Context: an optimization exercise on an open-source flow, tuned for small area and a short achievable clock period. The choices shown serve that exercise and are no tape-out recipe. RTL that was checked went through simulation tests only; none was proved equivalent to the original. The series may have gaps, and a smaller design here may also do less where the tests do not look. The RTL of runs 1 and 2 was laid out without a check of its function. Power figures rest on the tool's default switching activity, not on a simulated workload.

==> design.v <==
module MAC (
    input  wire [8:0]  NEG,
    input  wire [8:0]  ONE,
    input  wire [8:0]  TWO,
    input  wire [17:0] B,
    input  wire        CSEL,
    input  wire [34:0] ACC_S,
    input  wire [5:0] ACC_C,
    output wire [34:0] P_S,
    output wire [5:0] P_C
    );
    wire pp0_0, pp0_1, pp0_2, pp0_3, pp0_4, pp0_5, pp0_6, pp0_7, pp0_8, pp0_9, pp0_10, pp0_11;
    wire pp0_12, pp0_13, pp0_14, pp0_15, pp0_16, pp0_17, pp0_18, pp1_0, pp1_1, pp1_2, pp1_3, pp1_4;
    wire pp1_5, pp1_6, pp1_7, pp1_8, pp1_9, pp1_10, pp1_11, pp1_12, pp1_13, pp1_14, pp1_15, pp1_16;
    wire pp1_17, pp1_18, pp2_0, pp2_1, pp2_2, pp2_3, pp2_4, pp2_5, pp2_6, pp2_7, pp2_8, pp2_9;
    wire pp2_10, pp2_11, pp2_12, pp2_13, pp2_14, pp2_15, pp2_16, pp2_17, pp2_18, pp3_0, pp3_1, pp3_2;
    wire pp3_3, pp3_4, pp3_5, pp3_6, pp3_7, pp3_8, pp3_9, pp3_10, pp3_11, pp3_12, pp3_13, pp3_14;
    wire pp3_15, pp3_16, pp3_17, pp3_18, pp4_0, pp4_1, pp4_2, pp4_3, pp4_4, pp4_5, pp4_6, pp4_7;
    wire pp4_8, pp4_9, pp4_10, pp4_11, pp4_12, pp4_13, pp4_14, pp4_15, pp4_16, pp4_17, pp4_18, pp5_0;
    wire pp5_1, pp5_2, pp5_3, pp5_4, pp5_5, pp5_6, pp5_7, pp5_8, pp5_9, pp5_10, pp5_11, pp5_12;
    wire pp5_13, pp5_14, pp5_15, pp5_16, pp5_17, pp5_18, pp6_0, pp6_1, pp6_2, pp6_3, pp6_4, pp6_5;
    wire pp6_6, pp6_7, pp6_8, pp6_9, pp6_10, pp6_11, pp6_12, pp6_13, pp6_14, pp6_15, pp6_16, pp6_17;
    wire pp6_18, pp7_0, pp7_1, pp7_2, pp7_3, pp7_4, pp7_5, pp7_6, pp7_7, pp7_8, pp7_9, pp7_10;
    wire pp7_11, pp7_12, pp7_13, pp7_14, pp7_15, pp7_16, pp7_17, pp7_18, pp8_0, pp8_1, pp8_2, pp8_3;
    wire pp8_4, pp8_5, pp8_6, pp8_7, pp8_8, pp8_9, pp8_10, pp8_11, pp8_12, pp8_13, pp8_14, pp8_15;
    wire pp8_16, pp8_17, pp8_18, as0, as1, as2, as3, as4, as5, as6, as7, as8;
    wire as9, as10, as11, as12, as13, as14, as15, as16, as17, as18, as19, as20;
    wire as21, as22, as23, as24, as25, as26, as27, as28, as29, as30, as31, as32;
    wire as33, as34, s1, c1, s2, c2, s3, c3, s4, c4, s5, c5;
    wire s6, c6, s7, c7, s8, c8, s9, c9, s10, c10, s11, c11;
    wire s12, c12, s13, c13, s14, c14, s15, c15, s16, c16, s17, c17;
    wire s18, c18, s19, c19, s20, c20, s21, c21, s22, c22, s23, c23;
    wire s24, c24, s25, c25, s26, c26, s27, c27, s28, c28, s29, c29;
    wire s30, c30, s31, c31, s32, c32, s33, c33, s34, c34, s35, c35;
    wire s36, c36, s37, c37, s38, c38, s39, c39, s40, c40, s41, c41;
    wire s42, c42, s43, c43, s44, c44, s45, c45, s46, c46, s47, c47;
    wire s48, c48, s49, c49, s50, c50, s51, c51, s52, c52, s53, c53;
    wire s54, c54, s55, c55, s56, c56, s57, c57, s58, c58, s59, c59;
    wire s60, c60, s61, c61, s62, c62, s63, c63, s64, c64, s65, c65;
    wire s66, c66, s67, c67, s68, c68, s69, c69, s70, c70, s71, c71;
    wire s72, c72, s73, c73, s74, c74, s75, c75, s76, c76, s77, c77;
    wire s78, c78, s79, c79, s80, c80, s81, c81, s82, c82, s83, c83;
    wire s84, c84, s85, c85, s86, c86, s87, c87, s88, c88, s89, c89;
    wire s90, c90, s91, c91, s92, c92, s93, c93, s94, c94, s95, c95;
    wire s96, c96, s97, c97, s98, c98, s99, c99, s100, c100, s101, c101;
    wire s102, c102, s103, c103, s104, c104, s105, c105, s106, c106, s107, c107;
    wire s108, c108, s109, c109, s110, c110, s111, c111, s112, c112, s113, c113;
    wire s114, c114, s115, c115, s116, c116, s117, c117, s118, c118, s119, c119;
    wire s120, c120, s121, c121, s122, c122, s123, c123, s124, c124, s125, c125;
    wire s126, c126, s127, c127, s128, c128, s129, c129, s130, c130, s131, c131;
    wire s132, c132, s133, c133, s134, c134, s135, c135, s136, c136, s137, c137;
    wire s138, c138, s139, c139, s140, c140, s141, c141, s142, c142, s143, c143;
    wire s144, c144, s145, c145, s146, c146, s147, c147, s148, c148, s149, c149;
    wire s150, c150, s151, c151, s152, c152, s153, c153, s154, c154, s155, c155;
    wire s156, c156, s157, c157, s158, c158, s159, c159, s160, c160, s161, c161;
    wire ac0, ac1, ac2, ac3, ac4, ac5;
    assign pp0_0 = (B[0] & ONE[0]) ^ NEG[0];
    assign pp0_1 = ((B[1] & ONE[0]) | (B[0] & TWO[0])) ^ NEG[0];
    assign pp0_2 = ((B[2] & ONE[0]) | (B[1] & TWO[0])) ^ NEG[0];
    assign pp0_3 = ((B[3] & ONE[0]) | (B[2] & TWO[0])) ^ NEG[0];
    assign pp0_4 = ((B[4] & ONE[0]) | (B[3] & TWO[0])) ^ NEG[0];
    assign pp0_5 = ((B[5] & ONE[0]) | (B[4] & TWO[0])) ^ NEG[0];
    assign pp0_6 = ((B[6] & ONE[0]) | (B[5] & TWO[0])) ^ NEG[0];
    assign pp0_7 = ((B[7] & ONE[0]) | (B[6] & TWO[0])) ^ NEG[0];
    assign pp0_8 = ((B[8] & ONE[0]) | (B[7] & TWO[0])) ^ NEG[0];
    assign pp0_9 = ((B[9] & ONE[0]) | (B[8] & TWO[0])) ^ NEG[0];
    assign pp0_10 = ((B[10] & ONE[0]) | (B[9] & TWO[0])) ^ NEG[0];
    assign pp0_11 = ((B[11] & ONE[0]) | (B[10] & TWO[0])) ^ NEG[0];
    assign pp0_12 = ((B[12] & ONE[0]) | (B[11] & TWO[0])) ^ NEG[0];
    assign pp0_13 = ((B[13] & ONE[0]) | (B[12] & TWO[0])) ^ NEG[0];
    assign pp0_14 = ((B[14] & ONE[0]) | (B[13] & TWO[0])) ^ NEG[0];
    assign pp0_15 = ((B[15] & ONE[0]) | (B[14] & TWO[0])) ^ NEG[0];
    assign pp0_16 = ((B[16] & ONE[0]) | (B[15] & TWO[0])) ^ NEG[0];
    assign pp0_17 = ((B[17] & ONE[0]) | (B[16] & TWO[0])) ^ NEG[0];
    assign pp0_18 = ~(((B[17] & ONE[0]) | (B[17] & TWO[0])) ^ NEG[0]);
    assign pp1_0 = (B[0] & ONE[1]) ^ NEG[1];
    assign pp1_1 = ((B[1] & ONE[1]) | (B[0] & TWO[1])) ^ NEG[1];
    assign pp1_2 = ((B[2] & ONE[1]) | (B[1] & TWO[1])) ^ NEG[1];
    assign pp1_3 = ((B[3] & ONE[1]) | (B[2] & TWO[1])) ^ NEG[1];
    assign pp1_4 = ((B[4] & ONE[1]) | (B[3] & TWO[1])) ^ NEG[1];
    assign pp1_5 = ((B[5] & ONE[1]) | (B[4] & TWO[1])) ^ NEG[1];
    assign pp1_6 = ((B[6] & ONE[1]) | (B[5] & TWO[1])) ^ NEG[1];
    assign pp1_7 = ((B[7] & ONE[1]) | (B[6] & TWO[1])) ^ NEG[1];
    assign pp1_8 = ((B[8] & ONE[1]) | (B[7] & TWO[1])) ^ NEG[1];
    assign pp1_9 = ((B[9] & ONE[1]) | (B[8] & TWO[1])) ^ NEG[1];
    assign pp1_10 = ((B[10] & ONE[1]) | (B[9] & TWO[1])) ^ NEG[1];
    assign pp1_11 = ((B[11] & ONE[1]) | (B[10] & TWO[1])) ^ NEG[1];
    assign pp1_12 = ((B[12] & ONE[1]) | (B[11] & TWO[1])) ^ NEG[1];
    assign pp1_13 = ((B[13] & ONE[1]) | (B[12] & TWO[1])) ^ NEG[1];
    assign pp1_14 = ((B[14] & ONE[1]) | (B[13] & TWO[1])) ^ NEG[1];
    assign pp1_15 = ((B[15] & ONE[1]) | (B[14] & TWO[1])) ^ NEG[1];
    assign pp1_16 = ((B[16] & ONE[1]) | (B[15] & TWO[1])) ^ NEG[1];
    assign pp1_17 = ((B[17] & ONE[1]) | (B[16] & TWO[1])) ^ NEG[1];
    assign pp1_18 = ~(((B[17] & ONE[1]) | (B[17] & TWO[1])) ^ NEG[1]);
    assign pp2_0 = (B[0] & ONE[2]) ^ NEG[2];
    assign pp2_1 = ((B[1] & ONE[2]) | (B[0] & TWO[2])) ^ NEG[2];
    assign pp2_2 = ((B[2] & ONE[2]) | (B[1] & TWO[2])) ^ NEG[2];
    assign pp2_3 = ((B[3] & ONE[2]) | (B[2] & TWO[2])) ^ NEG[2];
    assign pp2_4 = ((B[4] & ONE[2]) | (B[3] & TWO[2])) ^ NEG[2];
    assign pp2_5 = ((B[5] & ONE[2]) | (B[4] & TWO[2])) ^ NEG[2];
    assign pp2_6 = ((B[6] & ONE[2]) | (B[5] & TWO[2])) ^ NEG[2];
    assign pp2_7 = ((B[7] & ONE[2]) | (B[6] & TWO[2])) ^ NEG[2];
    assign pp2_8 = ((B[8] & ONE[2]) | (B[7] & TWO[2])) ^ NEG[2];
    assign pp2_9 = ((B[9] & ONE[2]) | (B[8] & TWO[2])) ^ NEG[2];
    assign pp2_10 = ((B[10] & ONE[2]) | (B[9] & TWO[2])) ^ NEG[2];
    assign pp2_11 = ((B[11] & ONE[2]) | (B[10] & TWO[2])) ^ NEG[2];
    assign pp2_12 = ((B[12] & ONE[2]) | (B[11] & TWO[2])) ^ NEG[2];
    assign pp2_13 = ((B[13] & ONE[2]) | (B[12] & TWO[2])) ^ NEG[2];
    assign pp2_14 = ((B[14] & ONE[2]) | (B[13] & TWO[2])) ^ NEG[2];
    assign pp2_15 = ((B[15] & ONE[2]) | (B[14] & TWO[2])) ^ NEG[2];
    assign pp2_16 = ((B[16] & ONE[2]) | (B[15] & TWO[2])) ^ NEG[2];
    assign pp2_17 = ((B[17] & ONE[2]) | (B[16] & TWO[2])) ^ NEG[2];
    assign pp2_18 = ~(((B[17] & ONE[2]) | (B[17] & TWO[2])) ^ NEG[2]);
    assign pp3_0 = (B[0] & ONE[3]) ^ NEG[3];
    assign pp3_1 = ((B[1] & ONE[3]) | (B[0] & TWO[3])) ^ NEG[3];
    assign pp3_2 = ((B[2] & ONE[3]) | (B[1] & TWO[3])) ^ NEG[3];
    assign pp3_3 = ((B[3] & ONE[3]) | (B[2] & TWO[3])) ^ NEG[3];
    assign pp3_4 = ((B[4] & ONE[3]) | (B[3] & TWO[3])) ^ NEG[3];
    assign pp3_5 = ((B[5] & ONE[3]) | (B[4] & TWO[3])) ^ NEG[3];
    assign pp3_6 = ((B[6] & ONE[3]) | (B[5] & TWO[3])) ^ NEG[3];
    assign pp3_7 = ((B[7] & ONE[3]) | (B[6] & TWO[3])) ^ NEG[3];
    assign pp3_8 = ((B[8] & ONE[3]) | (B[7] & TWO[3])) ^ NEG[3];
    assign pp3_9 = ((B[9] & ONE[3]) | (B[8] & TWO[3])) ^ NEG[3];
    assign pp3_10 = ((B[10] & ONE[3]) | (B[9] & TWO[3])) ^ NEG[3];
    assign pp3_11 = ((B[11] & ONE[3]) | (B[10] & TWO[3])) ^ NEG[3];
    assign pp3_12 = ((B[12] & ONE[3]) | (B[11] & TWO[3])) ^ NEG[3];
    assign pp3_13 = ((B[13] & ONE[3]) | (B[12] & TWO[3])) ^ NEG[3];
    assign pp3_14 = ((B[14] & ONE[3]) | (B[13] & TWO[3])) ^ NEG[3];
    assign pp3_15 = ((B[15] & ONE[3]) | (B[14] & TWO[3])) ^ NEG[3];
    assign pp3_16 = ((B[16] & ONE[3]) | (B[15] & TWO[3])) ^ NEG[3];
    assign pp3_17 = ((B[17] & ONE[3]) | (B[16] & TWO[3])) ^ NEG[3];
    assign pp3_18 = ~(((B[17] & ONE[3]) | (B[17] & TWO[3])) ^ NEG[3]);
    assign pp4_0 = (B[0] & ONE[4]) ^ NEG[4];
    assign pp4_1 = ((B[1] & ONE[4]) | (B[0] & TWO[4])) ^ NEG[4];
    assign pp4_2 = ((B[2] & ONE[4]) | (B[1] & TWO[4])) ^ NEG[4];
    assign pp4_3 = ((B[3] & ONE[4]) | (B[2] & TWO[4])) ^ NEG[4];
    assign pp4_4 = ((B[4] & ONE[4]) | (B[3] & TWO[4])) ^ NEG[4];
    assign pp4_5 = ((B[5] & ONE[4]) | (B[4] & TWO[4])) ^ NEG[4];
    assign pp4_6 = ((B[6] & ONE[4]) | (B[5] & TWO[4])) ^ NEG[4];
    assign pp4_7 = ((B[7] & ONE[4]) | (B[6] & TWO[4])) ^ NEG[4];
    assign pp4_8 = ((B[8] & ONE[4]) | (B[7] & TWO[4])) ^ NEG[4];
    assign pp4_9 = ((B[9] & ONE[4]) | (B[8] & TWO[4])) ^ NEG[4];
    assign pp4_10 = ((B[10] & ONE[4]) | (B[9] & TWO[4])) ^ NEG[4];
    assign pp4_11 = ((B[11] & ONE[4]) | (B[10] & TWO[4])) ^ NEG[4];
    assign pp4_12 = ((B[12] & ONE[4]) | (B[11] & TWO[4])) ^ NEG[4];
    assign pp4_13 = ((B[13] & ONE[4]) | (B[12] & TWO[4])) ^ NEG[4];
    assign pp4_14 = ((B[14] & ONE[4]) | (B[13] & TWO[4])) ^ NEG[4];
    assign pp4_15 = ((B[15] & ONE[4]) | (B[14] & TWO[4])) ^ NEG[4];
    assign pp4_16 = ((B[16] & ONE[4]) | (B[15] & TWO[4])) ^ NEG[4];
    assign pp4_17 = ((B[17] & ONE[4]) | (B[16] & TWO[4])) ^ NEG[4];
    assign pp4_18 = ~(((B[17] & ONE[4]) | (B[17] & TWO[4])) ^ NEG[4]);
    assign pp5_0 = (B[0] & ONE[5]) ^ NEG[5];
    assign pp5_1 = ((B[1] & ONE[5]) | (B[0] & TWO[5])) ^ NEG[5];
    assign pp5_2 = ((B[2] & ONE[5]) | (B[1] & TWO[5])) ^ NEG[5];
    assign pp5_3 = ((B[3] & ONE[5]) | (B[2] & TWO[5])) ^ NEG[5];
    assign pp5_4 = ((B[4] & ONE[5]) | (B[3] & TWO[5])) ^ NEG[5];
    assign pp5_5 = ((B[5] & ONE[5]) | (B[4] & TWO[5])) ^ NEG[5];
    assign pp5_6 = ((B[6] & ONE[5]) | (B[5] & TWO[5])) ^ NEG[5];
    assign pp5_7 = ((B[7] & ONE[5]) | (B[6] & TWO[5])) ^ NEG[5];
    assign pp5_8 = ((B[8] & ONE[5]) | (B[7] & TWO[5])) ^ NEG[5];
    assign pp5_9 = ((B[9] & ONE[5]) | (B[8] & TWO[5])) ^ NEG[5];
    assign pp5_10 = ((B[10] & ONE[5]) | (B[9] & TWO[5])) ^ NEG[5];
    assign pp5_11 = ((B[11] & ONE[5]) | (B[10] & TWO[5])) ^ NEG[5];
    assign pp5_12 = ((B[12] & ONE[5]) | (B[11] & TWO[5])) ^ NEG[5];
    assign pp5_13 = ((B[13] & ONE[5]) | (B[12] & TWO[5])) ^ NEG[5];
    assign pp5_14 = ((B[14] & ONE[5]) | (B[13] & TWO[5])) ^ NEG[5];
    assign pp5_15 = ((B[15] & ONE[5]) | (B[14] & TWO[5])) ^ NEG[5];
    assign pp5_16 = ((B[16] & ONE[5]) | (B[15] & TWO[5])) ^ NEG[5];
    assign pp5_17 = ((B[17] & ONE[5]) | (B[16] & TWO[5])) ^ NEG[5];
    assign pp5_18 = ~(((B[17] & ONE[5]) | (B[17] & TWO[5])) ^ NEG[5]);
    assign pp6_0 = (B[0] & ONE[6]) ^ NEG[6];
    assign pp6_1 = ((B[1] & ONE[6]) | (B[0] & TWO[6])) ^ NEG[6];
    assign pp6_2 = ((B[2] & ONE[6]) | (B[1] & TWO[6])) ^ NEG[6];
    assign pp6_3 = ((B[3] & ONE[6]) | (B[2] & TWO[6])) ^ NEG[6];
    assign pp6_4 = ((B[4] & ONE[6]) | (B[3] & TWO[6])) ^ NEG[6];
    assign pp6_5 = ((B[5] & ONE[6]) | (B[4] & TWO[6])) ^ NEG[6];
    assign pp6_6 = ((B[6] & ONE[6]) | (B[5] & TWO[6])) ^ NEG[6];
    assign pp6_7 = ((B[7] & ONE[6]) | (B[6] & TWO[6])) ^ NEG[6];
    assign pp6_8 = ((B[8] & ONE[6]) | (B[7] & TWO[6])) ^ NEG[6];
    assign pp6_9 = ((B[9] & ONE[6]) | (B[8] & TWO[6])) ^ NEG[6];
    assign pp6_10 = ((B[10] & ONE[6]) | (B[9] & TWO[6])) ^ NEG[6];
    assign pp6_11 = ((B[11] & ONE[6]) | (B[10] & TWO[6])) ^ NEG[6];
    assign pp6_12 = ((B[12] & ONE[6]) | (B[11] & TWO[6])) ^ NEG[6];
    assign pp6_13 = ((B[13] & ONE[6]) | (B[12] & TWO[6])) ^ NEG[6];
    assign pp6_14 = ((B[14] & ONE[6]) | (B[13] & TWO[6])) ^ NEG[6];
    assign pp6_15 = ((B[15] & ONE[6]) | (B[14] & TWO[6])) ^ NEG[6];
    assign pp6_16 = ((B[16] & ONE[6]) | (B[15] & TWO[6])) ^ NEG[6];
    assign pp6_17 = ((B[17] & ONE[6]) | (B[16] & TWO[6])) ^ NEG[6];
    assign pp6_18 = ~(((B[17] & ONE[6]) | (B[17] & TWO[6])) ^ NEG[6]);
    assign pp7_0 = (B[0] & ONE[7]) ^ NEG[7];
    assign pp7_1 = ((B[1] & ONE[7]) | (B[0] & TWO[7])) ^ NEG[7];
    assign pp7_2 = ((B[2] & ONE[7]) | (B[1] & TWO[7])) ^ NEG[7];
    assign pp7_3 = ((B[3] & ONE[7]) | (B[2] & TWO[7])) ^ NEG[7];
    assign pp7_4 = ((B[4] & ONE[7]) | (B[3] & TWO[7])) ^ NEG[7];
    assign pp7_5 = ((B[5] & ONE[7]) | (B[4] & TWO[7])) ^ NEG[7];
    assign pp7_6 = ((B[6] & ONE[7]) | (B[5] & TWO[7])) ^ NEG[7];
    assign pp7_7 = ((B[7] & ONE[7]) | (B[6] & TWO[7])) ^ NEG[7];
    assign pp7_8 = ((B[8] & ONE[7]) | (B[7] & TWO[7])) ^ NEG[7];
    assign pp7_9 = ((B[9] & ONE[7]) | (B[8] & TWO[7])) ^ NEG[7];
    assign pp7_10 = ((B[10] & ONE[7]) | (B[9] & TWO[7])) ^ NEG[7];
    assign pp7_11 = ((B[11] & ONE[7]) | (B[10] & TWO[7])) ^ NEG[7];
    assign pp7_12 = ((B[12] & ONE[7]) | (B[11] & TWO[7])) ^ NEG[7];
    assign pp7_13 = ((B[13] & ONE[7]) | (B[12] & TWO[7])) ^ NEG[7];
    assign pp7_14 = ((B[14] & ONE[7]) | (B[13] & TWO[7])) ^ NEG[7];
    assign pp7_15 = ((B[15] & ONE[7]) | (B[14] & TWO[7])) ^ NEG[7];
    assign pp7_16 = ((B[16] & ONE[7]) | (B[15] & TWO[7])) ^ NEG[7];
    assign pp7_17 = ((B[17] & ONE[7]) | (B[16] & TWO[7])) ^ NEG[7];
    assign pp7_18 = ~(((B[17] & ONE[7]) | (B[17] & TWO[7])) ^ NEG[7]);
    assign pp8_0 = (B[0] & ONE[8]) ^ NEG[8];
    assign pp8_1 = ((B[1] & ONE[8]) | (B[0] & TWO[8])) ^ NEG[8];
    assign pp8_2 = ((B[2] & ONE[8]) | (B[1] & TWO[8])) ^ NEG[8];
    assign pp8_3 = ((B[3] & ONE[8]) | (B[2] & TWO[8])) ^ NEG[8];
    assign pp8_4 = ((B[4] & ONE[8]) | (B[3] & TWO[8])) ^ NEG[8];
    assign pp8_5 = ((B[5] & ONE[8]) | (B[4] & TWO[8])) ^ NEG[8];
    assign pp8_6 = ((B[6] & ONE[8]) | (B[5] & TWO[8])) ^ NEG[8];
    assign pp8_7 = ((B[7] & ONE[8]) | (B[6] & TWO[8])) ^ NEG[8];
    assign pp8_8 = ((B[8] & ONE[8]) | (B[7] & TWO[8])) ^ NEG[8];
    assign pp8_9 = ((B[9] & ONE[8]) | (B[8] & TWO[8])) ^ NEG[8];
    assign pp8_10 = ((B[10] & ONE[8]) | (B[9] & TWO[8])) ^ NEG[8];
    assign pp8_11 = ((B[11] & ONE[8]) | (B[10] & TWO[8])) ^ NEG[8];
    assign pp8_12 = ((B[12] & ONE[8]) | (B[11] & TWO[8])) ^ NEG[8];
    assign pp8_13 = ((B[13] & ONE[8]) | (B[12] & TWO[8])) ^ NEG[8];
    assign pp8_14 = ((B[14] & ONE[8]) | (B[13] & TWO[8])) ^ NEG[8];
    assign pp8_15 = ((B[15] & ONE[8]) | (B[14] & TWO[8])) ^ NEG[8];
    assign pp8_16 = ((B[16] & ONE[8]) | (B[15] & TWO[8])) ^ NEG[8];
    assign pp8_17 = ((B[17] & ONE[8]) | (B[16] & TWO[8])) ^ NEG[8];
    assign pp8_18 = ~(((B[17] & ONE[8]) | (B[17] & TWO[8])) ^ NEG[8]);
    assign as0 = ACC_S[0] & CSEL;
    assign as1 = ACC_S[1] & CSEL;
    assign as2 = ACC_S[2] & CSEL;
    assign as3 = ACC_S[3] & CSEL;
    assign as4 = ACC_S[4] & CSEL;
    assign as5 = ACC_S[5] & CSEL;
    assign as6 = ACC_S[6] & CSEL;
    assign as7 = ACC_S[7] & CSEL;
    assign as8 = ACC_S[8] & CSEL;
    assign as9 = ACC_S[9] & CSEL;
    assign as10 = ACC_S[10] & CSEL;
    assign as11 = ACC_S[11] & CSEL;
    assign as12 = ACC_S[12] & CSEL;
    assign as13 = ACC_S[13] & CSEL;
    assign as14 = ACC_S[14] & CSEL;
    assign as15 = ACC_S[15] & CSEL;
    assign as16 = ACC_S[16] & CSEL;
    assign as17 = ACC_S[17] & CSEL;
    assign as18 = ACC_S[18] & CSEL;
    assign as19 = ACC_S[19] & CSEL;
    assign as20 = ACC_S[20] & CSEL;
    assign as21 = ACC_S[21] & CSEL;
    assign as22 = ACC_S[22] & CSEL;
    assign as23 = ACC_S[23] & CSEL;
    assign as24 = ACC_S[24] & CSEL;
    assign as25 = ACC_S[25] & CSEL;
    assign as26 = ACC_S[26] & CSEL;
    assign as27 = ACC_S[27] & CSEL;
    assign as28 = ACC_S[28] & CSEL;
    assign as29 = ACC_S[29] & CSEL;
    assign as30 = ACC_S[30] & CSEL;
    assign as31 = ACC_S[31] & CSEL;
    assign as32 = ACC_S[32] & CSEL;
    assign as33 = ACC_S[33] & CSEL;
    assign as34 = ACC_S[34] & CSEL;
    assign ac0 = ACC_C[0] & CSEL;
    assign ac1 = ACC_C[1] & CSEL;
    assign ac2 = ACC_C[2] & CSEL;
    assign ac3 = ACC_C[3] & CSEL;
    assign ac4 = ACC_C[4] & CSEL;
    assign ac5 = ACC_C[5] & CSEL;
    FA us1 (.a(NEG[1]), .b(pp0_2), .ci(pp1_0), .s(s1), .co(c1));
    FA us2 (.a(pp0_3), .b(pp1_1), .ci(as3), .s(s2), .co(c2));
    FA us3 (.a(NEG[2]), .b(pp1_2), .ci(pp0_4), .s(s3), .co(c3));
    FAL us4 (.a(pp2_0), .b(as4), .cl(c2), .s(s4), .co(c4));
    FA us5 (.a(pp1_3), .b(pp0_5), .ci(pp2_1), .s(s5), .co(c5));
    FA us6 (.a(as5), .b(c3), .ci(s5), .s(s6), .co(c6));
    FA us7 (.a(NEG[3]), .b(pp1_4), .ci(as6), .s(s7), .co(c7));
    FA us8 (.a(pp2_2), .b(pp0_6), .ci(pp3_0), .s(s8), .co(c8));
    FA us9 (.a(c5), .b(s7), .ci(s8), .s(s9), .co(c9));
    FA us10 (.a(pp1_5), .b(pp2_3), .ci(as7), .s(s10), .co(c10));
    FAL us11 (.a(pp3_1), .b(pp0_7), .cl(c7), .s(s11), .co(c11));
    FA us12 (.a(c8), .b(s10), .ci(s11), .s(s12), .co(c12));
    FA us13 (.a(NEG[4]), .b(pp4_0), .ci(pp0_8), .s(s13), .co(c13));
    FA us14 (.a(pp3_2), .b(pp2_4), .ci(pp1_6), .s(s14), .co(c14));
    FA us15 (.a(as8), .b(c10), .ci(s13), .s(s15), .co(c15));
    FAL us16 (.a(s14), .b(c11), .cl(s15), .s(s16), .co(c16));
    FA us17 (.a(pp3_3), .b(pp2_5), .ci(as9), .s(s17), .co(c17));
    FA us18 (.a(pp1_7), .b(pp0_9), .ci(pp4_1), .s(s18), .co(c18));
    FA us19 (.a(c13), .b(c14), .ci(s17), .s(s19), .co(c19));
    FAL us20 (.a(s18), .b(c15), .cl(s19), .s(s20), .co(c20));
    FA us21 (.a(NEG[5]), .b(pp4_2), .ci(pp5_0), .s(s21), .co(c21));
    FA us22 (.a(pp0_10), .b(pp2_6), .ci(pp3_4), .s(s22), .co(c22));
    FAL us23 (.a(pp1_8), .b(as10), .cl(c17), .s(s23), .co(c23));
    FA us24 (.a(c18), .b(s21), .ci(s23), .s(s24), .co(c24));
    FAL us25 (.a(s22), .b(c19), .cl(s24), .s(s25), .co(c25));
    FA us26 (.a(pp1_9), .b(pp3_5), .ci(pp5_1), .s(s26), .co(c26));
    FA us27 (.a(pp2_7), .b(pp0_11), .ci(pp4_3), .s(s27), .co(c27));
    FA us28 (.a(as11), .b(c21), .ci(c22), .s(s28), .co(c28));
    FA us29 (.a(s27), .b(s26), .ci(c23), .s(s29), .co(c29));
    FA us30 (.a(s28), .b(c24), .ci(s29), .s(s30), .co(c30));
    FA us31 (.a(NEG[6]), .b(pp5_2), .ci(pp0_12), .s(s31), .co(c31));
    FA us32 (.a(pp4_4), .b(pp1_10), .ci(pp6_0), .s(s32), .co(c32));
    FA us33 (.a(pp3_6), .b(pp2_8), .ci(as12), .s(s33), .co(c33));
    FA us34 (.a(c27), .b(c26), .ci(s31), .s(s34), .co(c34));
    FAL us35 (.a(s33), .b(s32), .cl(c28), .s(s35), .co(c35));
    FA us36 (.a(c29), .b(s34), .ci(s35), .s(s36), .co(c36));
    FA us37 (.a(pp6_1), .b(pp1_11), .ci(pp4_5), .s(s37), .co(c37));
    FA us38 (.a(pp3_7), .b(pp5_3), .ci(as13), .s(s38), .co(c38));
    FAL us39 (.a(pp2_9), .b(pp0_13), .cl(c31), .s(s39), .co(c39));
    FA us40 (.a(c33), .b(c32), .ci(s38), .s(s40), .co(c40));
    FAL us41 (.a(s37), .b(s39), .cl(c34), .s(s41), .co(c41));
    FA us42 (.a(s40), .b(c35), .ci(s41), .s(s42), .co(c42));
    FA us43 (.a(NEG[7]), .b(pp2_10), .ci(pp5_4), .s(s43), .co(c43));
    FA us44 (.a(pp6_2), .b(pp1_12), .ci(pp4_6), .s(s44), .co(c44));
    FA us45 (.a(pp3_8), .b(pp0_14), .ci(pp7_0), .s(s45), .co(c45));
    FA us46 (.a(as14), .b(c38), .ci(c37), .s(s46), .co(c46));
    FA us47 (.a(s43), .b(s44), .ci(s45), .s(s47), .co(c47));
    FA us48 (.a(c39), .b(c40), .ci(s46), .s(s48), .co(c48));
    FAL us49 (.a(s47), .b(c41), .cl(s48), .s(s49), .co(c49));
    FA us50 (.a(pp7_1), .b(pp1_13), .ci(pp6_3), .s(s50), .co(c50));
    FA us51 (.a(pp2_11), .b(pp3_9), .ci(pp0_15), .s(s51), .co(c51));
    FA us52 (.a(pp5_5), .b(pp4_7), .ci(as15), .s(s52), .co(c52));
    FA us53 (.a(c43), .b(c45), .ci(c44), .s(s53), .co(c53));
    FA us54 (.a(s51), .b(s52), .ci(s50), .s(s54), .co(c54));
    FA us55 (.a(c46), .b(c47), .ci(s53), .s(s55), .co(c55));
    FA us56 (.a(s54), .b(c48), .ci(s55), .s(s56), .co(c56));
    FA us57 (.a(NEG[8]), .b(pp7_2), .ci(pp1_14), .s(s57), .co(c57));
    FA us58 (.a(pp0_16), .b(pp4_8), .ci(pp2_12), .s(s58), .co(c58));
    FA us59 (.a(pp3_10), .b(pp6_4), .ci(pp5_6), .s(s59), .co(c59));
    FAL us60 (.a(pp8_0), .b(as16), .cl(c52), .s(s60), .co(c60));
    FA us61 (.a(c50), .b(c51), .ci(s59), .s(s61), .co(c61));
    FA us62 (.a(s57), .b(s58), .ci(s60), .s(s62), .co(c62));
    FA us63 (.a(c53), .b(c54), .ci(s61), .s(s63), .co(c63));
    FAL us64 (.a(s62), .b(c55), .cl(s63), .s(s64), .co(c64));
    FA us65 (.a(pp7_3), .b(pp3_11), .ci(pp4_9), .s(s65), .co(c65));
    FA us66 (.a(pp0_17), .b(pp1_15), .ci(pp6_5), .s(s66), .co(c66));
    FA us67 (.a(pp8_1), .b(pp2_13), .ci(pp5_7), .s(s67), .co(c67));
    FA us68 (.a(as17), .b(c57), .ci(c59), .s(s68), .co(c68));
    FA us69 (.a(c58), .b(s67), .ci(s65), .s(s69), .co(c69));
    FAL us70 (.a(s66), .b(c60), .cl(c61), .s(s70), .co(c70));
    FA us71 (.a(s68), .b(c62), .ci(s69), .s(s71), .co(c71));
    FA us72 (.a(s70), .b(c63), .ci(s71), .s(s72), .co(c72));
    assign s73 = ~(pp3_12 ^ pp7_4);
    assign c73 = pp3_12 | pp7_4;
    FA us74 (.a(pp4_10), .b(pp8_2), .ci(as18), .s(s74), .co(c74));
    FA us75 (.a(pp6_6), .b(pp2_14), .ci(pp1_16), .s(s75), .co(c75));
    FAL us76 (.a(pp5_8), .b(pp0_18), .cl(s73), .s(s76), .co(c76));
    FA us77 (.a(c67), .b(c65), .ci(c66), .s(s77), .co(c77));
    FA us78 (.a(s76), .b(s75), .ci(s74), .s(s78), .co(c78));
    FA us79 (.a(c68), .b(c69), .ci(s77), .s(s79), .co(c79));
    FAL us80 (.a(s78), .b(c70), .cl(c71), .s(s80), .co(c80));
    HA us81 (.a(s79), .b(s80), .s(s81), .co(c81));
    assign s82 = ~(pp6_7 ^ as19);
    assign c82 = pp6_7 | as19;
    FA us83 (.a(pp1_17), .b(pp2_15), .ci(pp7_5), .s(s83), .co(c83));
    FA us84 (.a(pp8_3), .b(pp5_9), .ci(pp3_13), .s(s84), .co(c84));
    FA us85 (.a(pp4_11), .b(c73), .ci(s82), .s(s85), .co(c85));
    FA us86 (.a(c75), .b(c74), .ci(c76), .s(s86), .co(c86));
    FAL us87 (.a(s84), .b(s83), .cl(s85), .s(s87), .co(c87));
    FA us88 (.a(c77), .b(c78), .ci(s86), .s(s88), .co(c88));
    FA us89 (.a(s87), .b(c79), .ci(s88), .s(s89), .co(c89));
    HA us90 (.a(c80), .b(c81), .s(s90), .co(c90));
    FA us91 (.a(pp3_14), .b(pp1_18), .ci(pp6_8), .s(s91), .co(c91));
    FA us92 (.a(pp5_10), .b(pp2_16), .ci(pp8_4), .s(s92), .co(c92));
    FA us93 (.a(pp4_12), .b(pp7_6), .ci(as20), .s(s93), .co(c93));
    FA us94 (.a(c82), .b(c83), .ci(c84), .s(s94), .co(c94));
    FA us95 (.a(s92), .b(s91), .ci(c85), .s(s95), .co(c95));
    FA us96 (.a(s93), .b(c86), .ci(s94), .s(s96), .co(c96));
    FAL us97 (.a(c87), .b(s95), .cl(c88), .s(s97), .co(c97));
    FAL us98 (.a(s96), .b(s97), .cl(c89), .s(s98), .co(c98));
    assign s99 = ~(pp7_7 ^ pp4_13);
    assign c99 = pp7_7 | pp4_13;
    FA us100 (.a(pp6_9), .b(pp2_17), .ci(as21), .s(s100), .co(c100));
    FA us101 (.a(pp3_15), .b(pp5_11), .ci(pp8_5), .s(s101), .co(c101));
    FA us102 (.a(s99), .b(c92), .ci(c93), .s(s102), .co(c102));
    FA us103 (.a(c91), .b(s100), .ci(s101), .s(s103), .co(c103));
    FA us104 (.a(c94), .b(s102), .ci(c95), .s(s104), .co(c104));
    FAL us105 (.a(s103), .b(c96), .cl(s104), .s(s105), .co(c105));
    HA us106 (.a(c97), .b(s105), .s(s106), .co(c106));
    FA us107 (.a(pp2_18), .b(pp8_6), .ci(pp4_14), .s(s107), .co(c107));
    FA us108 (.a(pp7_8), .b(pp3_16), .ci(pp5_12), .s(s108), .co(c108));
    FAL us109 (.a(pp6_10), .b(as22), .cl(c99), .s(s109), .co(c109));
    FA us110 (.a(c101), .b(c100), .ci(s109), .s(s110), .co(c110));
    FAL us111 (.a(s108), .b(s107), .cl(c102), .s(s111), .co(c111));
    FA us112 (.a(c103), .b(s111), .ci(s110), .s(s112), .co(c112));
    FAL us113 (.a(c104), .b(s112), .cl(c105), .s(s113), .co(c113));
    assign s114 = ~(pp6_11 ^ pp3_17);
    assign c114 = pp6_11 | pp3_17;
    FA us115 (.a(pp8_7), .b(pp5_13), .ci(pp4_15), .s(s115), .co(c115));
    FAL us116 (.a(pp7_9), .b(as23), .cl(s114), .s(s116), .co(c116));
    FA us117 (.a(c108), .b(c107), .ci(c109), .s(s117), .co(c117));
    FAL us118 (.a(s115), .b(s116), .cl(c110), .s(s118), .co(c118));
    FA us119 (.a(c111), .b(s117), .ci(s118), .s(s119), .co(c119));
    HA us120 (.a(c112), .b(s119), .s(s120), .co(c120));
    FA us121 (.a(pp5_14), .b(pp7_10), .ci(pp3_18), .s(s121), .co(c121));
    FA us122 (.a(pp8_8), .b(pp6_12), .ci(pp4_16), .s(s122), .co(c122));
    FAL us123 (.a(as24), .b(c114), .cl(s121), .s(s123), .co(c123));
    FA us124 (.a(c115), .b(s122), .ci(c116), .s(s124), .co(c124));
    FA us125 (.a(s123), .b(c117), .ci(s124), .s(s125), .co(c125));
    FA us126 (.a(c118), .b(c119), .ci(s125), .s(s126), .co(c126));
    assign s127 = ~(pp5_15 ^ pp7_11);
    assign c127 = pp5_15 | pp7_11;
    FA us128 (.a(pp8_9), .b(pp6_13), .ci(as25), .s(s128), .co(c128));
    FAL us129 (.a(pp4_17), .b(s127), .cl(c122), .s(s129), .co(c129));
    FAL us130 (.a(c121), .b(s128), .cl(s129), .s(s130), .co(c130));
    FA us131 (.a(c123), .b(c124), .ci(s130), .s(s131), .co(c131));
    HA us132 (.a(c125), .b(s131), .s(s132), .co(c132));
    FA us133 (.a(pp5_16), .b(pp4_18), .ci(as26), .s(s133), .co(c133));
    FA us134 (.a(pp6_14), .b(pp8_10), .ci(pp7_12), .s(s134), .co(c134));
    FA us135 (.a(c127), .b(c128), .ci(s134), .s(s135), .co(c135));
    FAL us136 (.a(s133), .b(c129), .cl(s135), .s(s136), .co(c136));
    FAL us137 (.a(c130), .b(s136), .cl(c131), .s(s137), .co(c137));
    assign s138 = ~(pp5_17 ^ pp6_15);
    assign c138 = pp5_17 | pp6_15;
    FA us139 (.a(pp8_11), .b(pp7_13), .ci(as27), .s(s139), .co(c139));
    FA us140 (.a(s138), .b(c134), .ci(c133), .s(s140), .co(c140));
    FA us141 (.a(s139), .b(c135), .ci(s140), .s(s141), .co(c141));
    HA us142 (.a(c136), .b(s141), .s(s142), .co(c142));
    FA us143 (.a(pp8_12), .b(pp6_16), .ci(pp5_18), .s(s143), .co(c143));
    FAL us144 (.a(pp7_14), .b(as28), .cl(c138), .s(s144), .co(c144));
    FA us145 (.a(c139), .b(s143), .ci(s144), .s(s145), .co(c145));
    FAL us146 (.a(c140), .b(s145), .cl(c141), .s(s146), .co(c146));
    assign s147 = ~(pp8_13 ^ as29);
    assign c147 = pp8_13 | as29;
    FAL us148 (.a(pp7_15), .b(pp6_17), .cl(s147), .s(s148), .co(c148));
    FA us149 (.a(c143), .b(s148), .ci(c144), .s(s149), .co(c149));
    HA us150 (.a(c145), .b(s149), .s(s150), .co(c150));
    FA us151 (.a(pp7_16), .b(pp8_14), .ci(as30), .s(s151), .co(c151));
    FAL us152 (.a(pp6_18), .b(c147), .cl(c148), .s(s152), .co(c152));
    FAL us153 (.a(s151), .b(s152), .cl(c149), .s(s153), .co(c153));
    assign s154 = ~(pp8_15 ^ pp7_17);
    assign c154 = pp8_15 | pp7_17;
    FAL us155 (.a(as31), .b(s154), .cl(c151), .s(s155), .co(c155));
    HA us156 (.a(s155), .b(c152), .s(s156), .co(c156));
    FA us157 (.a(pp8_16), .b(pp7_18), .ci(as32), .s(s157), .co(c157));
    FAL us158 (.a(c154), .b(s157), .cl(c155), .s(s158), .co(c158));
    assign s159 = ~(pp8_17 ^ as33);
    assign c159 = pp8_17 | as33;
    HA us160 (.a(s159), .b(c157), .s(s160), .co(c160));
    FAL us161 (.a(pp8_18), .b(as34), .cl(c159), .s(s161), .co(c161));
    wire [34:0] X = {c160, c158, c156, c153, c150, c146, c142, c137, c132, c126, c120, c113, c106, c98, c90, s89, c72, c64, c56, c49, c42, c36, c30, c25, c20, c16, c12, c9, c6, c4, s3, c1, as2, pp0_1, pp0_0};
    wire [34:0] Y = {s161, s160, s158, s156, s153, s150, s146, s142, s137, s132, s126, s120, s113, s106, s98, s90, s81, s72, s64, s56, s49, s42, s36, s30, s25, s20, s16, s12, s9, s6, s4, s2, s1, as1, as0};
    wire [11:0] blk0 = {1'b0, X[9:0], NEG[0]} + {1'b0, Y[9:0], NEG[0]};
    assign {P_C[0], P_S[9:0]} = blk0[11:1];
    wire [9:0] blk1 = {1'b0, X[17:10], ac0} + {1'b0, Y[17:10], ac0};
    assign {P_C[1], P_S[17:10]} = blk1[9:1];
    wire [3:0] blk2 = {1'b0, X[19:18], ac1} + {1'b0, Y[19:18], ac1};
    assign {P_C[2], P_S[19:18]} = blk2[3:1];
    wire [3:0] blk3 = {1'b0, X[21:20], ac2} + {1'b0, Y[21:20], ac2};
    assign {P_C[3], P_S[21:20]} = blk3[3:1];
    wire [4:0] blk4 = {1'b0, X[24:22], ac3} + {1'b0, Y[24:22], ac3};
    assign {P_C[4], P_S[24:22]} = blk4[4:1];
    wire [4:0] blk5 = {1'b0, X[27:25], ac4} + {1'b0, Y[27:25], ac4};
    assign {P_C[5], P_S[27:25]} = blk5[4:1];
    wire [8:0] blk6 = {1'b0, X[34:28], ac5} + {1'b0, Y[34:28], ac5};
    assign P_S[34:28] = blk6[7:1];
endmodule
module MACRES (
    input  wire [34:0] S,
    input  wire [5:0] C,
    output wire [17:0] R
    );
    wire [34:0] cv = {1'b0, 1'b0, 1'b0, 1'b0, 1'b0, 1'b0, C[5], 1'b0, 1'b0, C[4], 1'b0, 1'b0, C[3], 1'b0, C[2], 1'b0, C[1], 1'b0, 1'b0, 1'b0, 1'b0, 1'b0, 1'b0, 1'b0, C[0], 1'b0, 1'b0, 1'b0, 1'b0, 1'b0, 1'b0, 1'b0, 1'b0, 1'b0, 1'b0};
    wire [34:0] p = S + cv;
    assign R = p[34:17];
endmodule
module FA (input wire a, input wire b, input wire ci, output wire s, output wire co);
    assign s = a ^ b ^ ci;
    assign co = (a & b) | (a & ci) | (b & ci);
endmodule
module FAL (input wire a, input wire b, input wire cl, output wire s, output wire co);
    wire p, g;
    HA h (.a(a), .b(b), .s(p), .co(g));
    XOR2 x (.a(p), .b(cl), .y(s));
    AO21 o (.a(p), .b(cl), .c(g), .y(co));
endmodule
module XOR2 (input wire a, input wire b, output wire y);
    assign y = a ^ b;
endmodule
module AO21 (input wire a, input wire b, input wire c, output wire y);
    assign y = (a & b) | c;
endmodule
module HA (input wire a, input wire b, output wire s, output wire co);
    assign s = a ^ b;
    assign co = a & b;
endmodule
`timescale 1ns / 1ps
module dly # (
    parameter integer DATA_WIDTH = 18,
    parameter integer CYC_DLY = 1
)
(
    input wire clk,
    input wire [DATA_WIDTH-1:0] din,
    output wire [DATA_WIDTH-1:0] dout
    );
    reg [DATA_WIDTH-1:0] dlys [CYC_DLY-1:0];
    always @ (posedge clk)
        dlys[0] <= din;
    genvar i;
    generate
    for(i = 1; i < CYC_DLY; i = i + 1)
    begin : stage
        always @ (posedge clk)
            dlys[i] <= dlys[i-1];
    end
    endgenerate
    assign dout = dlys[CYC_DLY-1];
endmodule
`timescale 1ns / 1ps
module node(
    input wire clk,
    input wire rstn,
    input wire [8:0] ain_neg,
    input wire [8:0] ain_one,
    input wire [8:0] ain_two,
    input wire [17:0] bin,
    input wire csel,
    output wire [8:0] aout_neg,
    output wire [8:0] aout_one,
    output wire [8:0] aout_two,
    output wire [17:0] res
    );
    reg [8:0] bufa_neg, bufa_one, bufa_two;
    assign aout_neg = bufa_neg;
    assign aout_one = bufa_one;
    assign aout_two = bufa_two;
    always @ (posedge clk)
    begin
        if(1'b0 == rstn)
        begin
            bufa_neg <= 9'd0;
            bufa_one <= 9'd0;
            bufa_two <= 9'd0;
        end
        else
        begin
            bufa_neg <= ain_neg;
            bufa_one <= ain_one;
            bufa_two <= ain_two;
        end
    end
    reg [17:0] bufb;
    always @ (posedge clk)
        bufb <= bin;
    reg [34:0] p_s;
    reg [5:0] p_c;
    wire [34:0] n_s;
    wire [5:0] n_c;
    MAC dspcore (
        .NEG(bufa_neg),
        .ONE(bufa_one),
        .TWO(bufa_two),
        .B(bufb),
        .CSEL(csel),
        .ACC_S(p_s),
        .ACC_C(p_c),
        .P_S(n_s),
        .P_C(n_c)
    );
    always @ (posedge clk)
    begin
        p_s <= n_s;
        p_c <= n_c;
    end
    MACRES resadd (
        .S(p_s),
        .C(p_c),
        .R(res)
    );
endmodule
`timescale 1ns / 1ps
module mesh # (
    parameter integer IDX_WIDTH_FOR_NODES = 3,
    parameter integer NUM_NODES = 2 ** IDX_WIDTH_FOR_NODES
)
(
    input clk,
    input rstn,
    input [17:0] init,
    input [1:0] asel,
    input [NUM_NODES-1:0] csels,
    input [IDX_WIDTH_FOR_NODES-1:0] ressel,
    input [1:0] dinsel,
    input [18*NUM_NODES-1:0] mbram_dout,
    input [17:0] vbram0_dout,
    input [17:0] vbram1_dout,
    output [17:0] vbram0_din,
    output [17:0] vbram1_din
    );
    wire [17:0] bdly [NUM_NODES-1:0];
    assign bdly[0] = mbram_dout[17:0];
    genvar i;
    generate
    for(i = 1; i < NUM_NODES; i = i + 1)
    begin : lane
        dly # (
            .DATA_WIDTH(18),
            .CYC_DLY(i)
        ) dly_inst (
            .clk(clk),
            .din(mbram_dout[18*i +: 18]),
            .dout(bdly[i])
        );
    end
    endgenerate
    wire [17:0] vbram_dout_selected = asel[0] ? vbram1_dout : vbram0_dout;
    wire [17:0] ain_selected = asel[1] ? init : vbram_dout_selected;
    wire [18:0] ax = {ain_selected, 1'b0};
    wire [8:0] dneg [NUM_NODES:0];
    wire [8:0] done [NUM_NODES:0];
    wire [8:0] dtwo [NUM_NODES:0];
    generate
    for(i = 0; i < 9; i = i + 1)
    begin : rec
        assign done[0][i] = ax[2*i+1] ^ ax[2*i];
        assign dtwo[0][i] = (ax[2*i+2] & ~ax[2*i+1] & ~ax[2*i]) |
                            (~ax[2*i+2] & ax[2*i+1] & ax[2*i]);
        assign dneg[0][i] = ax[2*i+2] & ~(ax[2*i+1] & ax[2*i]);
    end
    endgenerate
    wire [17:0] ress [NUM_NODES-1:0];
    generate
    for(i = 0; i < NUM_NODES; i = i + 1)
    begin : nd
        node node_in_mesh (
            .clk(clk),
            .rstn(rstn),
            .ain_neg(dneg[i]),
            .ain_one(done[i]),
            .ain_two(dtwo[i]),
            .bin(bdly[i]),
            .csel(csels[i]),
            .aout_neg(dneg[i+1]),
            .aout_one(done[i+1]),
            .aout_two(dtwo[i+1]),
            .res(ress[i])
        );
    end
    endgenerate
    reg [17:0] res_bufs [NUM_NODES-1:0];
    generate
    for(i = 0; i < NUM_NODES; i = i + 1)
    begin : rb
        always @ (posedge clk)
            res_bufs[i] <= ress[i];
    end
    endgenerate
    wire [NUM_NODES:0] osel0, osel1;
    generate
    for(i = 0; i < NUM_NODES; i = i + 1)
    begin : dec
        assign osel0[i] = ~dinsel[0] & (ressel == i);
        assign osel1[i] = ~dinsel[1] & (ressel == i);
    end
    endgenerate
    assign osel0[NUM_NODES] = dinsel[0];
    assign osel1[NUM_NODES] = dinsel[1];
    generate
    for(i = 0; i < 18; i = i + 1)
    begin : ob
        OSEL9 o0 (
            .s(osel0),
            .d({vbram1_dout[i], res_bufs[7][i], res_bufs[6][i], res_bufs[5][i], res_bufs[4][i],
                res_bufs[3][i], res_bufs[2][i], res_bufs[1][i], res_bufs[0][i]}),
            .y(vbram0_din[i])
        );
        OSEL9 o1 (
            .s(osel1),
            .d({vbram0_dout[i], res_bufs[7][i], res_bufs[6][i], res_bufs[5][i], res_bufs[4][i],
                res_bufs[3][i], res_bufs[2][i], res_bufs[1][i], res_bufs[0][i]}),
            .y(vbram1_din[i])
        );
    end
    endgenerate
endmodule
module OSEL9 (
    input wire [8:0] s,
    input wire [8:0] d,
    output wire y
    );
    wire [2:0] n;
    AOI222 g0 (.a1(s[0]), .a2(d[0]), .b1(s[1]), .b2(d[1]), .c1(s[2]), .c2(d[2]), .y(n[0]));
    AOI222 g1 (.a1(s[3]), .a2(d[3]), .b1(s[4]), .b2(d[4]), .c1(s[5]), .c2(d[5]), .y(n[1]));
    AOI222 g2 (.a1(s[6]), .a2(d[6]), .b1(s[7]), .b2(d[7]), .c1(s[8]), .c2(d[8]), .y(n[2]));
    NAND3 g3 (.a(n[0]), .b(n[1]), .c(n[2]), .y(y));
endmodule
module AOI222 (
    input wire a1, input wire a2, input wire b1, input wire b2, input wire c1, input wire c2,
    output wire y
    );
    assign y = ~((a1 & a2) | (b1 & b2) | (c1 & c2));
endmodule
module NAND3 (input wire a, input wire b, input wire c, output wire y);
    assign y = ~(a & b & c);
endmodule
==> flow/run.sh <==
#!/bin/bash
# Layout flow: the standard flow, with the port buffers that
# buffer_ports inserts made of the plain buffer sky130_fd_sc_hd__buf_1
# (the resizer may still resize them) instead of its default pick.
# Each tool's output goes to the ORFS logs; make's own output to flow.log.
set -o pipefail
export BUFFER_PORTS_ARGS="-buffer_cell sky130_fd_sc_hd__buf_1"
bash standard.sh > flow.log 2>&1
==> standard.sh <==
#!/bin/bash
# synth_recipe.tcl (not shown) runs the flow's synth.tcl, then flattens the netlist and writes it again
# the make line also repeats each setting of config.mk as NAME=value (left out here)
make -C /OpenROAD-flow-scripts/flow DESIGN_CONFIG=/design/flow/config.mk WORK_HOME=/design/flow/orfs CLKGATE_MAP_FILE= SYNTH_SCRIPT=/design/flow/synth_recipe.tcl "${@:-finish}"
==> config.mk <==
export PLATFORM = sky130hd
export DESIGN_NAME = mesh
export DESIGN_NICKNAME = mesh
export VERILOG_FILES = /design/flow/design.v
export SDC_FILE = /design/flow/constraint.sdc
export NUM_CORES = 4
export LEC_CHECK = 0
export CAP_MARGIN = 20
export CORE_MARGIN = 2
export CORE_UTILIZATION = 45
export PLACE_DENSITY = 0.65
export SETUP_SLACK_MARGIN = 3.1
export SLEW_MARGIN = 20
export SYNTH_HIERARCHICAL = 1
export SYNTH_MINIMUM_KEEP_SIZE = 0
==> constraint.sdc <==
create_clock -name core_clock -period 7.0 [get_ports {clk}]
set_input_delay 1.4000 -clock core_clock [delete_from_list [all_inputs] [get_ports {clk}]]
set_output_delay 1.4000 -clock core_clock [all_outputs]
set_load 0.01 [all_outputs]
==> flow_summary.yaml, run 1 <==
outcome:
  status: "complete, no violations"
layout:
  fillers: 19420
  layout-drive-gt1-share: 0.2197
  fin_cells: 13010
  final_nets: 11740
  area_delta_synth_final_pct: 17.85
  area.sequential_um2: 27830
  multi_input_area_um2: 73420
sta:
  clock.fmax_mhz: 224.2
  rsz0062_at_grt: "yes"
  worst_slew_pin_slew_ns: 1.219
  hold_viol: 0
  drv_slew: 0
  finalCriticalPeriod_ns: 4.461
  fin_crit_sh: 0.6372
  fin_tns_setup_ns: 0
  max_slew_margin: 0.1642
  setup_viol: 0
global_routing:
  use_met3: 0.05237
  grtUsageMet1: 0.3313
  top_usage_layer: "met2"
  antenna_found_initial: 31
  grt_overflow: 0
  grt_pass1_wl_mm: 481.7
  grt_pass1_vias: 79090
  grt_max_degree: 217
  grt_usage: 0.2713
  use_met2: 0.4428
setup_path:
  critPathCaptureType: "output pin"
  slowest_stage: "a222oi_1"
  start_kind: "input pin"
  cp-startpoint: "dinsel[0]"
  r2r-end: "nd[0].node_in_mesh.p_s[24]$_DFF_P_"
  critical_path_required_ns: 5.60
  critPathKind: "in2out"
  r2r_start: "nd[0].node_in_mesh.bufa_one[2]$_SDFF_PN0_"
  r2r_slack_ns: 3.10
  cp.arrival_ns: 3.06
  max_stage_delay_ns: 0.32
  crit_end: "vbram0_din[2]"
  cp_max_fo: 5
  crit_chain: "clkbuf_16, buf_12, nand2b_4, nor2_4, bufbuf_16, a222oi_1, nand3_2, buf_6"
  reg2reg_depth: 13
power_and_ir_drop:
  power_density_nw_per_um2: 347.8
  leakage_nw: 50.59
  vdd_drop_max_mv: 0.5367
clock_tree:
  cts_sinks: 1336
  clk_pin_slew_ns: 0.07
  numCtsBuffers: 151
  ctsHoldBuffers: 0
  root_buffer: "clkbuf_16"
  htree_levels: 4
  clockBufferDepth: 3
  clock_latency_ns: 0.86
  cts_tree: "done"
run:
  max_cap_violations: 0
placed_design:
  postPlaceCellArea_um2: 106000
  placed_cells: 12230
  hpwl_mm: 213.3
  routabilityCongestion: 0.9544
  portBuffers: 250
hold_path:
  hold_path_depth: 0
  min_path_type: "reg2reg"
detailed_routing:
  wire_per_inst_um: 25.37
  drt_iter0_drc: 7748
  drt_wl_total_mm: 330.2
  ant_nets: 0
  dr.pass1.iters: 12
  num_vias: 77540
  drc: 0
  vias_per_cell: 5.959
logic_synthesis:
  syn-num-nets: 11540
  postSynthCellCount: 9673
  yosysWarnings: 24
  syn_area_um2: 101100
  syn_avg_cell_area_um2: 10.45
floorplanning:
  dieArea_um2: 228500
  ios: 251
  start_util: 0.4514
[run 1: power by group]
| group | switching [W] | total [W] | internal [W] | leakage [nW] |
|---|---|---|---|---|
| clock | 0.00359 | 0.00813 | 0.00454 | 2.45 |
| combinational | 0.0114 | 0.0221 | 0.0108 | 36.8 |
| sequential | 0.00188 | 0.0112 | 0.00931 | 11.3 |
[run 1: cells in the final DEF (no fill, tap or decap), types with 24 or more instances in the layout]
cell	instances
nand2b_1	25
buf_8	24
a222oi_1	108
clkinv_2	24
nor2b_1	33
fa_1	649
a22oi_1	1183
nand2_1	234
a21oi_2	54
xnor2_1	1370
a21o_1	368
o21ai_1	43
o21ai_0	122
o21bai_1	24
a22oi_2	41
fa_2	247
buf_1	214
dfxtp_1	1044
ha_4	138
buf_6	113
and2_1	277
clkbuf_16	159
and2_2	168
ha_1	619
nand3_1	57
buf_12	101
and3_1	32
and2_4	43
buf_4	340
xor2_1	592
a21oi_1	115
inv_1	293
a31o_2	31
dfxtp_4	288
mux2i_1	26
nand4_1	48
xor2_2	39
nor2_1	135
inv_2	42
[run 1: worst min path at each step]
stage	startpoint	to	slack [ns]
2_1_floorplan	lane[2].dly_inst.dlys[0][0]$_DFF_P_	lane[2].dly_inst.dlys[1][0]$_DFF_P_	0.31
3_3_place_gp	lane[3].dly_inst.dlys[2][11]$_DFF_P_	nd[3].node_in_mesh.bufb[11]$_DFF_P_	0.31
3_5_place_dp	lane[6].dly_inst.dlys[2][4]$_DFF_P_	lane[6].dly_inst.dlys[3][4]$_DFF_P_	0.31
4_1_cts	lane[4].dly_inst.dlys[1][14]$_DFF_P_	lane[4].dly_inst.dlys[2][14]$_DFF_P_	0.30
5_1_grt	lane[4].dly_inst.dlys[1][14]$_DFF_P_	lane[4].dly_inst.dlys[2][14]$_DFF_P_	0.31
6_report	lane[6].dly_inst.dlys[4][8]$_DFF_P_	lane[6].dly_inst.dlys[5][8]$_DFF_P_	0.31
[run 1: layer usage]
layer	share of wire	vias up
met3	0.085	1183
li1	-	33840
met2	0.46	4293
met1	0.38	38220
met5	0.00019	-
met4	0.072	10
[run 1: critical path: cells and delay by family]
family	cells	cell delay, ns
buffers and inverters	4	0.73
and+or+nand+nor	3	0.60
AOI/OAI and AO/OA	1	0.32
[run 1: per-stage QoR]
step / hold slack [ns] / power [W] / setup WS [ns]
4_1_cts: 0.3045 / 0.04070 / 2.582
3_5_place_dp: 0.3121 / 0.03218 / 1.484
5_1_grt: 0.3055 / 0.04453 / 2.506
3_3_place_gp: 0.3109 / 0.03147 / 1.474
2_1_floorplan: 0.3096 / 0.02704 / 2.563
6_report: 0.3121 / 0.04145 / 2.539
[run 1: cell type report]
| class | instances | area share |
|---|---|---|
| Sequential cell | 1336 | 0.2336 |
| Tap cell | 2992 | 0.03142 |
| Antenna cell | 20 | 0.0004200 |
| Multi-Input combinational cell | 7209 | 0.6161 |
| Clock buffer | 188 | 0.03414 |
| Timing Repair Buffer | 838 | 0.06493 |
| Clock inverter | 94 | 0.008851 |
| Inverter | 335 | 0.01055 |
[run 1: what timing repair did]
item,4_1_cts,5_1_grt
gates resized for setup,597,385
buffers inserted,61,409
pin swaps,101,159
gates cloned,8,6
endpoints found under the setup margin,226,151
[run 1: registers in the layout (all words and copies together), names as in the netlist]
name	cells
res_bufs	144
nd.node_in_mesh.bufa_two	72
nd.node_in_mesh.bufa_one	72
nd.node_in_mesh.p_s	280
lane.dly_inst.dlys	504
nd.node_in_mesh.bufb	144
nd.node_in_mesh.bufa_neg	72
nd.node_in_mesh.p_c	48
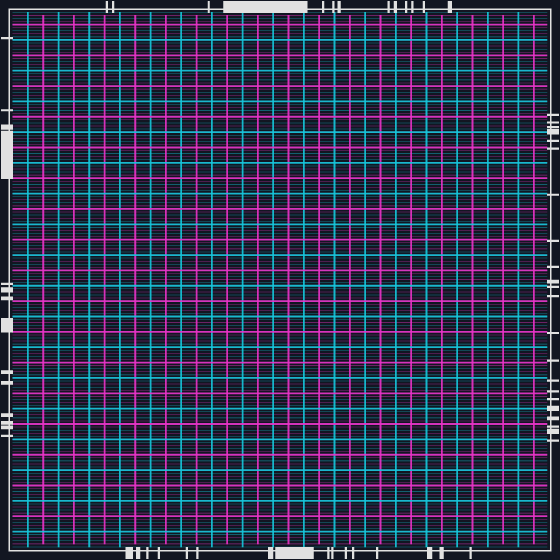
Run 1: PDN straps and rails
Pins as bars on the die edge.
[cyan] VSS
[magenta] VDD
rows: 174
met5 straps: 34
signal pins: 251
met1 rails: 175
Die W: 478.0 um
Core ar.: 224,000 um2

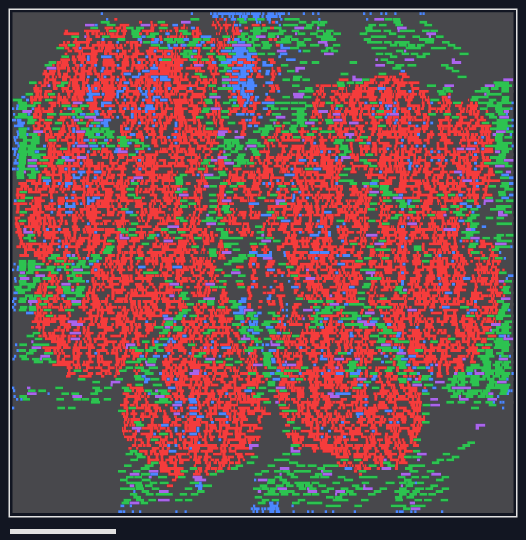
Run 1: placement by cell class
Scale bar: 100 um. Fill, decap, tap and diode cells in grey.
[green] registers | cells: 1,336 | share of their area: 24%
[purple] clock drivers and dummy loads | cells: 282 | share of their area: 4.4%
[blue] remaining buffers and delay cells | cells: 838 | share of their area: 6.7%
[red] remaining logic cells | cells: 7,544 | share of their area: 65%
Finished Core Util: 0.5319
sequential portion of the cell area: 0.2336
finished layout cell area: 119,200 um2
# rows: 174

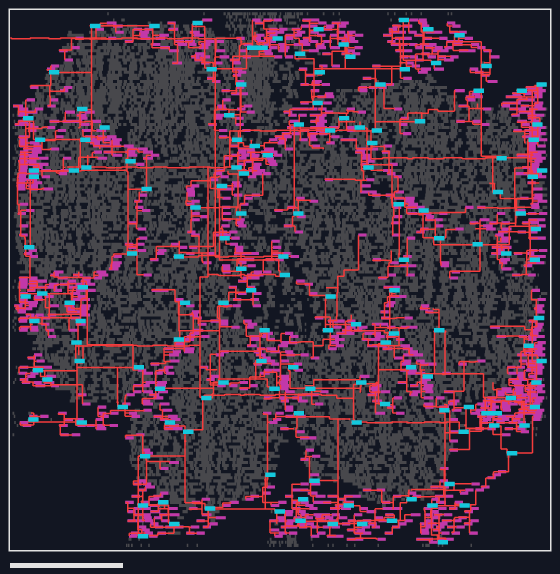
Run 1: clock network drawn from the DEF
Scale bar: 100 um.
[cyan] clock-net drivers | count: 151
[magenta] flip-flops | count: 1,336
[red] clock wires | length: 18,800 um
routed clock nets: 152
clock network fraction of design power: 0.196
clock skew: 0.05192 ns

Run 1, the clock network:
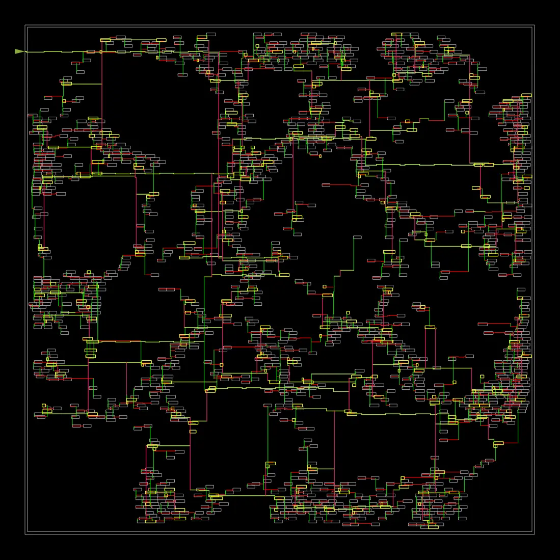

## Run 2: what changed since run 1
--- a/design.v
+++ b/design.v
@@ -644,51 +644,41 @@
             res_bufs[i] <= ress[i];
     end
     endgenerate
-    wire [NUM_NODES:0] osel0, osel1;
+    wire [NUM_NODES-1:0] oh;
     generate
     for(i = 0; i < NUM_NODES; i = i + 1)
     begin : dec
-        assign osel0[i] = ~dinsel[0] & (ressel == i);
-        assign osel1[i] = ~dinsel[1] & (ressel == i);
+        assign oh[i] = (ressel == i);
     end
     endgenerate
-    assign osel0[NUM_NODES] = dinsel[0];
-    assign osel1[NUM_NODES] = dinsel[1];
+    wire [1:0] dn = ~dinsel;
     generate
     for(i = 0; i < 18; i = i + 1)
     begin : ob
-        OSEL9 o0 (
-            .s(osel0),
-            .d({vbram1_dout[i], res_bufs[7][i], res_bufs[6][i], res_bufs[5][i], res_bufs[4][i],
-                res_bufs[3][i], res_bufs[2][i], res_bufs[1][i], res_bufs[0][i]}),
-            .y(vbram0_din[i])
-        );
-        OSEL9 o1 (
-            .s(osel1),
-            .d({vbram0_dout[i], res_bufs[7][i], res_bufs[6][i], res_bufs[5][i], res_bufs[4][i],
-                res_bufs[3][i], res_bufs[2][i], res_bufs[1][i], res_bufs[0][i]}),
-            .y(vbram1_din[i])
-        );
+        wire [3:0] n;
+        wire m;
+        AOI22 g0 (.a1(oh[0]), .a2(res_bufs[0][i]), .b1(oh[1]), .b2(res_bufs[1][i]), .y(n[0]));
+        AOI22 g1 (.a1(oh[2]), .a2(res_bufs[2][i]), .b1(oh[3]), .b2(res_bufs[3][i]), .y(n[1]));
+        AOI22 g2 (.a1(oh[4]), .a2(res_bufs[4][i]), .b1(oh[5]), .b2(res_bufs[5][i]), .y(n[2]));
+        AOI22 g3 (.a1(oh[6]), .a2(res_bufs[6][i]), .b1(oh[7]), .b2(res_bufs[7][i]), .y(n[3]));
+        NAND4 g4 (.a(n[0]), .b(n[1]), .c(n[2]), .d(n[3]), .y(m));
+        MUXN o0 (.s(dinsel[0]), .sn(dn[0]), .d1(vbram1_dout[i]), .d0(m), .y(vbram0_din[i]));
+        MUXN o1 (.s(dinsel[1]), .sn(dn[1]), .d1(vbram0_dout[i]), .d0(m), .y(vbram1_din[i]));
     end
     endgenerate
 endmodule
-module OSEL9 (
-    input wire [8:0] s,
-    input wire [8:0] d,
-    output wire y
-    );
-    wire [2:0] n;
-    AOI222 g0 (.a1(s[0]), .a2(d[0]), .b1(s[1]), .b2(d[1]), .c1(s[2]), .c2(d[2]), .y(n[0]));
-    AOI222 g1 (.a1(s[3]), .a2(d[3]), .b1(s[4]), .b2(d[4]), .c1(s[5]), .c2(d[5]), .y(n[1]));
-    AOI222 g2 (.a1(s[6]), .a2(d[6]), .b1(s[7]), .b2(d[7]), .c1(s[8]), .c2(d[8]), .y(n[2]));
-    NAND3 g3 (.a(n[0]), .b(n[1]), .c(n[2]), .y(y));
+module AOI22 (input wire a1, input wire a2, input wire b1, input wire b2, output wire y);
+    assign y = ~((a1 & a2) | (b1 & b2));
 endmodule
-module AOI222 (
-    input wire a1, input wire a2, input wire b1, input wire b2, input wire c1, input wire c2,
-    output wire y
-    );
-    assign y = ~((a1 & a2) | (b1 & b2) | (c1 & c2));
+module NAND4 (input wire a, input wire b, input wire c, input wire d, output wire y);
+    assign y = ~(a & b & c & d);
 endmodule
-module NAND3 (input wire a, input wire b, input wire c, output wire y);
-    assign y = ~(a & b & c);
+module NAND2 (input wire a, input wire b, output wire y);
+    assign y = ~(a & b);
+endmodule
+module MUXN (input wire s, input wire sn, input wire d1, input wire d0, output wire y);
+    wire t1, t0;
+    NAND2 n1 (.a(s), .b(d1), .y(t1));
+    NAND2 n0 (.a(sn), .b(d0), .y(t0));
+    NAND2 n2 (.a(t1), .b(t0), .y(y));
 endmodule
--- a/config.mk
+++ b/config.mk
@@ -9,7 +9,7 @@
 export CORE_MARGIN = 2
 export CORE_UTILIZATION = 45
 export PLACE_DENSITY = 0.65
-export SETUP_SLACK_MARGIN = 3.1
+export SETUP_SLACK_MARGIN = 3.0
 export SLEW_MARGIN = 20
 export SYNTH_HIERARCHICAL = 1
 export SYNTH_MINIMUM_KEEP_SIZE = 0
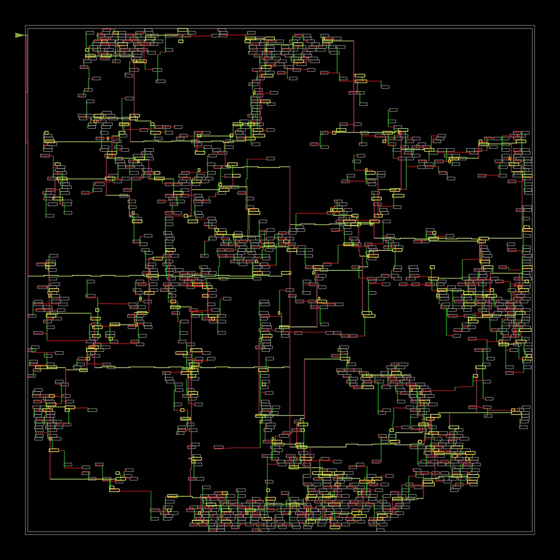
Run 2: the clock network
Clock Sink Count: 1,336
flip-flop and latch count: 1,336
Worst-Skew Late Latency: 0.84 ns

==> flow_summary.yaml, run 2 <==
outcome:
  status: "complete, no violations"
logic_synthesis:
  syn-num-nets: 11950
  syn_area_um2: 103800
  postSynthCellCount: 10070
  syn_avg_cell_area_um2: 10.31
  yosysWarnings: 24
sta:
  fin_tns_setup_ns: 0
  clock.fmax_mhz: 239.4
  rsz0062_at_grt: "yes"
  setup_viol: 0
  fin_crit_sh: 0.5967
  worst_slew_pin_slew_ns: 0.8164
  hold_viol: 0
  max_slew_margin: 0.4558
  finalCriticalPeriod_ns: 4.177
  drv_slew: 0
  skew_ns: 0.03241
clock_tree:
  htree_levels: 4
  cts_tree: "done"
  clockBufferDepth: 3
  numCtsBuffers: 155
  clk_pin_slew_ns: 0.06
  ctsHoldBuffers: 0
  root_buffer: "clkbuf_16"
layout:
  area_delta_synth_final_pct: 12.99
  layout_commonest_cell: "xnor2_1"
  final_nets: 11770
  fillers: 20210
  layout_common_cells: "1,376 x xnor2_1, 1,240 x a22oi_1, 1,049 x dfxtp_1"
  layout-drive-gt1-share: 0.1893
  fin_cells: 13050
  largest_reg_flops: 504
  largest-register: "lane.dly_inst.dlys"
  largest_registers: "lane.dly_inst.dlys (504), nd.node_in_mesh.p_s (280)"
global_routing:
  grt_overflow: 0
  grt_pass1_wl_mm: 475.7
  grt_max_degree: 91
  grt_pass1_vias: 82370
  grt_usage: 0.2559
  antenna_found_initial: 8
setup_path:
  cp_max_fo: 8
  cp.arrival_ns: 2.78
  critPathKind: "in2out"
  critical_path_required_ns: 5.60
  slowest_stage: "nor3b_4"
  max_stage_delay_ns: 0.32
  critPathCaptureType: "output pin"
  start_kind: "input pin"
  crit_chain: "buf_12, nor3b_4, buf_4, buf_8, a22oi_2, nand4_1, buf_12, nand2_1, nand2_1, buf_2"
floorplanning:
  ios: 251
  rows: 176
  start_util: 0.4519
  dieArea_um2: 234500
placed_design:
  hpwl_mm: 213.9
  placed_cells: 12610
  portBuffers: 250
  routabilityCongestion: 0.9462
hold_path:
  min_path_type: "reg2reg"
power_and_ir_drop:
  leakage_nw: 49.29
  total_power_w: 0.04228
  power_density_nw_per_um2: 360.5
detailed_routing:
  drt_wl_total_mm: 309.3
  vias_per_cell: 5.964
  drt_iter0_drc: 6894
  dr.pass1.iters: 6
  drc: 0
  num_vias: 77820
  wire_per_inst_um: 23.71
  ant_nets: 0
run:
  max_cap_violations: 0
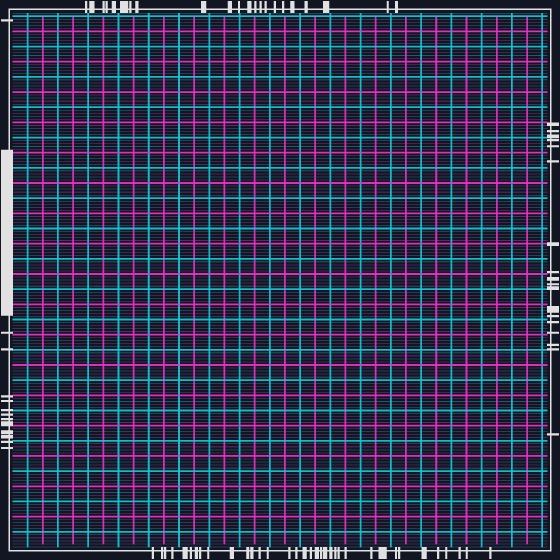
Run 2: PDN straps and rails
Pins as bars on the die edge.
[magenta] VDD
[cyan] VSS
met1 rails: 177
met5 straps: 35
rows: 176
Die W: 484.3 um
Die Ht: 484.3 um
Core ar.: 229,700 um2
maximum VDD drop: 0.3757 mV

run 2: worst max-delay path: cells and delay by family:
kind                   cells  cell delay (ns)
buffers and inverters      5             0.70
and+or+nand+nor            4             0.57
AOI/OAI and AO/OA          1             0.08
run 2: path summary, 6_finish.rpt:
kind                                                     startpoint                            endpoint  slack (ns)  depth (start not counted)
worst max-delay path                                      ressel[0]                       vbram1_din[0]        2.82                         10
worst min-delay path            lane[6].dly_inst.dlys[5][7]$_DFF_P_  nd[6].node_in_mesh.bufb[7]$_DFF_P_        0.31                          0
worst max register to register   nd[3].node_in_mesh.bufb[9]$_DFF_P_  nd[3].node_in_mesh.p_s[17]$_DFF_P_        3.07                          9
worst min register to register  lane[6].dly_inst.dlys[5][7]$_DFF_P_  nd[6].node_in_mesh.bufb[7]$_DFF_P_        0.31                          0
run 2: layer usage:
metal | up-vias | track usage | part of all wire
li1 | 34580 | - | -
met1 | 38460 | 0.3152 | 0.40
met2 | 3795 | 0.4258 | 0.47
met3 | 977 | 0.04644 | 0.080
met4 | 0 | 0.1342 | 0.056
met5 | - | 0 | 0
run 2: power breakdown:
| group | total, W | internal [W] | switching [W] |
|---|---|---|---|
| sequential | 0.0114 | 0.00926 | 0.00209 |
| clock | 0.00867 | 0.00509 | 0.00358 |
| combinational | 0.0223 | 0.0109 | 0.0113 |
run 2: layout make-up:
class	instances	area (um2)	area share
Multi-Input combinational cell	7576	75080	0.6401
Sequential cell	1336	27780	0.2368
Clock buffer	183	4144	0.03533
Timing Repair Buffer	494	3861	0.03292
Tap cell	3026	3786	0.03228
Clock inverter	101	1384	0.01180
Inverter	329	1242	0.01059
Antenna cell	4	10.01	0.00008534
run 2: stage by stage:
| stage | cell area, um2 | util | hold WS, ns | setup WS (ns) |
|---|---|---|---|---|
| 5_1_grt | 117300 | 0.5106 | 0.3196 | 2.791 |
| 3_5_place_dp | 108200 | 0.4712 | 0.3121 | 1.693 |
| 4_1_cts | 115100 | 0.5013 | 0.3143 | 2.879 |
| 6_report | 117300 | 0.5106 | 0.3136 | 2.823 |
| 3_3_place_gp | 108200 | 0.4711 | 0.3103 | 1.788 |
| 2_1_floorplan | 107000 | - | 0.3096 | 2.563 |
run 2: repair_timing:
action,CTS,global route
buffers inserted,37,111
pin swaps,53,30
cloned,3,1
resized for setup,458,337
setup endpoints to repair,209,141
Run 2, placement by cell class:
Scale bar: 100 um. Fill, decap, tap and diode cells in grey.
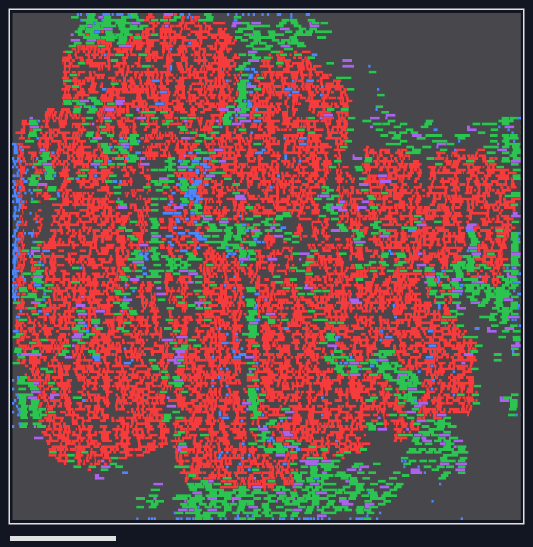

## Run 3: what changed since run 2
--- a/design.v
+++ b/design.v
@@ -644,26 +644,33 @@
             res_bufs[i] <= ress[i];
     end
     endgenerate
-    wire [NUM_NODES-1:0] oh;
-    generate
-    for(i = 0; i < NUM_NODES; i = i + 1)
-    begin : dec
-        assign oh[i] = (ressel == i);
-    end
-    endgenerate
+    wire [NUM_NODES-1:0] oh [1:0];
+    DEC3 dec0 (.s(ressel), .oh(oh[0]));
+    DEC3 dec1 (.s(ressel), .oh(oh[1]));
     wire [1:0] dn = ~dinsel;
     generate
     for(i = 0; i < 18; i = i + 1)
     begin : ob
+        wire [NUM_NODES-1:0] h = oh[i / 9];
         wire [3:0] n;
-        wire m;
-        AOI22 g0 (.a1(oh[0]), .a2(res_bufs[0][i]), .b1(oh[1]), .b2(res_bufs[1][i]), .y(n[0]));
-        AOI22 g1 (.a1(oh[2]), .a2(res_bufs[2][i]), .b1(oh[3]), .b2(res_bufs[3][i]), .y(n[1]));
-        AOI22 g2 (.a1(oh[4]), .a2(res_bufs[4][i]), .b1(oh[5]), .b2(res_bufs[5][i]), .y(n[2]));
-        AOI22 g3 (.a1(oh[6]), .a2(res_bufs[6][i]), .b1(oh[7]), .b2(res_bufs[7][i]), .y(n[3]));
-        NAND4 g4 (.a(n[0]), .b(n[1]), .c(n[2]), .d(n[3]), .y(m));
-        MUXN o0 (.s(dinsel[0]), .sn(dn[0]), .d1(vbram1_dout[i]), .d0(m), .y(vbram0_din[i]));
-        MUXN o1 (.s(dinsel[1]), .sn(dn[1]), .d1(vbram0_dout[i]), .d0(m), .y(vbram1_din[i]));
+        wire m0, m1;
+        AOI22 g0 (.a1(h[0]), .a2(res_bufs[0][i]), .b1(h[1]), .b2(res_bufs[1][i]), .y(n[0]));
+        AOI22 g1 (.a1(h[2]), .a2(res_bufs[2][i]), .b1(h[3]), .b2(res_bufs[3][i]), .y(n[1]));
+        AOI22 g2 (.a1(h[4]), .a2(res_bufs[4][i]), .b1(h[5]), .b2(res_bufs[5][i]), .y(n[2]));
+        AOI22 g3 (.a1(h[6]), .a2(res_bufs[6][i]), .b1(h[7]), .b2(res_bufs[7][i]), .y(n[3]));
+        NAND4 g4 (.a(n[0]), .b(n[1]), .c(n[2]), .d(n[3]), .y(m0));
+        NAND4 g5 (.a(n[0]), .b(n[1]), .c(n[2]), .d(n[3]), .y(m1));
+        MUXN o0 (.s(dinsel[0]), .sn(dn[0]), .d1(vbram1_dout[i]), .d0(m0), .y(vbram0_din[i]));
+        MUXN o1 (.s(dinsel[1]), .sn(dn[1]), .d1(vbram0_dout[i]), .d0(m1), .y(vbram1_din[i]));
+    end
+    endgenerate
+endmodule
+module DEC3 (input wire [2:0] s, output wire [7:0] oh);
+    genvar i;
+    generate
+    for(i = 0; i < 8; i = i + 1)
+    begin : d
+        assign oh[i] = (s == i);
     end
     endgenerate
 endmodule
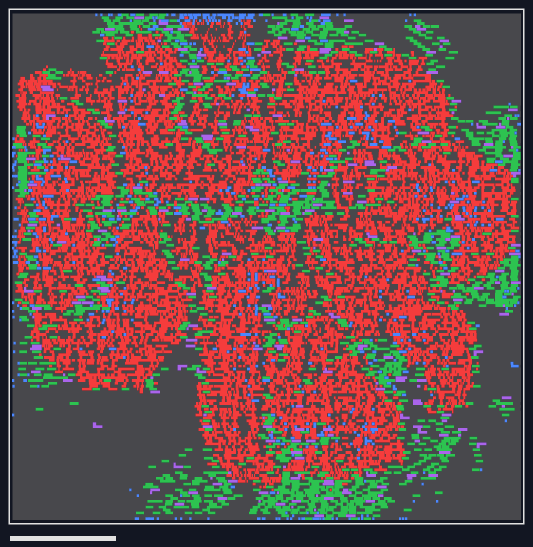
Run 3: placement by cell class
Scale bar: 100 um. Fill, decap, tap and diode cells in grey.
[green] registers | cells: 1,336 | share of their area: 24%
[purple] clock drivers and dummy loads | cells: 278 | share of their area: 4.6%
[red] remaining logic cells | cells: 7,949 | share of their area: 66%
[blue] remaining buffers and delay cells | cells: 735 | share of their area: 5.3%
# rows: 176
sequential portion of the cell area: 0.2339

==> flow_summary.yaml, run 3 <==
global_routing:
  grt_overflow: 0
  grt_usage: 0.2609
  grtUsageMet1: 0.3137
  grt_max_degree: 217
  use_met2: 0.4347
  grt_pass1_vias: 83130
  antenna_found_initial: 7
  top_usage_layer: "met2"
  grt_pass1_wl_mm: 483.5
  use_met3: 0.05400
logic_synthesis:
  syn-num-nets: 11990
  postSynthCellCount: 10110
  yosysWarnings: 24
  syn_avg_cell_area_um2: 10.28
  syn_area_um2: 104000
sta:
  skew_ns: 0.08196
  max_slew_margin: 0.2915
  clock.fmax_mhz: 231.8
  finalCriticalPeriod_ns: 4.314
  fin_crit_sh: 0.6164
  worst_slew_pin_slew_ns: 1.033
  drv_slew: 0
  rsz0062_at_grt: "yes"
  setup_viol: 0
  fin_tns_setup_ns: 0
power_and_ir_drop:
  total_power_w: 0.04130
  leakage_nw: 50.42
  power_density_nw_per_um2: 347.4
  vdd_drop_max_mv: 0.4387
setup_path:
  path_common_cell: "buf_12"
  start_kind: "input pin"
  critPathKind: "in2out"
  max_stage_delay_ns: 0.32
  cp_max_fo: 9
  critical_path_required_ns: 5.60
  critPathCaptureType: "output pin"
  crit_chain: "buf_12, buf_12, nor3b_4, buf_12, a22oi_2, nand4_1, nand2_1, nand2_1, clkbuf_2"
  cp.arrival_ns: 2.91
  slowest_stage: "a22oi_2"
detailed_routing:
  wire_per_inst_um: 23.86
  drc: 0
  drt_iter0_drc: 7190
  num_vias: 79510
  vias_per_cell: 5.965
  dr.pass1.iters: 6
  ant_nets: 0
  drt_wl_total_mm: 318.1
layout:
  multi_input_area_um2: 74620
  layout_common_cells: "1,390 x xnor2_1, 1,230 x a22oi_1, 1,050 x dfxtp_1"
  design_area_um2: 118900
  largest_registers: "lane.dly_inst.dlys (504), nd.node_in_mesh.p_s (280)"
  largest-register: "lane.dly_inst.dlys"
  area.sequential_um2: 27800
  layout-drive-gt1-share: 0.1972
  largest_reg_flops: 504
  layout_commonest_cell: "xnor2_1"
  area_delta_synth_final_pct: 14.30
  fillers: 20250
  final_nets: 12050
clock_tree:
  cts_sinks: 1336
  cts_tree: "done"
  clock_latency_ns: 0.85
  clockBufferDepth: 3
  ctsHoldBuffers: 0
  clk_pin_slew_ns: 0.06
  htree_levels: 4
  root_buffer: "clkbuf_16"
floorplanning:
  start_util: 0.4524
  dieArea_um2: 235000
  ios: 251
placed_design:
  hpwl_mm: 220.4
  routabilityCongestion: 0.9524
  postPlaceCellArea_um2: 108200
outcome:
  status: "complete, no violations"
hold_path:
  min_path_type: "reg2reg"
run:
  max_cap_violations: 0
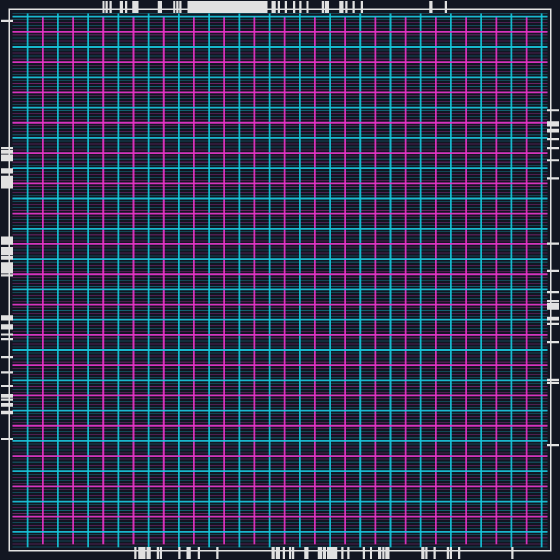
Run 3: PDN straps and rails
Pins as bars on the die edge.
[magenta] VDD
[cyan] VSS
met4 straps: 35
met5 straps: 35
met1 rails: 177
rows: 176
Die Ht: 484.7 um
Core ar.: 229,900 um2
Die W: 484.7 um

[run 3: layer usage]
metal	vias up	share of wire
met5	-	0.000085
met4	4	0.060
met3	997	0.081
met2	3938	0.47
met1	39290	0.39
li1	35280	-
[run 3: cell type report]
cell class	count	area share
clock inverter	97	0.01032
multi-input combinational	7612	0.6278
sequential	1336	0.2339
tap	3026	0.03185
timing repair buffer	735	0.05116
clock buffer	181	0.03426
inverter	337	0.01064
antenna	6	0.0001263
[run 3: worst max-delay path, delay by kind of cell]
family                 cells  cell delay (ns)
and+or+nand+nor            4             0.62
buffers and inverters      4             0.55
AOI/OAI and AO/OA          1             0.32
[run 3: power by group]
part	leakage, nW	switching (W)	internal, W
Sequential	11.3	0.00196	0.00926
Clock	2.58	0.00351	0.00481
Combinational	36.5	0.0113	0.0105
[run 3: timing repair]
action / in CTS / in global routing
cloned: 5 / 3
buffers inserted: 42 / 297
setup endpoints to repair: 206 / 138
endpoints found under the hold margin: 0 / 0
pin swaps: 33 / 46
gates resized for setup: 519 / 332
[run 3: per-stage QoR]
step	worst slack [ns]	cells	utilization	hold slack [ns]
after global routing	2.690	13330	0.5170	0.3224
after floorplan	2.558	10110	-	0.3096
final	2.686	13330	0.5170	0.3208
after CTS	2.759	13020	0.5003	0.3156
after detailed placement	1.778	12700	0.4706	0.3121
after global placement	1.811	12700	0.4706	0.3096
[run 3: final timing paths]
| check | startpoint | endpoint | slack (ns) | cells after the start |
|---|---|---|---|---|
| max | ressel[2] | vbram0_din[12] | 2.69 | 9 |
| min | lane[6].dly_inst.dlys[1][10]$_DFF_P_ | lane[6].dly_inst.dlys[2][10]$_DFF_P_ | 0.32 | 0 |
| max reg2reg | nd[6].node_in_mesh.bufb[8]$_DFF_P_ | nd[6].node_in_mesh.p_s[16]$_DFF_P_ | 3.07 | 11 |
| min reg2reg | lane[6].dly_inst.dlys[1][10]$_DFF_P_ | lane[6].dly_inst.dlys[2][10]$_DFF_P_ | 0.32 | 0 |
Run 3, the clock network:
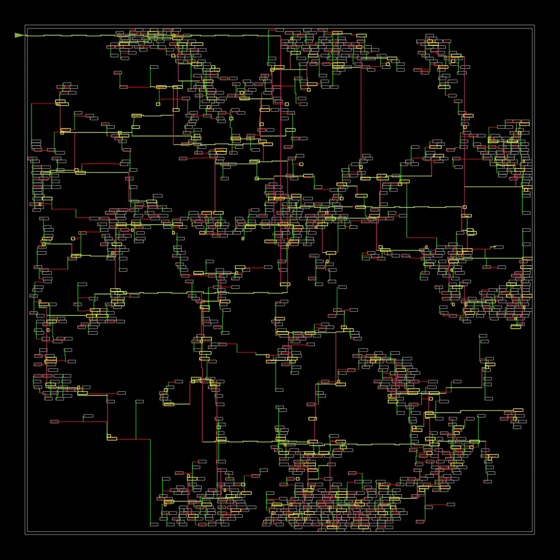

## Run 4: what changed since run 3
--- a/config.mk
+++ b/config.mk
@@ -8,6 +8,8 @@
 export CAP_MARGIN = 20
 export CORE_MARGIN = 2
 export CORE_UTILIZATION = 45
+export CTS_CLUSTER_DIAMETER = 100
+export CTS_CLUSTER_SIZE = 24
 export PLACE_DENSITY = 0.65
 export SETUP_SLACK_MARGIN = 3.0
 export SLEW_MARGIN = 20
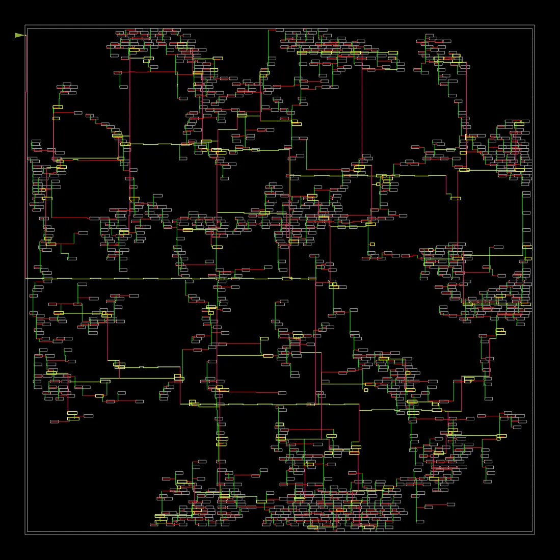
Run 4: the clock network
clock buffer count: 92
Clock net power: 0.00559 W
clock skew: 0.07739 ns
Worst-Skew Late Latency: 0.82 ns
total clock buffers created by CTS: 86

==> flow_summary.yaml, run 4 <==
global_routing:
  grt_usage: 0.2597
  grt_pass1_vias: 82100
  antenna_found_initial: 6
  grt_max_degree: 217
  grt_overflow: 0
  grt_pass1_wl_mm: 481.2
clock_tree:
  clk_pin_slew_ns: 0.08
  root_buffer: "clkbuf_16"
  cts_sinks: 1336
  clockBufferDepth: 3
  cts_tree: "done"
  htree_levels: 3
sta:
  setup_viol: 0
  fin_tns_setup_ns: 0
  rsz0062_at_grt: "yes"
  finalCriticalPeriod_ns: 4.274
  max_slew_margin: 0.1488
  worst_slew_pin_slew_ns: 1.241
  fin_crit_sh: 0.6106
  hold_viol: 0
  drv_slew: 0
  worst_slack_ns: 2.726
  clock.fmax_mhz: 233.9
layout:
  fin_cells: 13270
  fillers: 20400
  largest-register: "lane.dly_inst.dlys"
  area.sequential_um2: 27800
  area_delta_synth_final_pct: 13.18
  layout-drive-gt1-share: 0.1963
  largest_reg_flops: 504
  largest_registers: "lane.dly_inst.dlys (504), nd.node_in_mesh.p_s (280)"
  final_nets: 12070
  layout_common_cells: "1,386 x xnor2_1, 1,225 x a22oi_1, 1,046 x dfxtp_1"
  multi_input_area_um2: 74730
  layout_commonest_cell: "xnor2_1"
setup_path:
  crit_buf_inv: 4
  critical_path_required_ns: 5.60
  slowest_stage: "a22oi_2"
  start_kind: "input pin"
  critPathCaptureType: "output pin"
  cp.arrival_ns: 2.87
  max_stage_delay_ns: 0.31
  path_common_cell: "buf_12"
  critPathKind: "in2out"
  crit_family: "simple AND/OR/NAND/NOR gates"
  cp_max_fo: 9
  crit_chain: "buf_12, buf_12, nor3b_4, buf_12, a22oi_2, nand4_1, nand2_1, nand2_1, clkbuf_2"
  r2r_slack_ns: 3.06
placed_design:
  placed_cells: 12700
  pre_cts_slack_ns: 1.778
  portBuffers: 250
  hpwl_mm: 220.4
  routabilityCongestion: 0.9524
power_and_ir_drop:
  sw_frac_of_total: 0.4235
  p_seq_frac: 0.290
  leakage_nw: 49.86
  vdd_drop_max_mv: 0.4391
  comb_power_share: 0.566
  clockPowerShare: 0.145
  switching_power_w: 0.01636
  power_density_nw_per_um2: 328.2
  p_int_w: 0.02227
detailed_routing:
  drt_wl_total_mm: 319.8
  num_vias: 79640
  wire_per_inst_um: 24.10
  ant_nets: 0
  drt_iter0_drc: 7494
  vias_per_cell: 6.003
  drc: 0
  dr.pass1.iters: 9
outcome:
  status: "complete, no violations"
floorplanning:
  fp.dieW_um: 484.7
  die_h_um: 484.7
  start_util: 0.4524
  core-area_um2: 229900
  ios: 251
  dieArea_um2: 235000
  rows: 176
logic_synthesis:
  yosysWarnings: 24
  syn-num-nets: 11990
  syn_area_um2: 104000
  syn_avg_cell_area_um2: 10.28
  postSynthCellCount: 10110
run:
  max_cap_violations: 0
hold_path:
  min_path_type: "reg2reg"
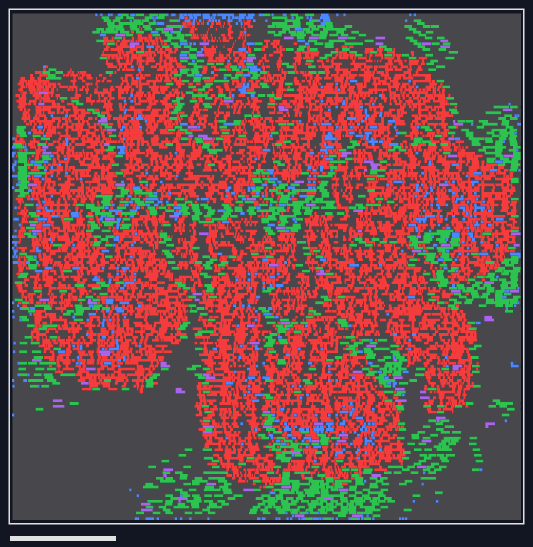
Run 4: placement by cell class
Scale bar: 100 um. Fill, decap, tap and diode cells in grey.
[purple] clock drivers and dummy loads | cells: 134 | share of their area: 2.6%
[blue] remaining buffers and delay cells | cells: 820 | share of their area: 6.3%
[red] remaining logic cells | cells: 7,949 | share of their area: 67%
[green] registers | cells: 1,336 | share of their area: 24%
sequential portion of the cell area: 0.2362
finished layout cell area: 117,700 um2
Finished Core Util: 0.5120

[run 4: cell types whose count changed in the layout (fill, tap and decap cells not counted), moves of 9 or more]
cell and change:
buf_12 +30, buf_4 +61, buf_6 -15, bufinv_16 -15, clkbuf_1 -11, clkbuf_16 -58
clkbuf_8 -11, clkinv_2 -26, clkinv_8 +9, clkinvlp_4 -12, inv_6 -17
[run 4: area by class of cell]
type | instances | share of cell area
timing repair buffer | 820 | 0.06093
inverter | 337 | 0.01075
sequential | 1336 | 0.2362
antenna | 2 | 0.00004252
clock buffer | 92 | 0.01901
multi-input combinational | 7612 | 0.6349
clock inverter | 42 | 0.005932
tap | 3026 | 0.03217
[run 4: power by group through the flow]
| stage | sequential (W) | clock [W] | combinational [W] |
|---|---|---|---|
| global placement | 0.0115 | 0 | 0.0204 |
| global route | 0.0113 | 0.00604 | 0.0245 |
| detailed placement | 0.0114 | 0 | 0.0211 |
| finish | 0.0112 | 0.00559 | 0.0219 |
| CTS | 0.0112 | 0.00579 | 0.0214 |
| floorplan | 0.0101 | 0 | 0.0174 |
[run 4: per-stage QoR]
step / power (W) / hold slack, ns / instance area, um2
after global routing: 0.04184 / 0.3007 / 117700
final: 0.03863 / 0.3060 / 117700
after global placement: 0.03181 / 0.3096 / 108200
after CTS: 0.03844 / 0.3019 / 112900
after floorplan: 0.02751 / 0.3096 / 106500
after detailed placement: 0.03255 / 0.3121 / 108200
[run 4: repair_timing]
action,4_1_cts,5_1_grt
gates cloned,5,9
setup buffers,49,369
resized for setup,580,333
setup endpoints to repair,209,127
hold buffers,0,0
pin swaps,37,65
[run 4: final timing paths]
path                                                                start  cells after the start                                   to
worst max-delay path                                            ressel[2]                      9                       vbram0_din[12]
worst min register to register        lane[7].dly_inst.dlys[3][5]$_DFF_P_                      0  lane[7].dly_inst.dlys[4][5]$_DFF_P_
worst max register to register  nd[1].node_in_mesh.bufa_one[4]$_SDFF_PN0_                     12   nd[1].node_in_mesh.p_s[16]$_DFF_P_
worst min-delay path                  lane[7].dly_inst.dlys[3][5]$_DFF_P_                      0  lane[7].dly_inst.dlys[4][5]$_DFF_P_
[run 4: layer usage]
metal	track usage	part of all wire	up-vias
li1	-	-	35230
met1	0.3171	0.39	39540
met2	0.4331	0.47	3881
met3	0.04832	0.080	987
met4	0.1400	0.060	4
met5	0	0.000084	-
Run 4, clock network drawn from the DEF:
Scale bar: 100 um.
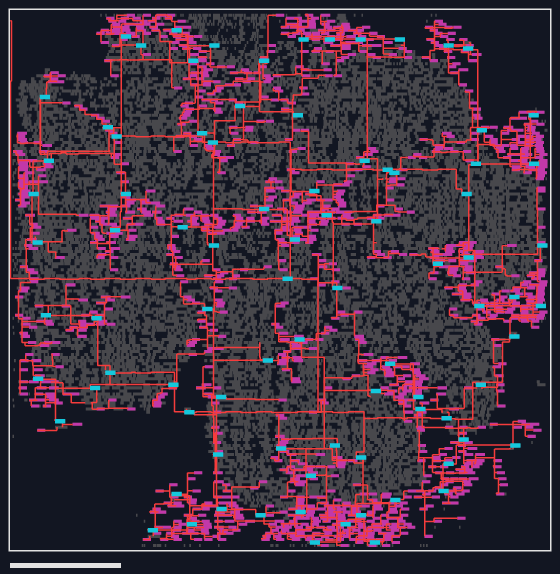

## Run 5: what changed since run 4
--- a/design.v
+++ b/design.v
@@ -644,14 +644,18 @@
             res_bufs[i] <= ress[i];
     end
     endgenerate
-    wire [NUM_NODES-1:0] oh [1:0];
-    DEC3 dec0 (.s(ressel), .oh(oh[0]));
-    DEC3 dec1 (.s(ressel), .oh(oh[1]));
+    wire [NUM_NODES-1:0] oh [5:0];
+    generate
+    for(i = 0; i < 6; i = i + 1)
+    begin : dc
+        DEC3 dec (.s(ressel), .oh(oh[i]));
+    end
+    endgenerate
     wire [1:0] dn = ~dinsel;
     generate
     for(i = 0; i < 18; i = i + 1)
     begin : ob
-        wire [NUM_NODES-1:0] h = oh[i / 9];
+        wire [NUM_NODES-1:0] h = oh[i / 3];
         wire [3:0] n;
         wire m0, m1;
         AOI22 g0 (.a1(h[0]), .a2(res_bufs[0][i]), .b1(h[1]), .b2(res_bufs[1][i]), .y(n[0]));
--- a/config.mk
+++ b/config.mk
@@ -9,7 +9,7 @@
 export CORE_MARGIN = 2
 export CORE_UTILIZATION = 45
 export CTS_CLUSTER_DIAMETER = 100
-export CTS_CLUSTER_SIZE = 24
+export CTS_CLUSTER_SIZE = 20
 export PLACE_DENSITY = 0.65
 export SETUP_SLACK_MARGIN = 3.0
 export SLEW_MARGIN = 20
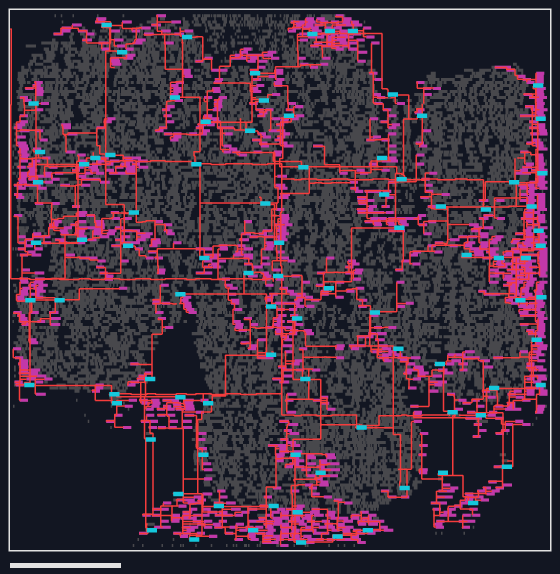
Run 5: clock network drawn from the DEF
Scale bar: 100 um.
[cyan] clock-net drivers | count: 90
[magenta] flip-flops | count: 1,336
[red] clock wires | length: 17,400 um
routed clock nets: 91
flops lie: spread over the die
Clock net power: 0.00550 W
clock network fraction of design power: 0.144

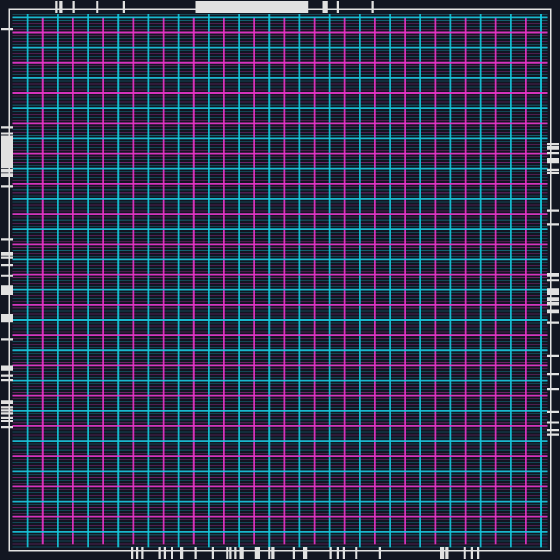
Run 5: PDN straps and rails
Pins as bars on the die edge.
[cyan] VSS
[magenta] VDD
signal pins: 251
met4 straps: 35
rows: 176
Die W: 485.3 um
Core ar.: 230,100 um2
maximum VDD drop: 0.9815 mV
Die Ht: 485.3 um

==> flow_summary.yaml, run 5 <==
clock_tree:
  clockBufferDepth: 3
  htree_levels: 3
  clock_latency_ns: 0.82
  ctsHoldBuffers: 0
  clk_pin_slew_ns: 0.08
  numCtsBuffers: 90
  root_buffer: "clkbuf_16"
  cts_tree: "done"
  cts_sinks: 1336
logic_synthesis:
  syn_avg_cell_area_um2: 10.28
  syn-num-nets: 12020
  postSynthCellCount: 10140
  syn_area_um2: 104300
  yosysWarnings: 24
global_routing:
  antenna_found_initial: 8
  grt_usage: 0.2565
  grt_overflow: 0
  grt_max_degree: 217
  grt_pass1_vias: 81330
  grt_pass1_wl_mm: 477.7
hold_path:
  holdCritStartpoint: "lane[4].dly_inst.dlys[1][10]$_DFF_P_"
  hold_path_depth: 0
  min_path_type: "reg2reg"
  holdPathEnd: "lane[4].dly_inst.dlys[2][10]$_DFF_P_"
power_and_ir_drop:
  switching_power_w: 0.01600
  comb_power_share: 0.566
  sw_frac_of_total: 0.4178
  leakage_nw: 49.23
  total_power_w: 0.03831
  power_density_nw_per_um2: 328.2
  p_int_w: 0.02230
  p_seq_frac: 0.290
setup_path:
  cp-startpoint: "ressel[1]"
  crit_chain: "clkbuf_16, buf_6, and3b_2, a22oi_2, nand4_1, nand2_1, nand2_1, buf_1"
  reg2reg_depth: 14
  crit_buf_inv: 3
  max_stage_delay_ns: 0.26
  critPathCaptureType: "output pin"
  critical_path_required_ns: 5.60
  cp_max_fo: 10
  start_kind: "input pin"
  r2r_start: "nd[4].node_in_mesh.bufa_two[3]$_SDFF_PN0_"
  critPathKind: "in2out"
  r2r_slack_ns: 3.06
  r2r-end: "nd[4].node_in_mesh.p_s[17]$_DFF_P_"
  slowest_stage: "nand4_1"
  crit_family: "simple AND/OR/NAND/NOR gates"
  cp.arrival_ns: 2.76
  path_common_cell: "nand2_1"
sta:
  worst_slack_ns: 2.835
  fin_crit_sh: 0.5949
  skew_ns: 0.06632
  clock.fmax_mhz: 240.1
  setup_viol: 0
  finalCriticalPeriod_ns: 4.165
  worst_slew_pin_slew_ns: 0.9845
  max_slew_margin: 0.3437
  rsz0062_at_grt: "yes"
  drv_slew: 0
  holdWs_ns: 0.2832
  fin_tns_setup_ns: 0
  hold_viol: 0
placed_design:
  portBuffers: 250
  pre_cts_slack_ns: 1.682
  routabilityCongestion: 0.9445
  placed_cells: 12730
  hpwl_mm: 211.9
layout:
  layout_common_cells: "1,390 x xnor2_1, 1,232 x a22oi_1, 1,061 x dfxtp_1"
  final_nets: 11990
  area_delta_synth_final_pct: 11.95
  fillers: 20250
  layout_commonest_cell: "xnor2_1"
  largest_registers: "lane.dly_inst.dlys (504), nd.node_in_mesh.p_s (280)"
  largest-register: "lane.dly_inst.dlys"
  fin_cells: 13180
  layout-drive-gt1-share: 0.1853
  largest_reg_flops: 504
detailed_routing:
  wl_met3_mm: 25.50
  drc: 0
  ant_nets: 0
  dr.pass1.iters: 8
  wl_met2_mm: 145.9
  num_vias: 78590
  drt_iter0_drc: 7242
  drt_wl_total_mm: 313.5
  vias_per_cell: 5.961
  highest_layer: "met5"
  wl_met1_mm: 125.9
  wire_per_inst_um: 23.78
run:
  max_cap_violations: 0
floorplanning:
  dieArea_um2: 235500
  rows: 176
  start_util: 0.4531
  ios: 251
outcome:
  status: "complete, no violations"
run 5: stage by stage:
stage | utilization | area, um2
6_report | 0.5072 | 116700
5_1_grt | 0.5072 | 116700
4_1_cts | 0.4922 | 113300
3_5_place_dp | 0.4711 | 108400
3_3_place_gp | 0.4711 | 108400
2_1_floorplan | - | 106700
run 5: worst register-to-register path, cell delays in order, from the launching register on:
cell	delay, ns
dfxtp_1	0.33
buf_12	0.15
buf_4	0.18
a22oi_1	0.19
xnor2_1	0.13
fa_2	0.41
a21o_1	0.18
fa_1	0.45
fa_1	0.58
ha_4	0.24
a21o_1	0.21
a211oi_2	0.21
nor2_1	0.10
o41ai_2	0.27
xnor2_1	0.17
run 5: layout make-up:
class	count	area (um2)	share of cell area
multi-input cells	7641	75030	0.6428
flip-flops and latches	1336	27760	0.2378
well taps	3026	3786	0.03244
inverters	337	1269	0.01087
diodes	6	15.01	0.0001286
repair buffers	706	6048	0.05182
clock inverters	37	514.2	0.004406
clock buffers	95	2301	0.01971
run 5: how the worst max path moves through the flow:
stage / cells past startpoint / slack (ns) / endpoint
3_5_place_dp: 13 / 1.68 / nd[2].node_in_mesh.p_s[24]$_DFF_P_
6_report: 8 / 2.84 / vbram0_din[2]
5_1_grt: 8 / 2.83 / vbram1_din[1]
3_3_place_gp: 12 / 1.73 / nd[3].node_in_mesh.p_s[24]$_DFF_P_
2_1_floorplan: 13 / 2.56 / nd[0].node_in_mesh.p_s[24]$_DFF_P_
4_1_cts: 8 / 2.91 / vbram1_din[4]
run 5: what timing repair did:
| action | in CTS | in global routing |
|---|---|---|
| gates resized for setup | 558 | 337 |
| pin swaps | 77 | 75 |
| setup buffers | 49 | 248 |
| cloned | 16 | 4 |
| setup endpoints to repair | 209 | 133 |
run 5: layer usage:
layer / GRT usage / up-vias
met2: 0.4242 / 3761
met4: 0.1188 / 10
met1: 0.3246 / 38810
met3: 0.04651 / 877
met5: 0 / -
li1: - / 35140
run 5: power groups by stage:
stage / Sequential (W) / Clock, W / Combinational, W
after floorplan: 0.0101 / 0 / 0.0174
after global placement: 0.0114 / 0 / 0.0203
after detailed placement: 0.0113 / 0 / 0.0210
after CTS: 0.0112 / 0.00572 / 0.0214
after global routing: 0.0112 / 0.00598 / 0.0244
final: 0.0111 / 0.00550 / 0.0217
Run 5, placement by cell class:
Scale bar: 100 um. Fill, decap, tap and diode cells in grey.
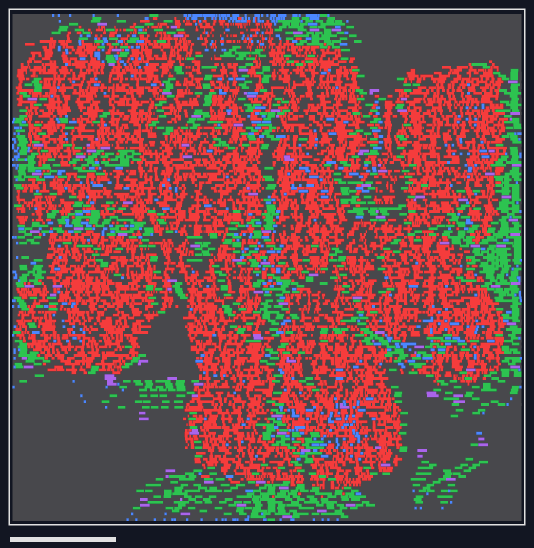

## Run 6: what changed since run 5
--- a/design.v
+++ b/design.v
@@ -656,14 +656,18 @@
     for(i = 0; i < 18; i = i + 1)
     begin : ob
         wire [NUM_NODES-1:0] h = oh[i / 3];
-        wire [3:0] n;
+        wire [3:0] n0, n1;
         wire m0, m1;
-        AOI22 g0 (.a1(h[0]), .a2(res_bufs[0][i]), .b1(h[1]), .b2(res_bufs[1][i]), .y(n[0]));
-        AOI22 g1 (.a1(h[2]), .a2(res_bufs[2][i]), .b1(h[3]), .b2(res_bufs[3][i]), .y(n[1]));
-        AOI22 g2 (.a1(h[4]), .a2(res_bufs[4][i]), .b1(h[5]), .b2(res_bufs[5][i]), .y(n[2]));
-        AOI22 g3 (.a1(h[6]), .a2(res_bufs[6][i]), .b1(h[7]), .b2(res_bufs[7][i]), .y(n[3]));
-        NAND4 g4 (.a(n[0]), .b(n[1]), .c(n[2]), .d(n[3]), .y(m0));
-        NAND4 g5 (.a(n[0]), .b(n[1]), .c(n[2]), .d(n[3]), .y(m1));
+        AOI22 g0 (.a1(h[0]), .a2(res_bufs[0][i]), .b1(h[1]), .b2(res_bufs[1][i]), .y(n0[0]));
+        AOI22 g1 (.a1(h[2]), .a2(res_bufs[2][i]), .b1(h[3]), .b2(res_bufs[3][i]), .y(n0[1]));
+        AOI22 g2 (.a1(h[4]), .a2(res_bufs[4][i]), .b1(h[5]), .b2(res_bufs[5][i]), .y(n0[2]));
+        AOI22 g3 (.a1(h[6]), .a2(res_bufs[6][i]), .b1(h[7]), .b2(res_bufs[7][i]), .y(n0[3]));
+        AOI22 g4 (.a1(h[0]), .a2(res_bufs[0][i]), .b1(h[1]), .b2(res_bufs[1][i]), .y(n1[0]));
+        AOI22 g5 (.a1(h[2]), .a2(res_bufs[2][i]), .b1(h[3]), .b2(res_bufs[3][i]), .y(n1[1]));
+        AOI22 g6 (.a1(h[4]), .a2(res_bufs[4][i]), .b1(h[5]), .b2(res_bufs[5][i]), .y(n1[2]));
+        AOI22 g7 (.a1(h[6]), .a2(res_bufs[6][i]), .b1(h[7]), .b2(res_bufs[7][i]), .y(n1[3]));
+        NAND4 g8 (.a(n0[0]), .b(n0[1]), .c(n0[2]), .d(n0[3]), .y(m0));
+        NAND4 g9 (.a(n1[0]), .b(n1[1]), .c(n1[2]), .d(n1[3]), .y(m1));
         MUXN o0 (.s(dinsel[0]), .sn(dn[0]), .d1(vbram1_dout[i]), .d0(m0), .y(vbram0_din[i]));
         MUXN o1 (.s(dinsel[1]), .sn(dn[1]), .d1(vbram0_dout[i]), .d0(m1), .y(vbram1_din[i]));
     end
--- a/config.mk
+++ b/config.mk
@@ -9,9 +9,9 @@
 export CORE_MARGIN = 2
 export CORE_UTILIZATION = 45
 export CTS_CLUSTER_DIAMETER = 100
-export CTS_CLUSTER_SIZE = 20
+export CTS_CLUSTER_SIZE = 24
 export PLACE_DENSITY = 0.65
-export SETUP_SLACK_MARGIN = 3.0
+export SETUP_SLACK_MARGIN = 2.85
 export SLEW_MARGIN = 20
 export SYNTH_HIERARCHICAL = 1
 export SYNTH_MINIMUM_KEEP_SIZE = 0
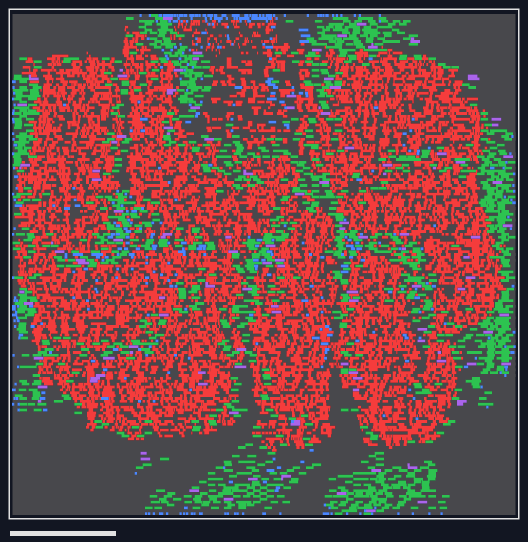
Run 6: placement by cell class
Scale bar: 100 um. Fill, decap, tap and diode cells in grey.
[red] remaining logic cells | cells: 7,690 | share of their area: 69%
[purple] clock drivers and dummy loads | cells: 129 | share of their area: 2.6%
[blue] remaining buffers and delay cells | cells: 499 | share of their area: 3.3%
[green] registers | cells: 1,336 | share of their area: 26%
finished layout cell area: 111,200 um2
Finished Core Util: 0.4945
# rows: 174
sequential portion of the cell area: 0.2472

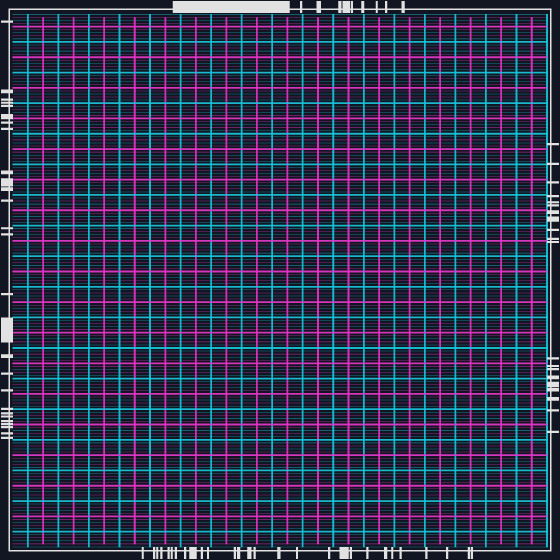
Run 6: PDN straps and rails
Pins as bars on the die edge.
[magenta] VDD
[cyan] VSS
signal pins: 251
rows: 174
Die W: 479.9 um
maximum VDD drop: 0.4364 mV

==> flow_summary.yaml, run 6 <==
clock_tree:
  cts_tree: "done"
  numCtsBuffers: 82
  clockBufferDepth: 3
  htree_levels: 3
  ctsHoldBuffers: 0
  clock_latency_ns: 0.79
  cts_sinks: 1336
  root_buffer: "clkbuf_16"
  clk_pin_slew_ns: 0.09
setup_path:
  crit_family: "simple AND/OR/NAND/NOR gates"
  cp.arrival_ns: 2.77
  r2r-end: "nd[0].node_in_mesh.p_s[24]$_DFF_P_"
  slowest_stage: "a22oi_2"
  start_kind: "input pin"
  critical_path_required_ns: 5.60
  cp_max_fo: 6
  path_common_cell: "nand2_1"
  r2r_start: "nd[0].node_in_mesh.bufb[17]$_DFF_P_"
  crit_buf_inv: 2
  crit_chain: "clkbuf_16, and3b_2, a22oi_2, nand4_1, nand2_1, nand2_1, buf_2"
  reg2reg_depth: 12
  critPathCaptureType: "output pin"
  max_stage_delay_ns: 0.34
  r2r_slack_ns: 2.97
  critPathKind: "in2out"
floorplanning:
  ios: 251
  dieArea_um2: 230300
  core-area_um2: 224900
  start_util: 0.4532
power_and_ir_drop:
  comb_power_share: 0.548
  sw_frac_of_total: 0.4208
  power_density_nw_per_um2: 333.3
  p_int_w: 0.02147
  switching_power_w: 0.01560
  clockPowerShare: 0.146
  p_seq_frac: 0.307
  total_power_w: 0.03707
  leakage_nw: 46.67
layout:
  final_nets: 11480
  largest-register: "lane.dly_inst.dlys"
  area.sequential_um2: 27490
  layout-drive-gt1-share: 0.1561
  layout_common_cells: "1,438 x xnor2_1, 1,222 x a22oi_1, 1,082 x dfxtp_1"
  fillers: 20160
  layout_commonest_cell: "xnor2_1"
  area_delta_synth_final_pct: 9.126
  largest_reg_flops: 504
  largest_registers: "lane.dly_inst.dlys (504), nd.node_in_mesh.p_s (280)"
  multi_input_area_um2: 72370
sta:
  skew_ns: 0.05554
  rsz0062_at_grt: "yes"
  max_slew_margin: 0.2106
  fin_tns_setup_ns: 0
  fin_crit_sh: 0.5950
  setup_viol: 0
  drv_slew: 0
  finalCriticalPeriod_ns: 4.165
  clock.fmax_mhz: 240.1
  hold_viol: 0
  worst_slew_pin_slew_ns: 1.180
global_routing:
  grt_max_degree: 217
  grt_pass1_wl_mm: 468.1
  grt_usage: 0.2603
  antenna_found_initial: 14
  grt_overflow: 0
  grt_pass1_vias: 78160
hold_path:
  holdPathEnd: "nd[1].node_in_mesh.bufb[12]$_DFF_P_"
  min_path_type: "reg2reg"
  holdCritStartpoint: "lane[1].dly_inst.dlys[0][12]$_DFF_P_"
  hold_path_depth: 0
detailed_routing:
  dr.pass1.iters: 7
  drc: 0
  wire_per_inst_um: 24.15
  vias_per_cell: 5.905
  drt_wl_total_mm: 305.8
  ant_nets: 0
  drt_iter0_drc: 7110
  num_vias: 74760
placed_design:
  routabilityCongestion: 0.9221
  hpwl_mm: 216.1
  postPlaceCellArea_um2: 106000
  portBuffers: 250
logic_synthesis:
  syn_avg_cell_area_um2: 10.38
  syn_area_um2: 101900
  postSynthCellCount: 9816
  yosysWarnings: 24
  syn-num-nets: 11690
outcome:
  status: "complete, no violations"
run:
  max_cap_violations: 0
run 6: power groups by stage:
stage / clock network (W) / registers (W) / logic (W)
floorplan: 0 / 0.0103 / 0.0160
global placement: 0 / 0.0115 / 0.0192
detailed placement: 0 / 0.0115 / 0.0200
CTS: 0.00560 / 0.0114 / 0.0202
global route: 0.00585 / 0.0115 / 0.0228
finish: 0.00540 / 0.0114 / 0.0203
run 6: stage by stage:
stage / std cells / hold slack [ns] / setup WS (ns)
3_3_place_gp: 12430 / 0.3098 / 1.731
5_1_grt: 12660 / 0.3040 / 2.812
6_report: 12660 / 0.2938 / 2.835
4_1_cts: 12570 / 0.2997 / 2.850
2_1_floorplan: 9816 / 0.3096 / 2.558
3_5_place_dp: 12430 / 0.3121 / 1.725
run 6: how the worst max path moves through the flow:
stage / from / to / depth (start not counted) / slack, ns
final: ressel[1] / vbram1_din[16] / 7 / 2.83
after global routing: nd[7].node_in_mesh.bufa_one[4]$_SDFF_PN0_ / nd[7].node_in_mesh.p_s[33]$_DFF_P_ / 13 / 2.81
after CTS: nd[0].node_in_mesh.bufb[7]$_DFF_P_ / nd[0].node_in_mesh.p_s[16]$_DFF_P_ / 11 / 2.85
after detailed placement: csels[2] / nd[2].node_in_mesh.p_s[24]$_DFF_P_ / 12 / 1.73
after global placement: csels[2] / nd[2].node_in_mesh.p_s[16]$_DFF_P_ / 11 / 1.73
after floorplan: csels[0] / nd[0].node_in_mesh.p_s[24]$_DFF_P_ / 13 / 2.56
run 6: worst reg2reg max path: stages, from the launching register on:
cell and delay [ns]:
dfxtp_2 0.70, a22oi_1 0.22, xnor2_1 0.19, fa_1 0.52, fa_1 0.50, fa_1 0.41, ha_1 0.33, a21o_1 0.21
xor2_1 0.20, ha_1 0.26, a31o_2 0.20, a21oi_2 0.13, xnor2_1 0.12
run 6: area by class of cell:
type                            instances  area share
Antenna cell                           15   0.0003375
Clock buffer                           87     0.01880
Clock inverter                         42    0.006041
Inverter                              337     0.01144
Multi-Input combinational cell       7353      0.6507
Sequential cell                      1336      0.2472
Tap cell                             2992     0.03366
Timing Repair Buffer                  499     0.03178
run 6: per-layer routing:
metal  routed length [um]  track usage  part of all wire
met5                   29            0          0.000095
met1               119900       0.3228              0.39
met2               143200       0.4278              0.47
met4                20150       0.1563             0.066
met3                22480      0.03954             0.074
run 6: what timing repair did:
action / CTS / global route
setup endpoints to repair: 178 / 130
gates resized for setup: 326 / 310
setup buffers: 7 / 70
cloned: 7 / 2
pin swaps: 9 / 25
Run 6, the clock network:
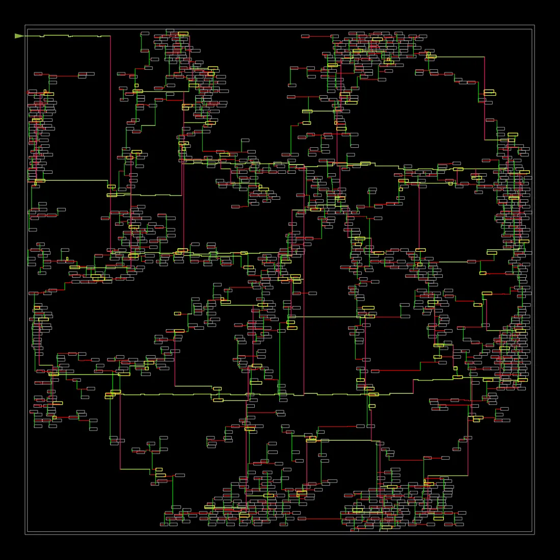

## Run 7: what changed since run 6
--- a/config.mk
+++ b/config.mk
@@ -11,7 +11,7 @@
 export CTS_CLUSTER_DIAMETER = 100
 export CTS_CLUSTER_SIZE = 24
 export PLACE_DENSITY = 0.65
-export SETUP_SLACK_MARGIN = 2.85
+export SETUP_SLACK_MARGIN = 2.7
 export SLEW_MARGIN = 20
 export SYNTH_HIERARCHICAL = 1
 export SYNTH_MINIMUM_KEEP_SIZE = 0
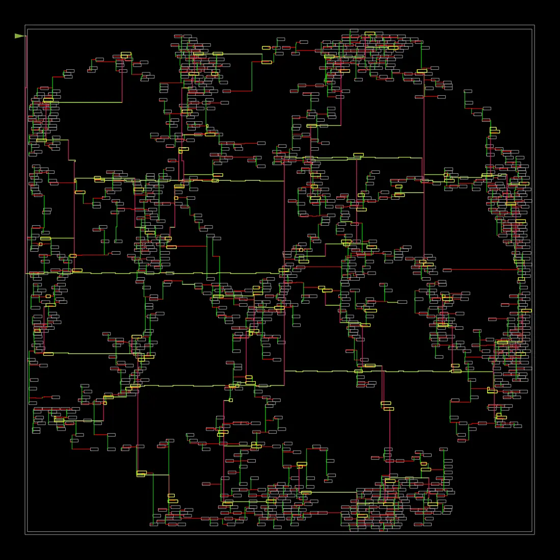
Run 7: the clock network
clock skew: 0.04717 ns
Worst-Skew Late Latency: 0.77 ns
clock buffer count: 86
total clock buffers created by CTS: 80
Clock net power: 0.00521 W

==> flow_summary.yaml, run 7 <==
setup_path:
  reg2reg_depth: 11
  cp_max_fo: 24
  critPathCaptureType: "output pin"
  r2r_slack_ns: 2.81
  cp.arrival_ns: 2.83
  r2r-end: "nd[0].node_in_mesh.p_s[16]$_DFF_P_"
  critical_path_required_ns: 5.60
  critPathKind: "in2out"
  start_kind: "input pin"
  r2r_start: "nd[0].node_in_mesh.bufa_two[6]$_SDFF_PN0_"
layout:
  layout_common_cells: "1,440 x xnor2_1, 1,224 x a22oi_1, 1,066 x dfxtp_1"
  layout-drive-gt1-share: 0.1394
  final_nets: 11370
  largest_reg_flops: 504
  fin_cells: 12560
  largest_registers: "lane.dly_inst.dlys (504), nd.node_in_mesh.p_s (280)"
  largest-register: "lane.dly_inst.dlys"
  layout_commonest_cell: "xnor2_1"
  area_delta_synth_final_pct: 7.046
sta:
  setup_viol: 0
  hold_viol: 0
  worst_slew_pin_slew_ns: 1.306
  fin_tns_setup_ns: 0
  max_slew_margin: 0.1228
  drv_slew: 0
  rsz0062_at_grt: "no"
  clock.fmax_mhz: 236.6
  fin_crit_sh: 0.6039
  finalCriticalPeriod_ns: 4.227
floorplanning:
  ios: 251
  dieArea_um2: 230300
  start_util: 0.4532
  die_h_um: 479.9
  core-area_um2: 224900
  fp.dieW_um: 479.9
  rows: 174
power_and_ir_drop:
  total_power_w: 0.03662
  leakage_nw: 45.90
  power_density_nw_per_um2: 335.7
  vdd_drop_max_mv: 0.4780
hold_path:
  holdCritStartpoint: "lane[3].dly_inst.dlys[0][10]$_DFF_P_"
  min_path_type: "reg2reg"
  hold_path_depth: 0
  holdPathEnd: "lane[3].dly_inst.dlys[1][10]$_DFF_P_"
global_routing:
  grt_usage: 0.2583
  grt_pass1_vias: 77110
  grt_overflow: 0
  antenna_found_initial: 8
  grt_max_degree: 100
  grt_pass1_wl_mm: 463.8
placed_design:
  hpwl_mm: 218.4
  placed_cells: 12410
  routabilityCongestion: 0.9385
  portBuffers: 250
clock_tree:
  clk_pin_slew_ns: 0.09
  clockBufferDepth: 3
  ctsHoldBuffers: 0
  htree_levels: 3
  cts_sinks: 1336
  cts_tree: "done"
  root_buffer: "clkbuf_16"
detailed_routing:
  drc: 0
  ant_nets: 0
  wire_per_inst_um: 24.13
  dr.pass1.iters: 6
  vias_per_cell: 5.878
  drt_wl_total_mm: 303.0
  drt_iter0_drc: 6192
  num_vias: 73820
logic_synthesis:
  yosysWarnings: 24
  syn_area_um2: 101900
  syn-num-nets: 11690
  syn_avg_cell_area_um2: 10.38
  postSynthCellCount: 9816
run:
  max_cap_violations: 0
outcome:
  status: "complete, no violations"
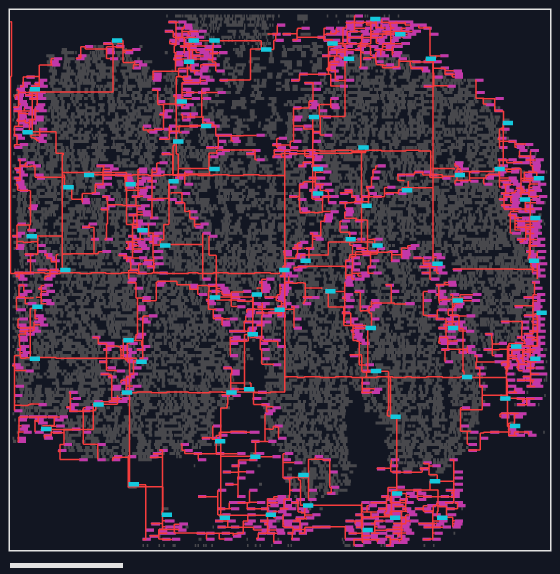
Run 7: clock network drawn from the DEF
Scale bar: 100 um.
[magenta] flip-flops | count: 1,336
[red] clock wires | length: 16,400 um
[cyan] clock-net drivers | count: 80
routed clock nets: 81
clock network fraction of design power: 0.142

-- run 7: changes by cell type in the layout (fill, tap and decap cells not counted), moves of 9 or more --
| cell | before | now |
|---|---|---|
| buf_4 | 153 | 136 |
| a211oi_2 | 10 | 1 |
| a211oi_1 | 14 | 23 |
| mux2i_2 | 0 | 14 |
| dfxtp_2 | 82 | 221 |
| dfxtp_1 | 1082 | 1066 |
| inv_1 | 318 | 328 |
| mux2i_1 | 19 | 5 |
| buf_8 | 21 | 0 |
| buf_6 | 63 | 11 |
| fa_1 | 690 | 733 |
| buf_12 | 15 | 1 |
| dfxtp_4 | 172 | 49 |
| fa_2 | 206 | 163 |
-- run 7: power breakdown --
part	leakage, nW	internal, W	switching (W)
Sequential	11.3	0.00935	0.00222
Clock	1.26	0.00230	0.00291
Combinational	33.4	0.00954	0.0103
-- run 7: metrics by stage --
step / util / instance area, um2 / setup WS, ns / hold WS, ns
finish: 0.4851 / 109100 / 2.773 / 0.3036
global route: 0.4850 / 109100 / 2.701 / 0.2868
CTS: 0.4834 / 108700 / 2.704 / 0.2947
global placement: 0.4692 / 105500 / 1.780 / 0.3102
detailed placement: 0.4692 / 105500 / 1.755 / 0.3121
floorplan: - / 103400 / 2.558 / 0.3096
-- run 7: worst max path at each step --
| stage | cells after the start | slack [ns] | from | end |
|---|---|---|---|---|
| global route | 11 | 2.70 | nd[0].node_in_mesh.bufa_two[6]$_SDFF_PN0_ | nd[0].node_in_mesh.p_s[16]$_DFF_P_ |
| floorplan | 13 | 2.56 | csels[0] | nd[0].node_in_mesh.p_s[24]$_DFF_P_ |
| CTS | 11 | 2.70 | nd[1].node_in_mesh.bufa_two[1]$_SDFF_PN0_ | nd[1].node_in_mesh.p_s[16]$_DFF_P_ |
| finish | 7 | 2.77 | ressel[2] | vbram1_din[6] |
| detailed placement | 12 | 1.75 | csels[6] | nd[6].node_in_mesh.p_s[17]$_DFF_P_ |
| global placement | 12 | 1.78 | csels[6] | nd[6].node_in_mesh.p_s[24]$_DFF_P_ |
-- run 7: worst max-delay path, cell delays in order --
cell	delay, ns
buf_6	0.22
nor3_2	0.54
a22oi_2	0.16
nand4_1	0.16
nand2_1	0.10
nand2_1	0.09
buf_1	0.15
-- run 7: repair_timing --
action,CTS,global route
hold endpoints to repair,0,0
buffers inserted,3,1
setup endpoints to repair,120,153
gates cloned,0,3
resized for setup,240,155
pin swaps,1,2
-- run 7: metal layers --
metal	global-route usage	wire (um)
met1	0.3201	120400
met4	0.1487	19660
met3	0.04214	22180
met5	0	13
met2	0.4253	140800
-- run 7: area by class of cell --
class	instances	area [um2]
fill	20430	115800
multi-input combinational	7353	72020
sequential	1336	27210
tap	2992	3744
timing repair buffer	395	2182
clock buffer	86	2066
inverter	337	1265
clock inverter	39	558.0
antenna	20	50.05

re-timing with driven ports:
No port has a modelled driver above. Below, the same layouts with a new extraction and two added sets of constraints. Step 1 (the two cells are an assumption about what drives the block):
set clk [get_ports {clk}]
set_driving_cell -lib_cell sky130_fd_sc_hd__clkbuf_16 $clk
set_driving_cell -lib_cell sky130_fd_sc_hd__buf_2 [delete_from_list [all_inputs] $clk]
Step 2 times the ports against the registers' clock, not the clock port: input delays grow and output delays shrink by t, the midpoint of the rising clock arrivals with the driver on. a / b / c = ideal ports / drivers / drivers and shift; a / b = the first two.
run	shift t [ns]	slack for setup (ns)	hold slack, ns
run 1	0.942	2.539 / 2.378 / 2.225	0.312 / 0.312 / 0.312
run 2	0.919	2.823 / 2.662 / 2.179	0.314 / 0.314 / 0.314
run 3	0.906	2.686 / 2.639 / 2.136	0.321 / 0.321 / 0.321
run 4	0.875	2.726 / 2.679 / 2.192	0.306 / 0.306 / 0.306
run 5	0.867	2.835 / 2.300 / 2.205	0.283 / 0.283 / 0.283
run 6	0.862	2.835 / 2.622 / 2.161	0.294 / 0.294 / 0.294
run 7	0.841	2.773 / 2.675 / 2.013	0.304 / 0.304 / 0.304
After both steps every run listed still meets setup and hold. The setup slack of run 7, which loses most, moves by -0.098 ns with the drivers and by -0.760 ns with both steps.
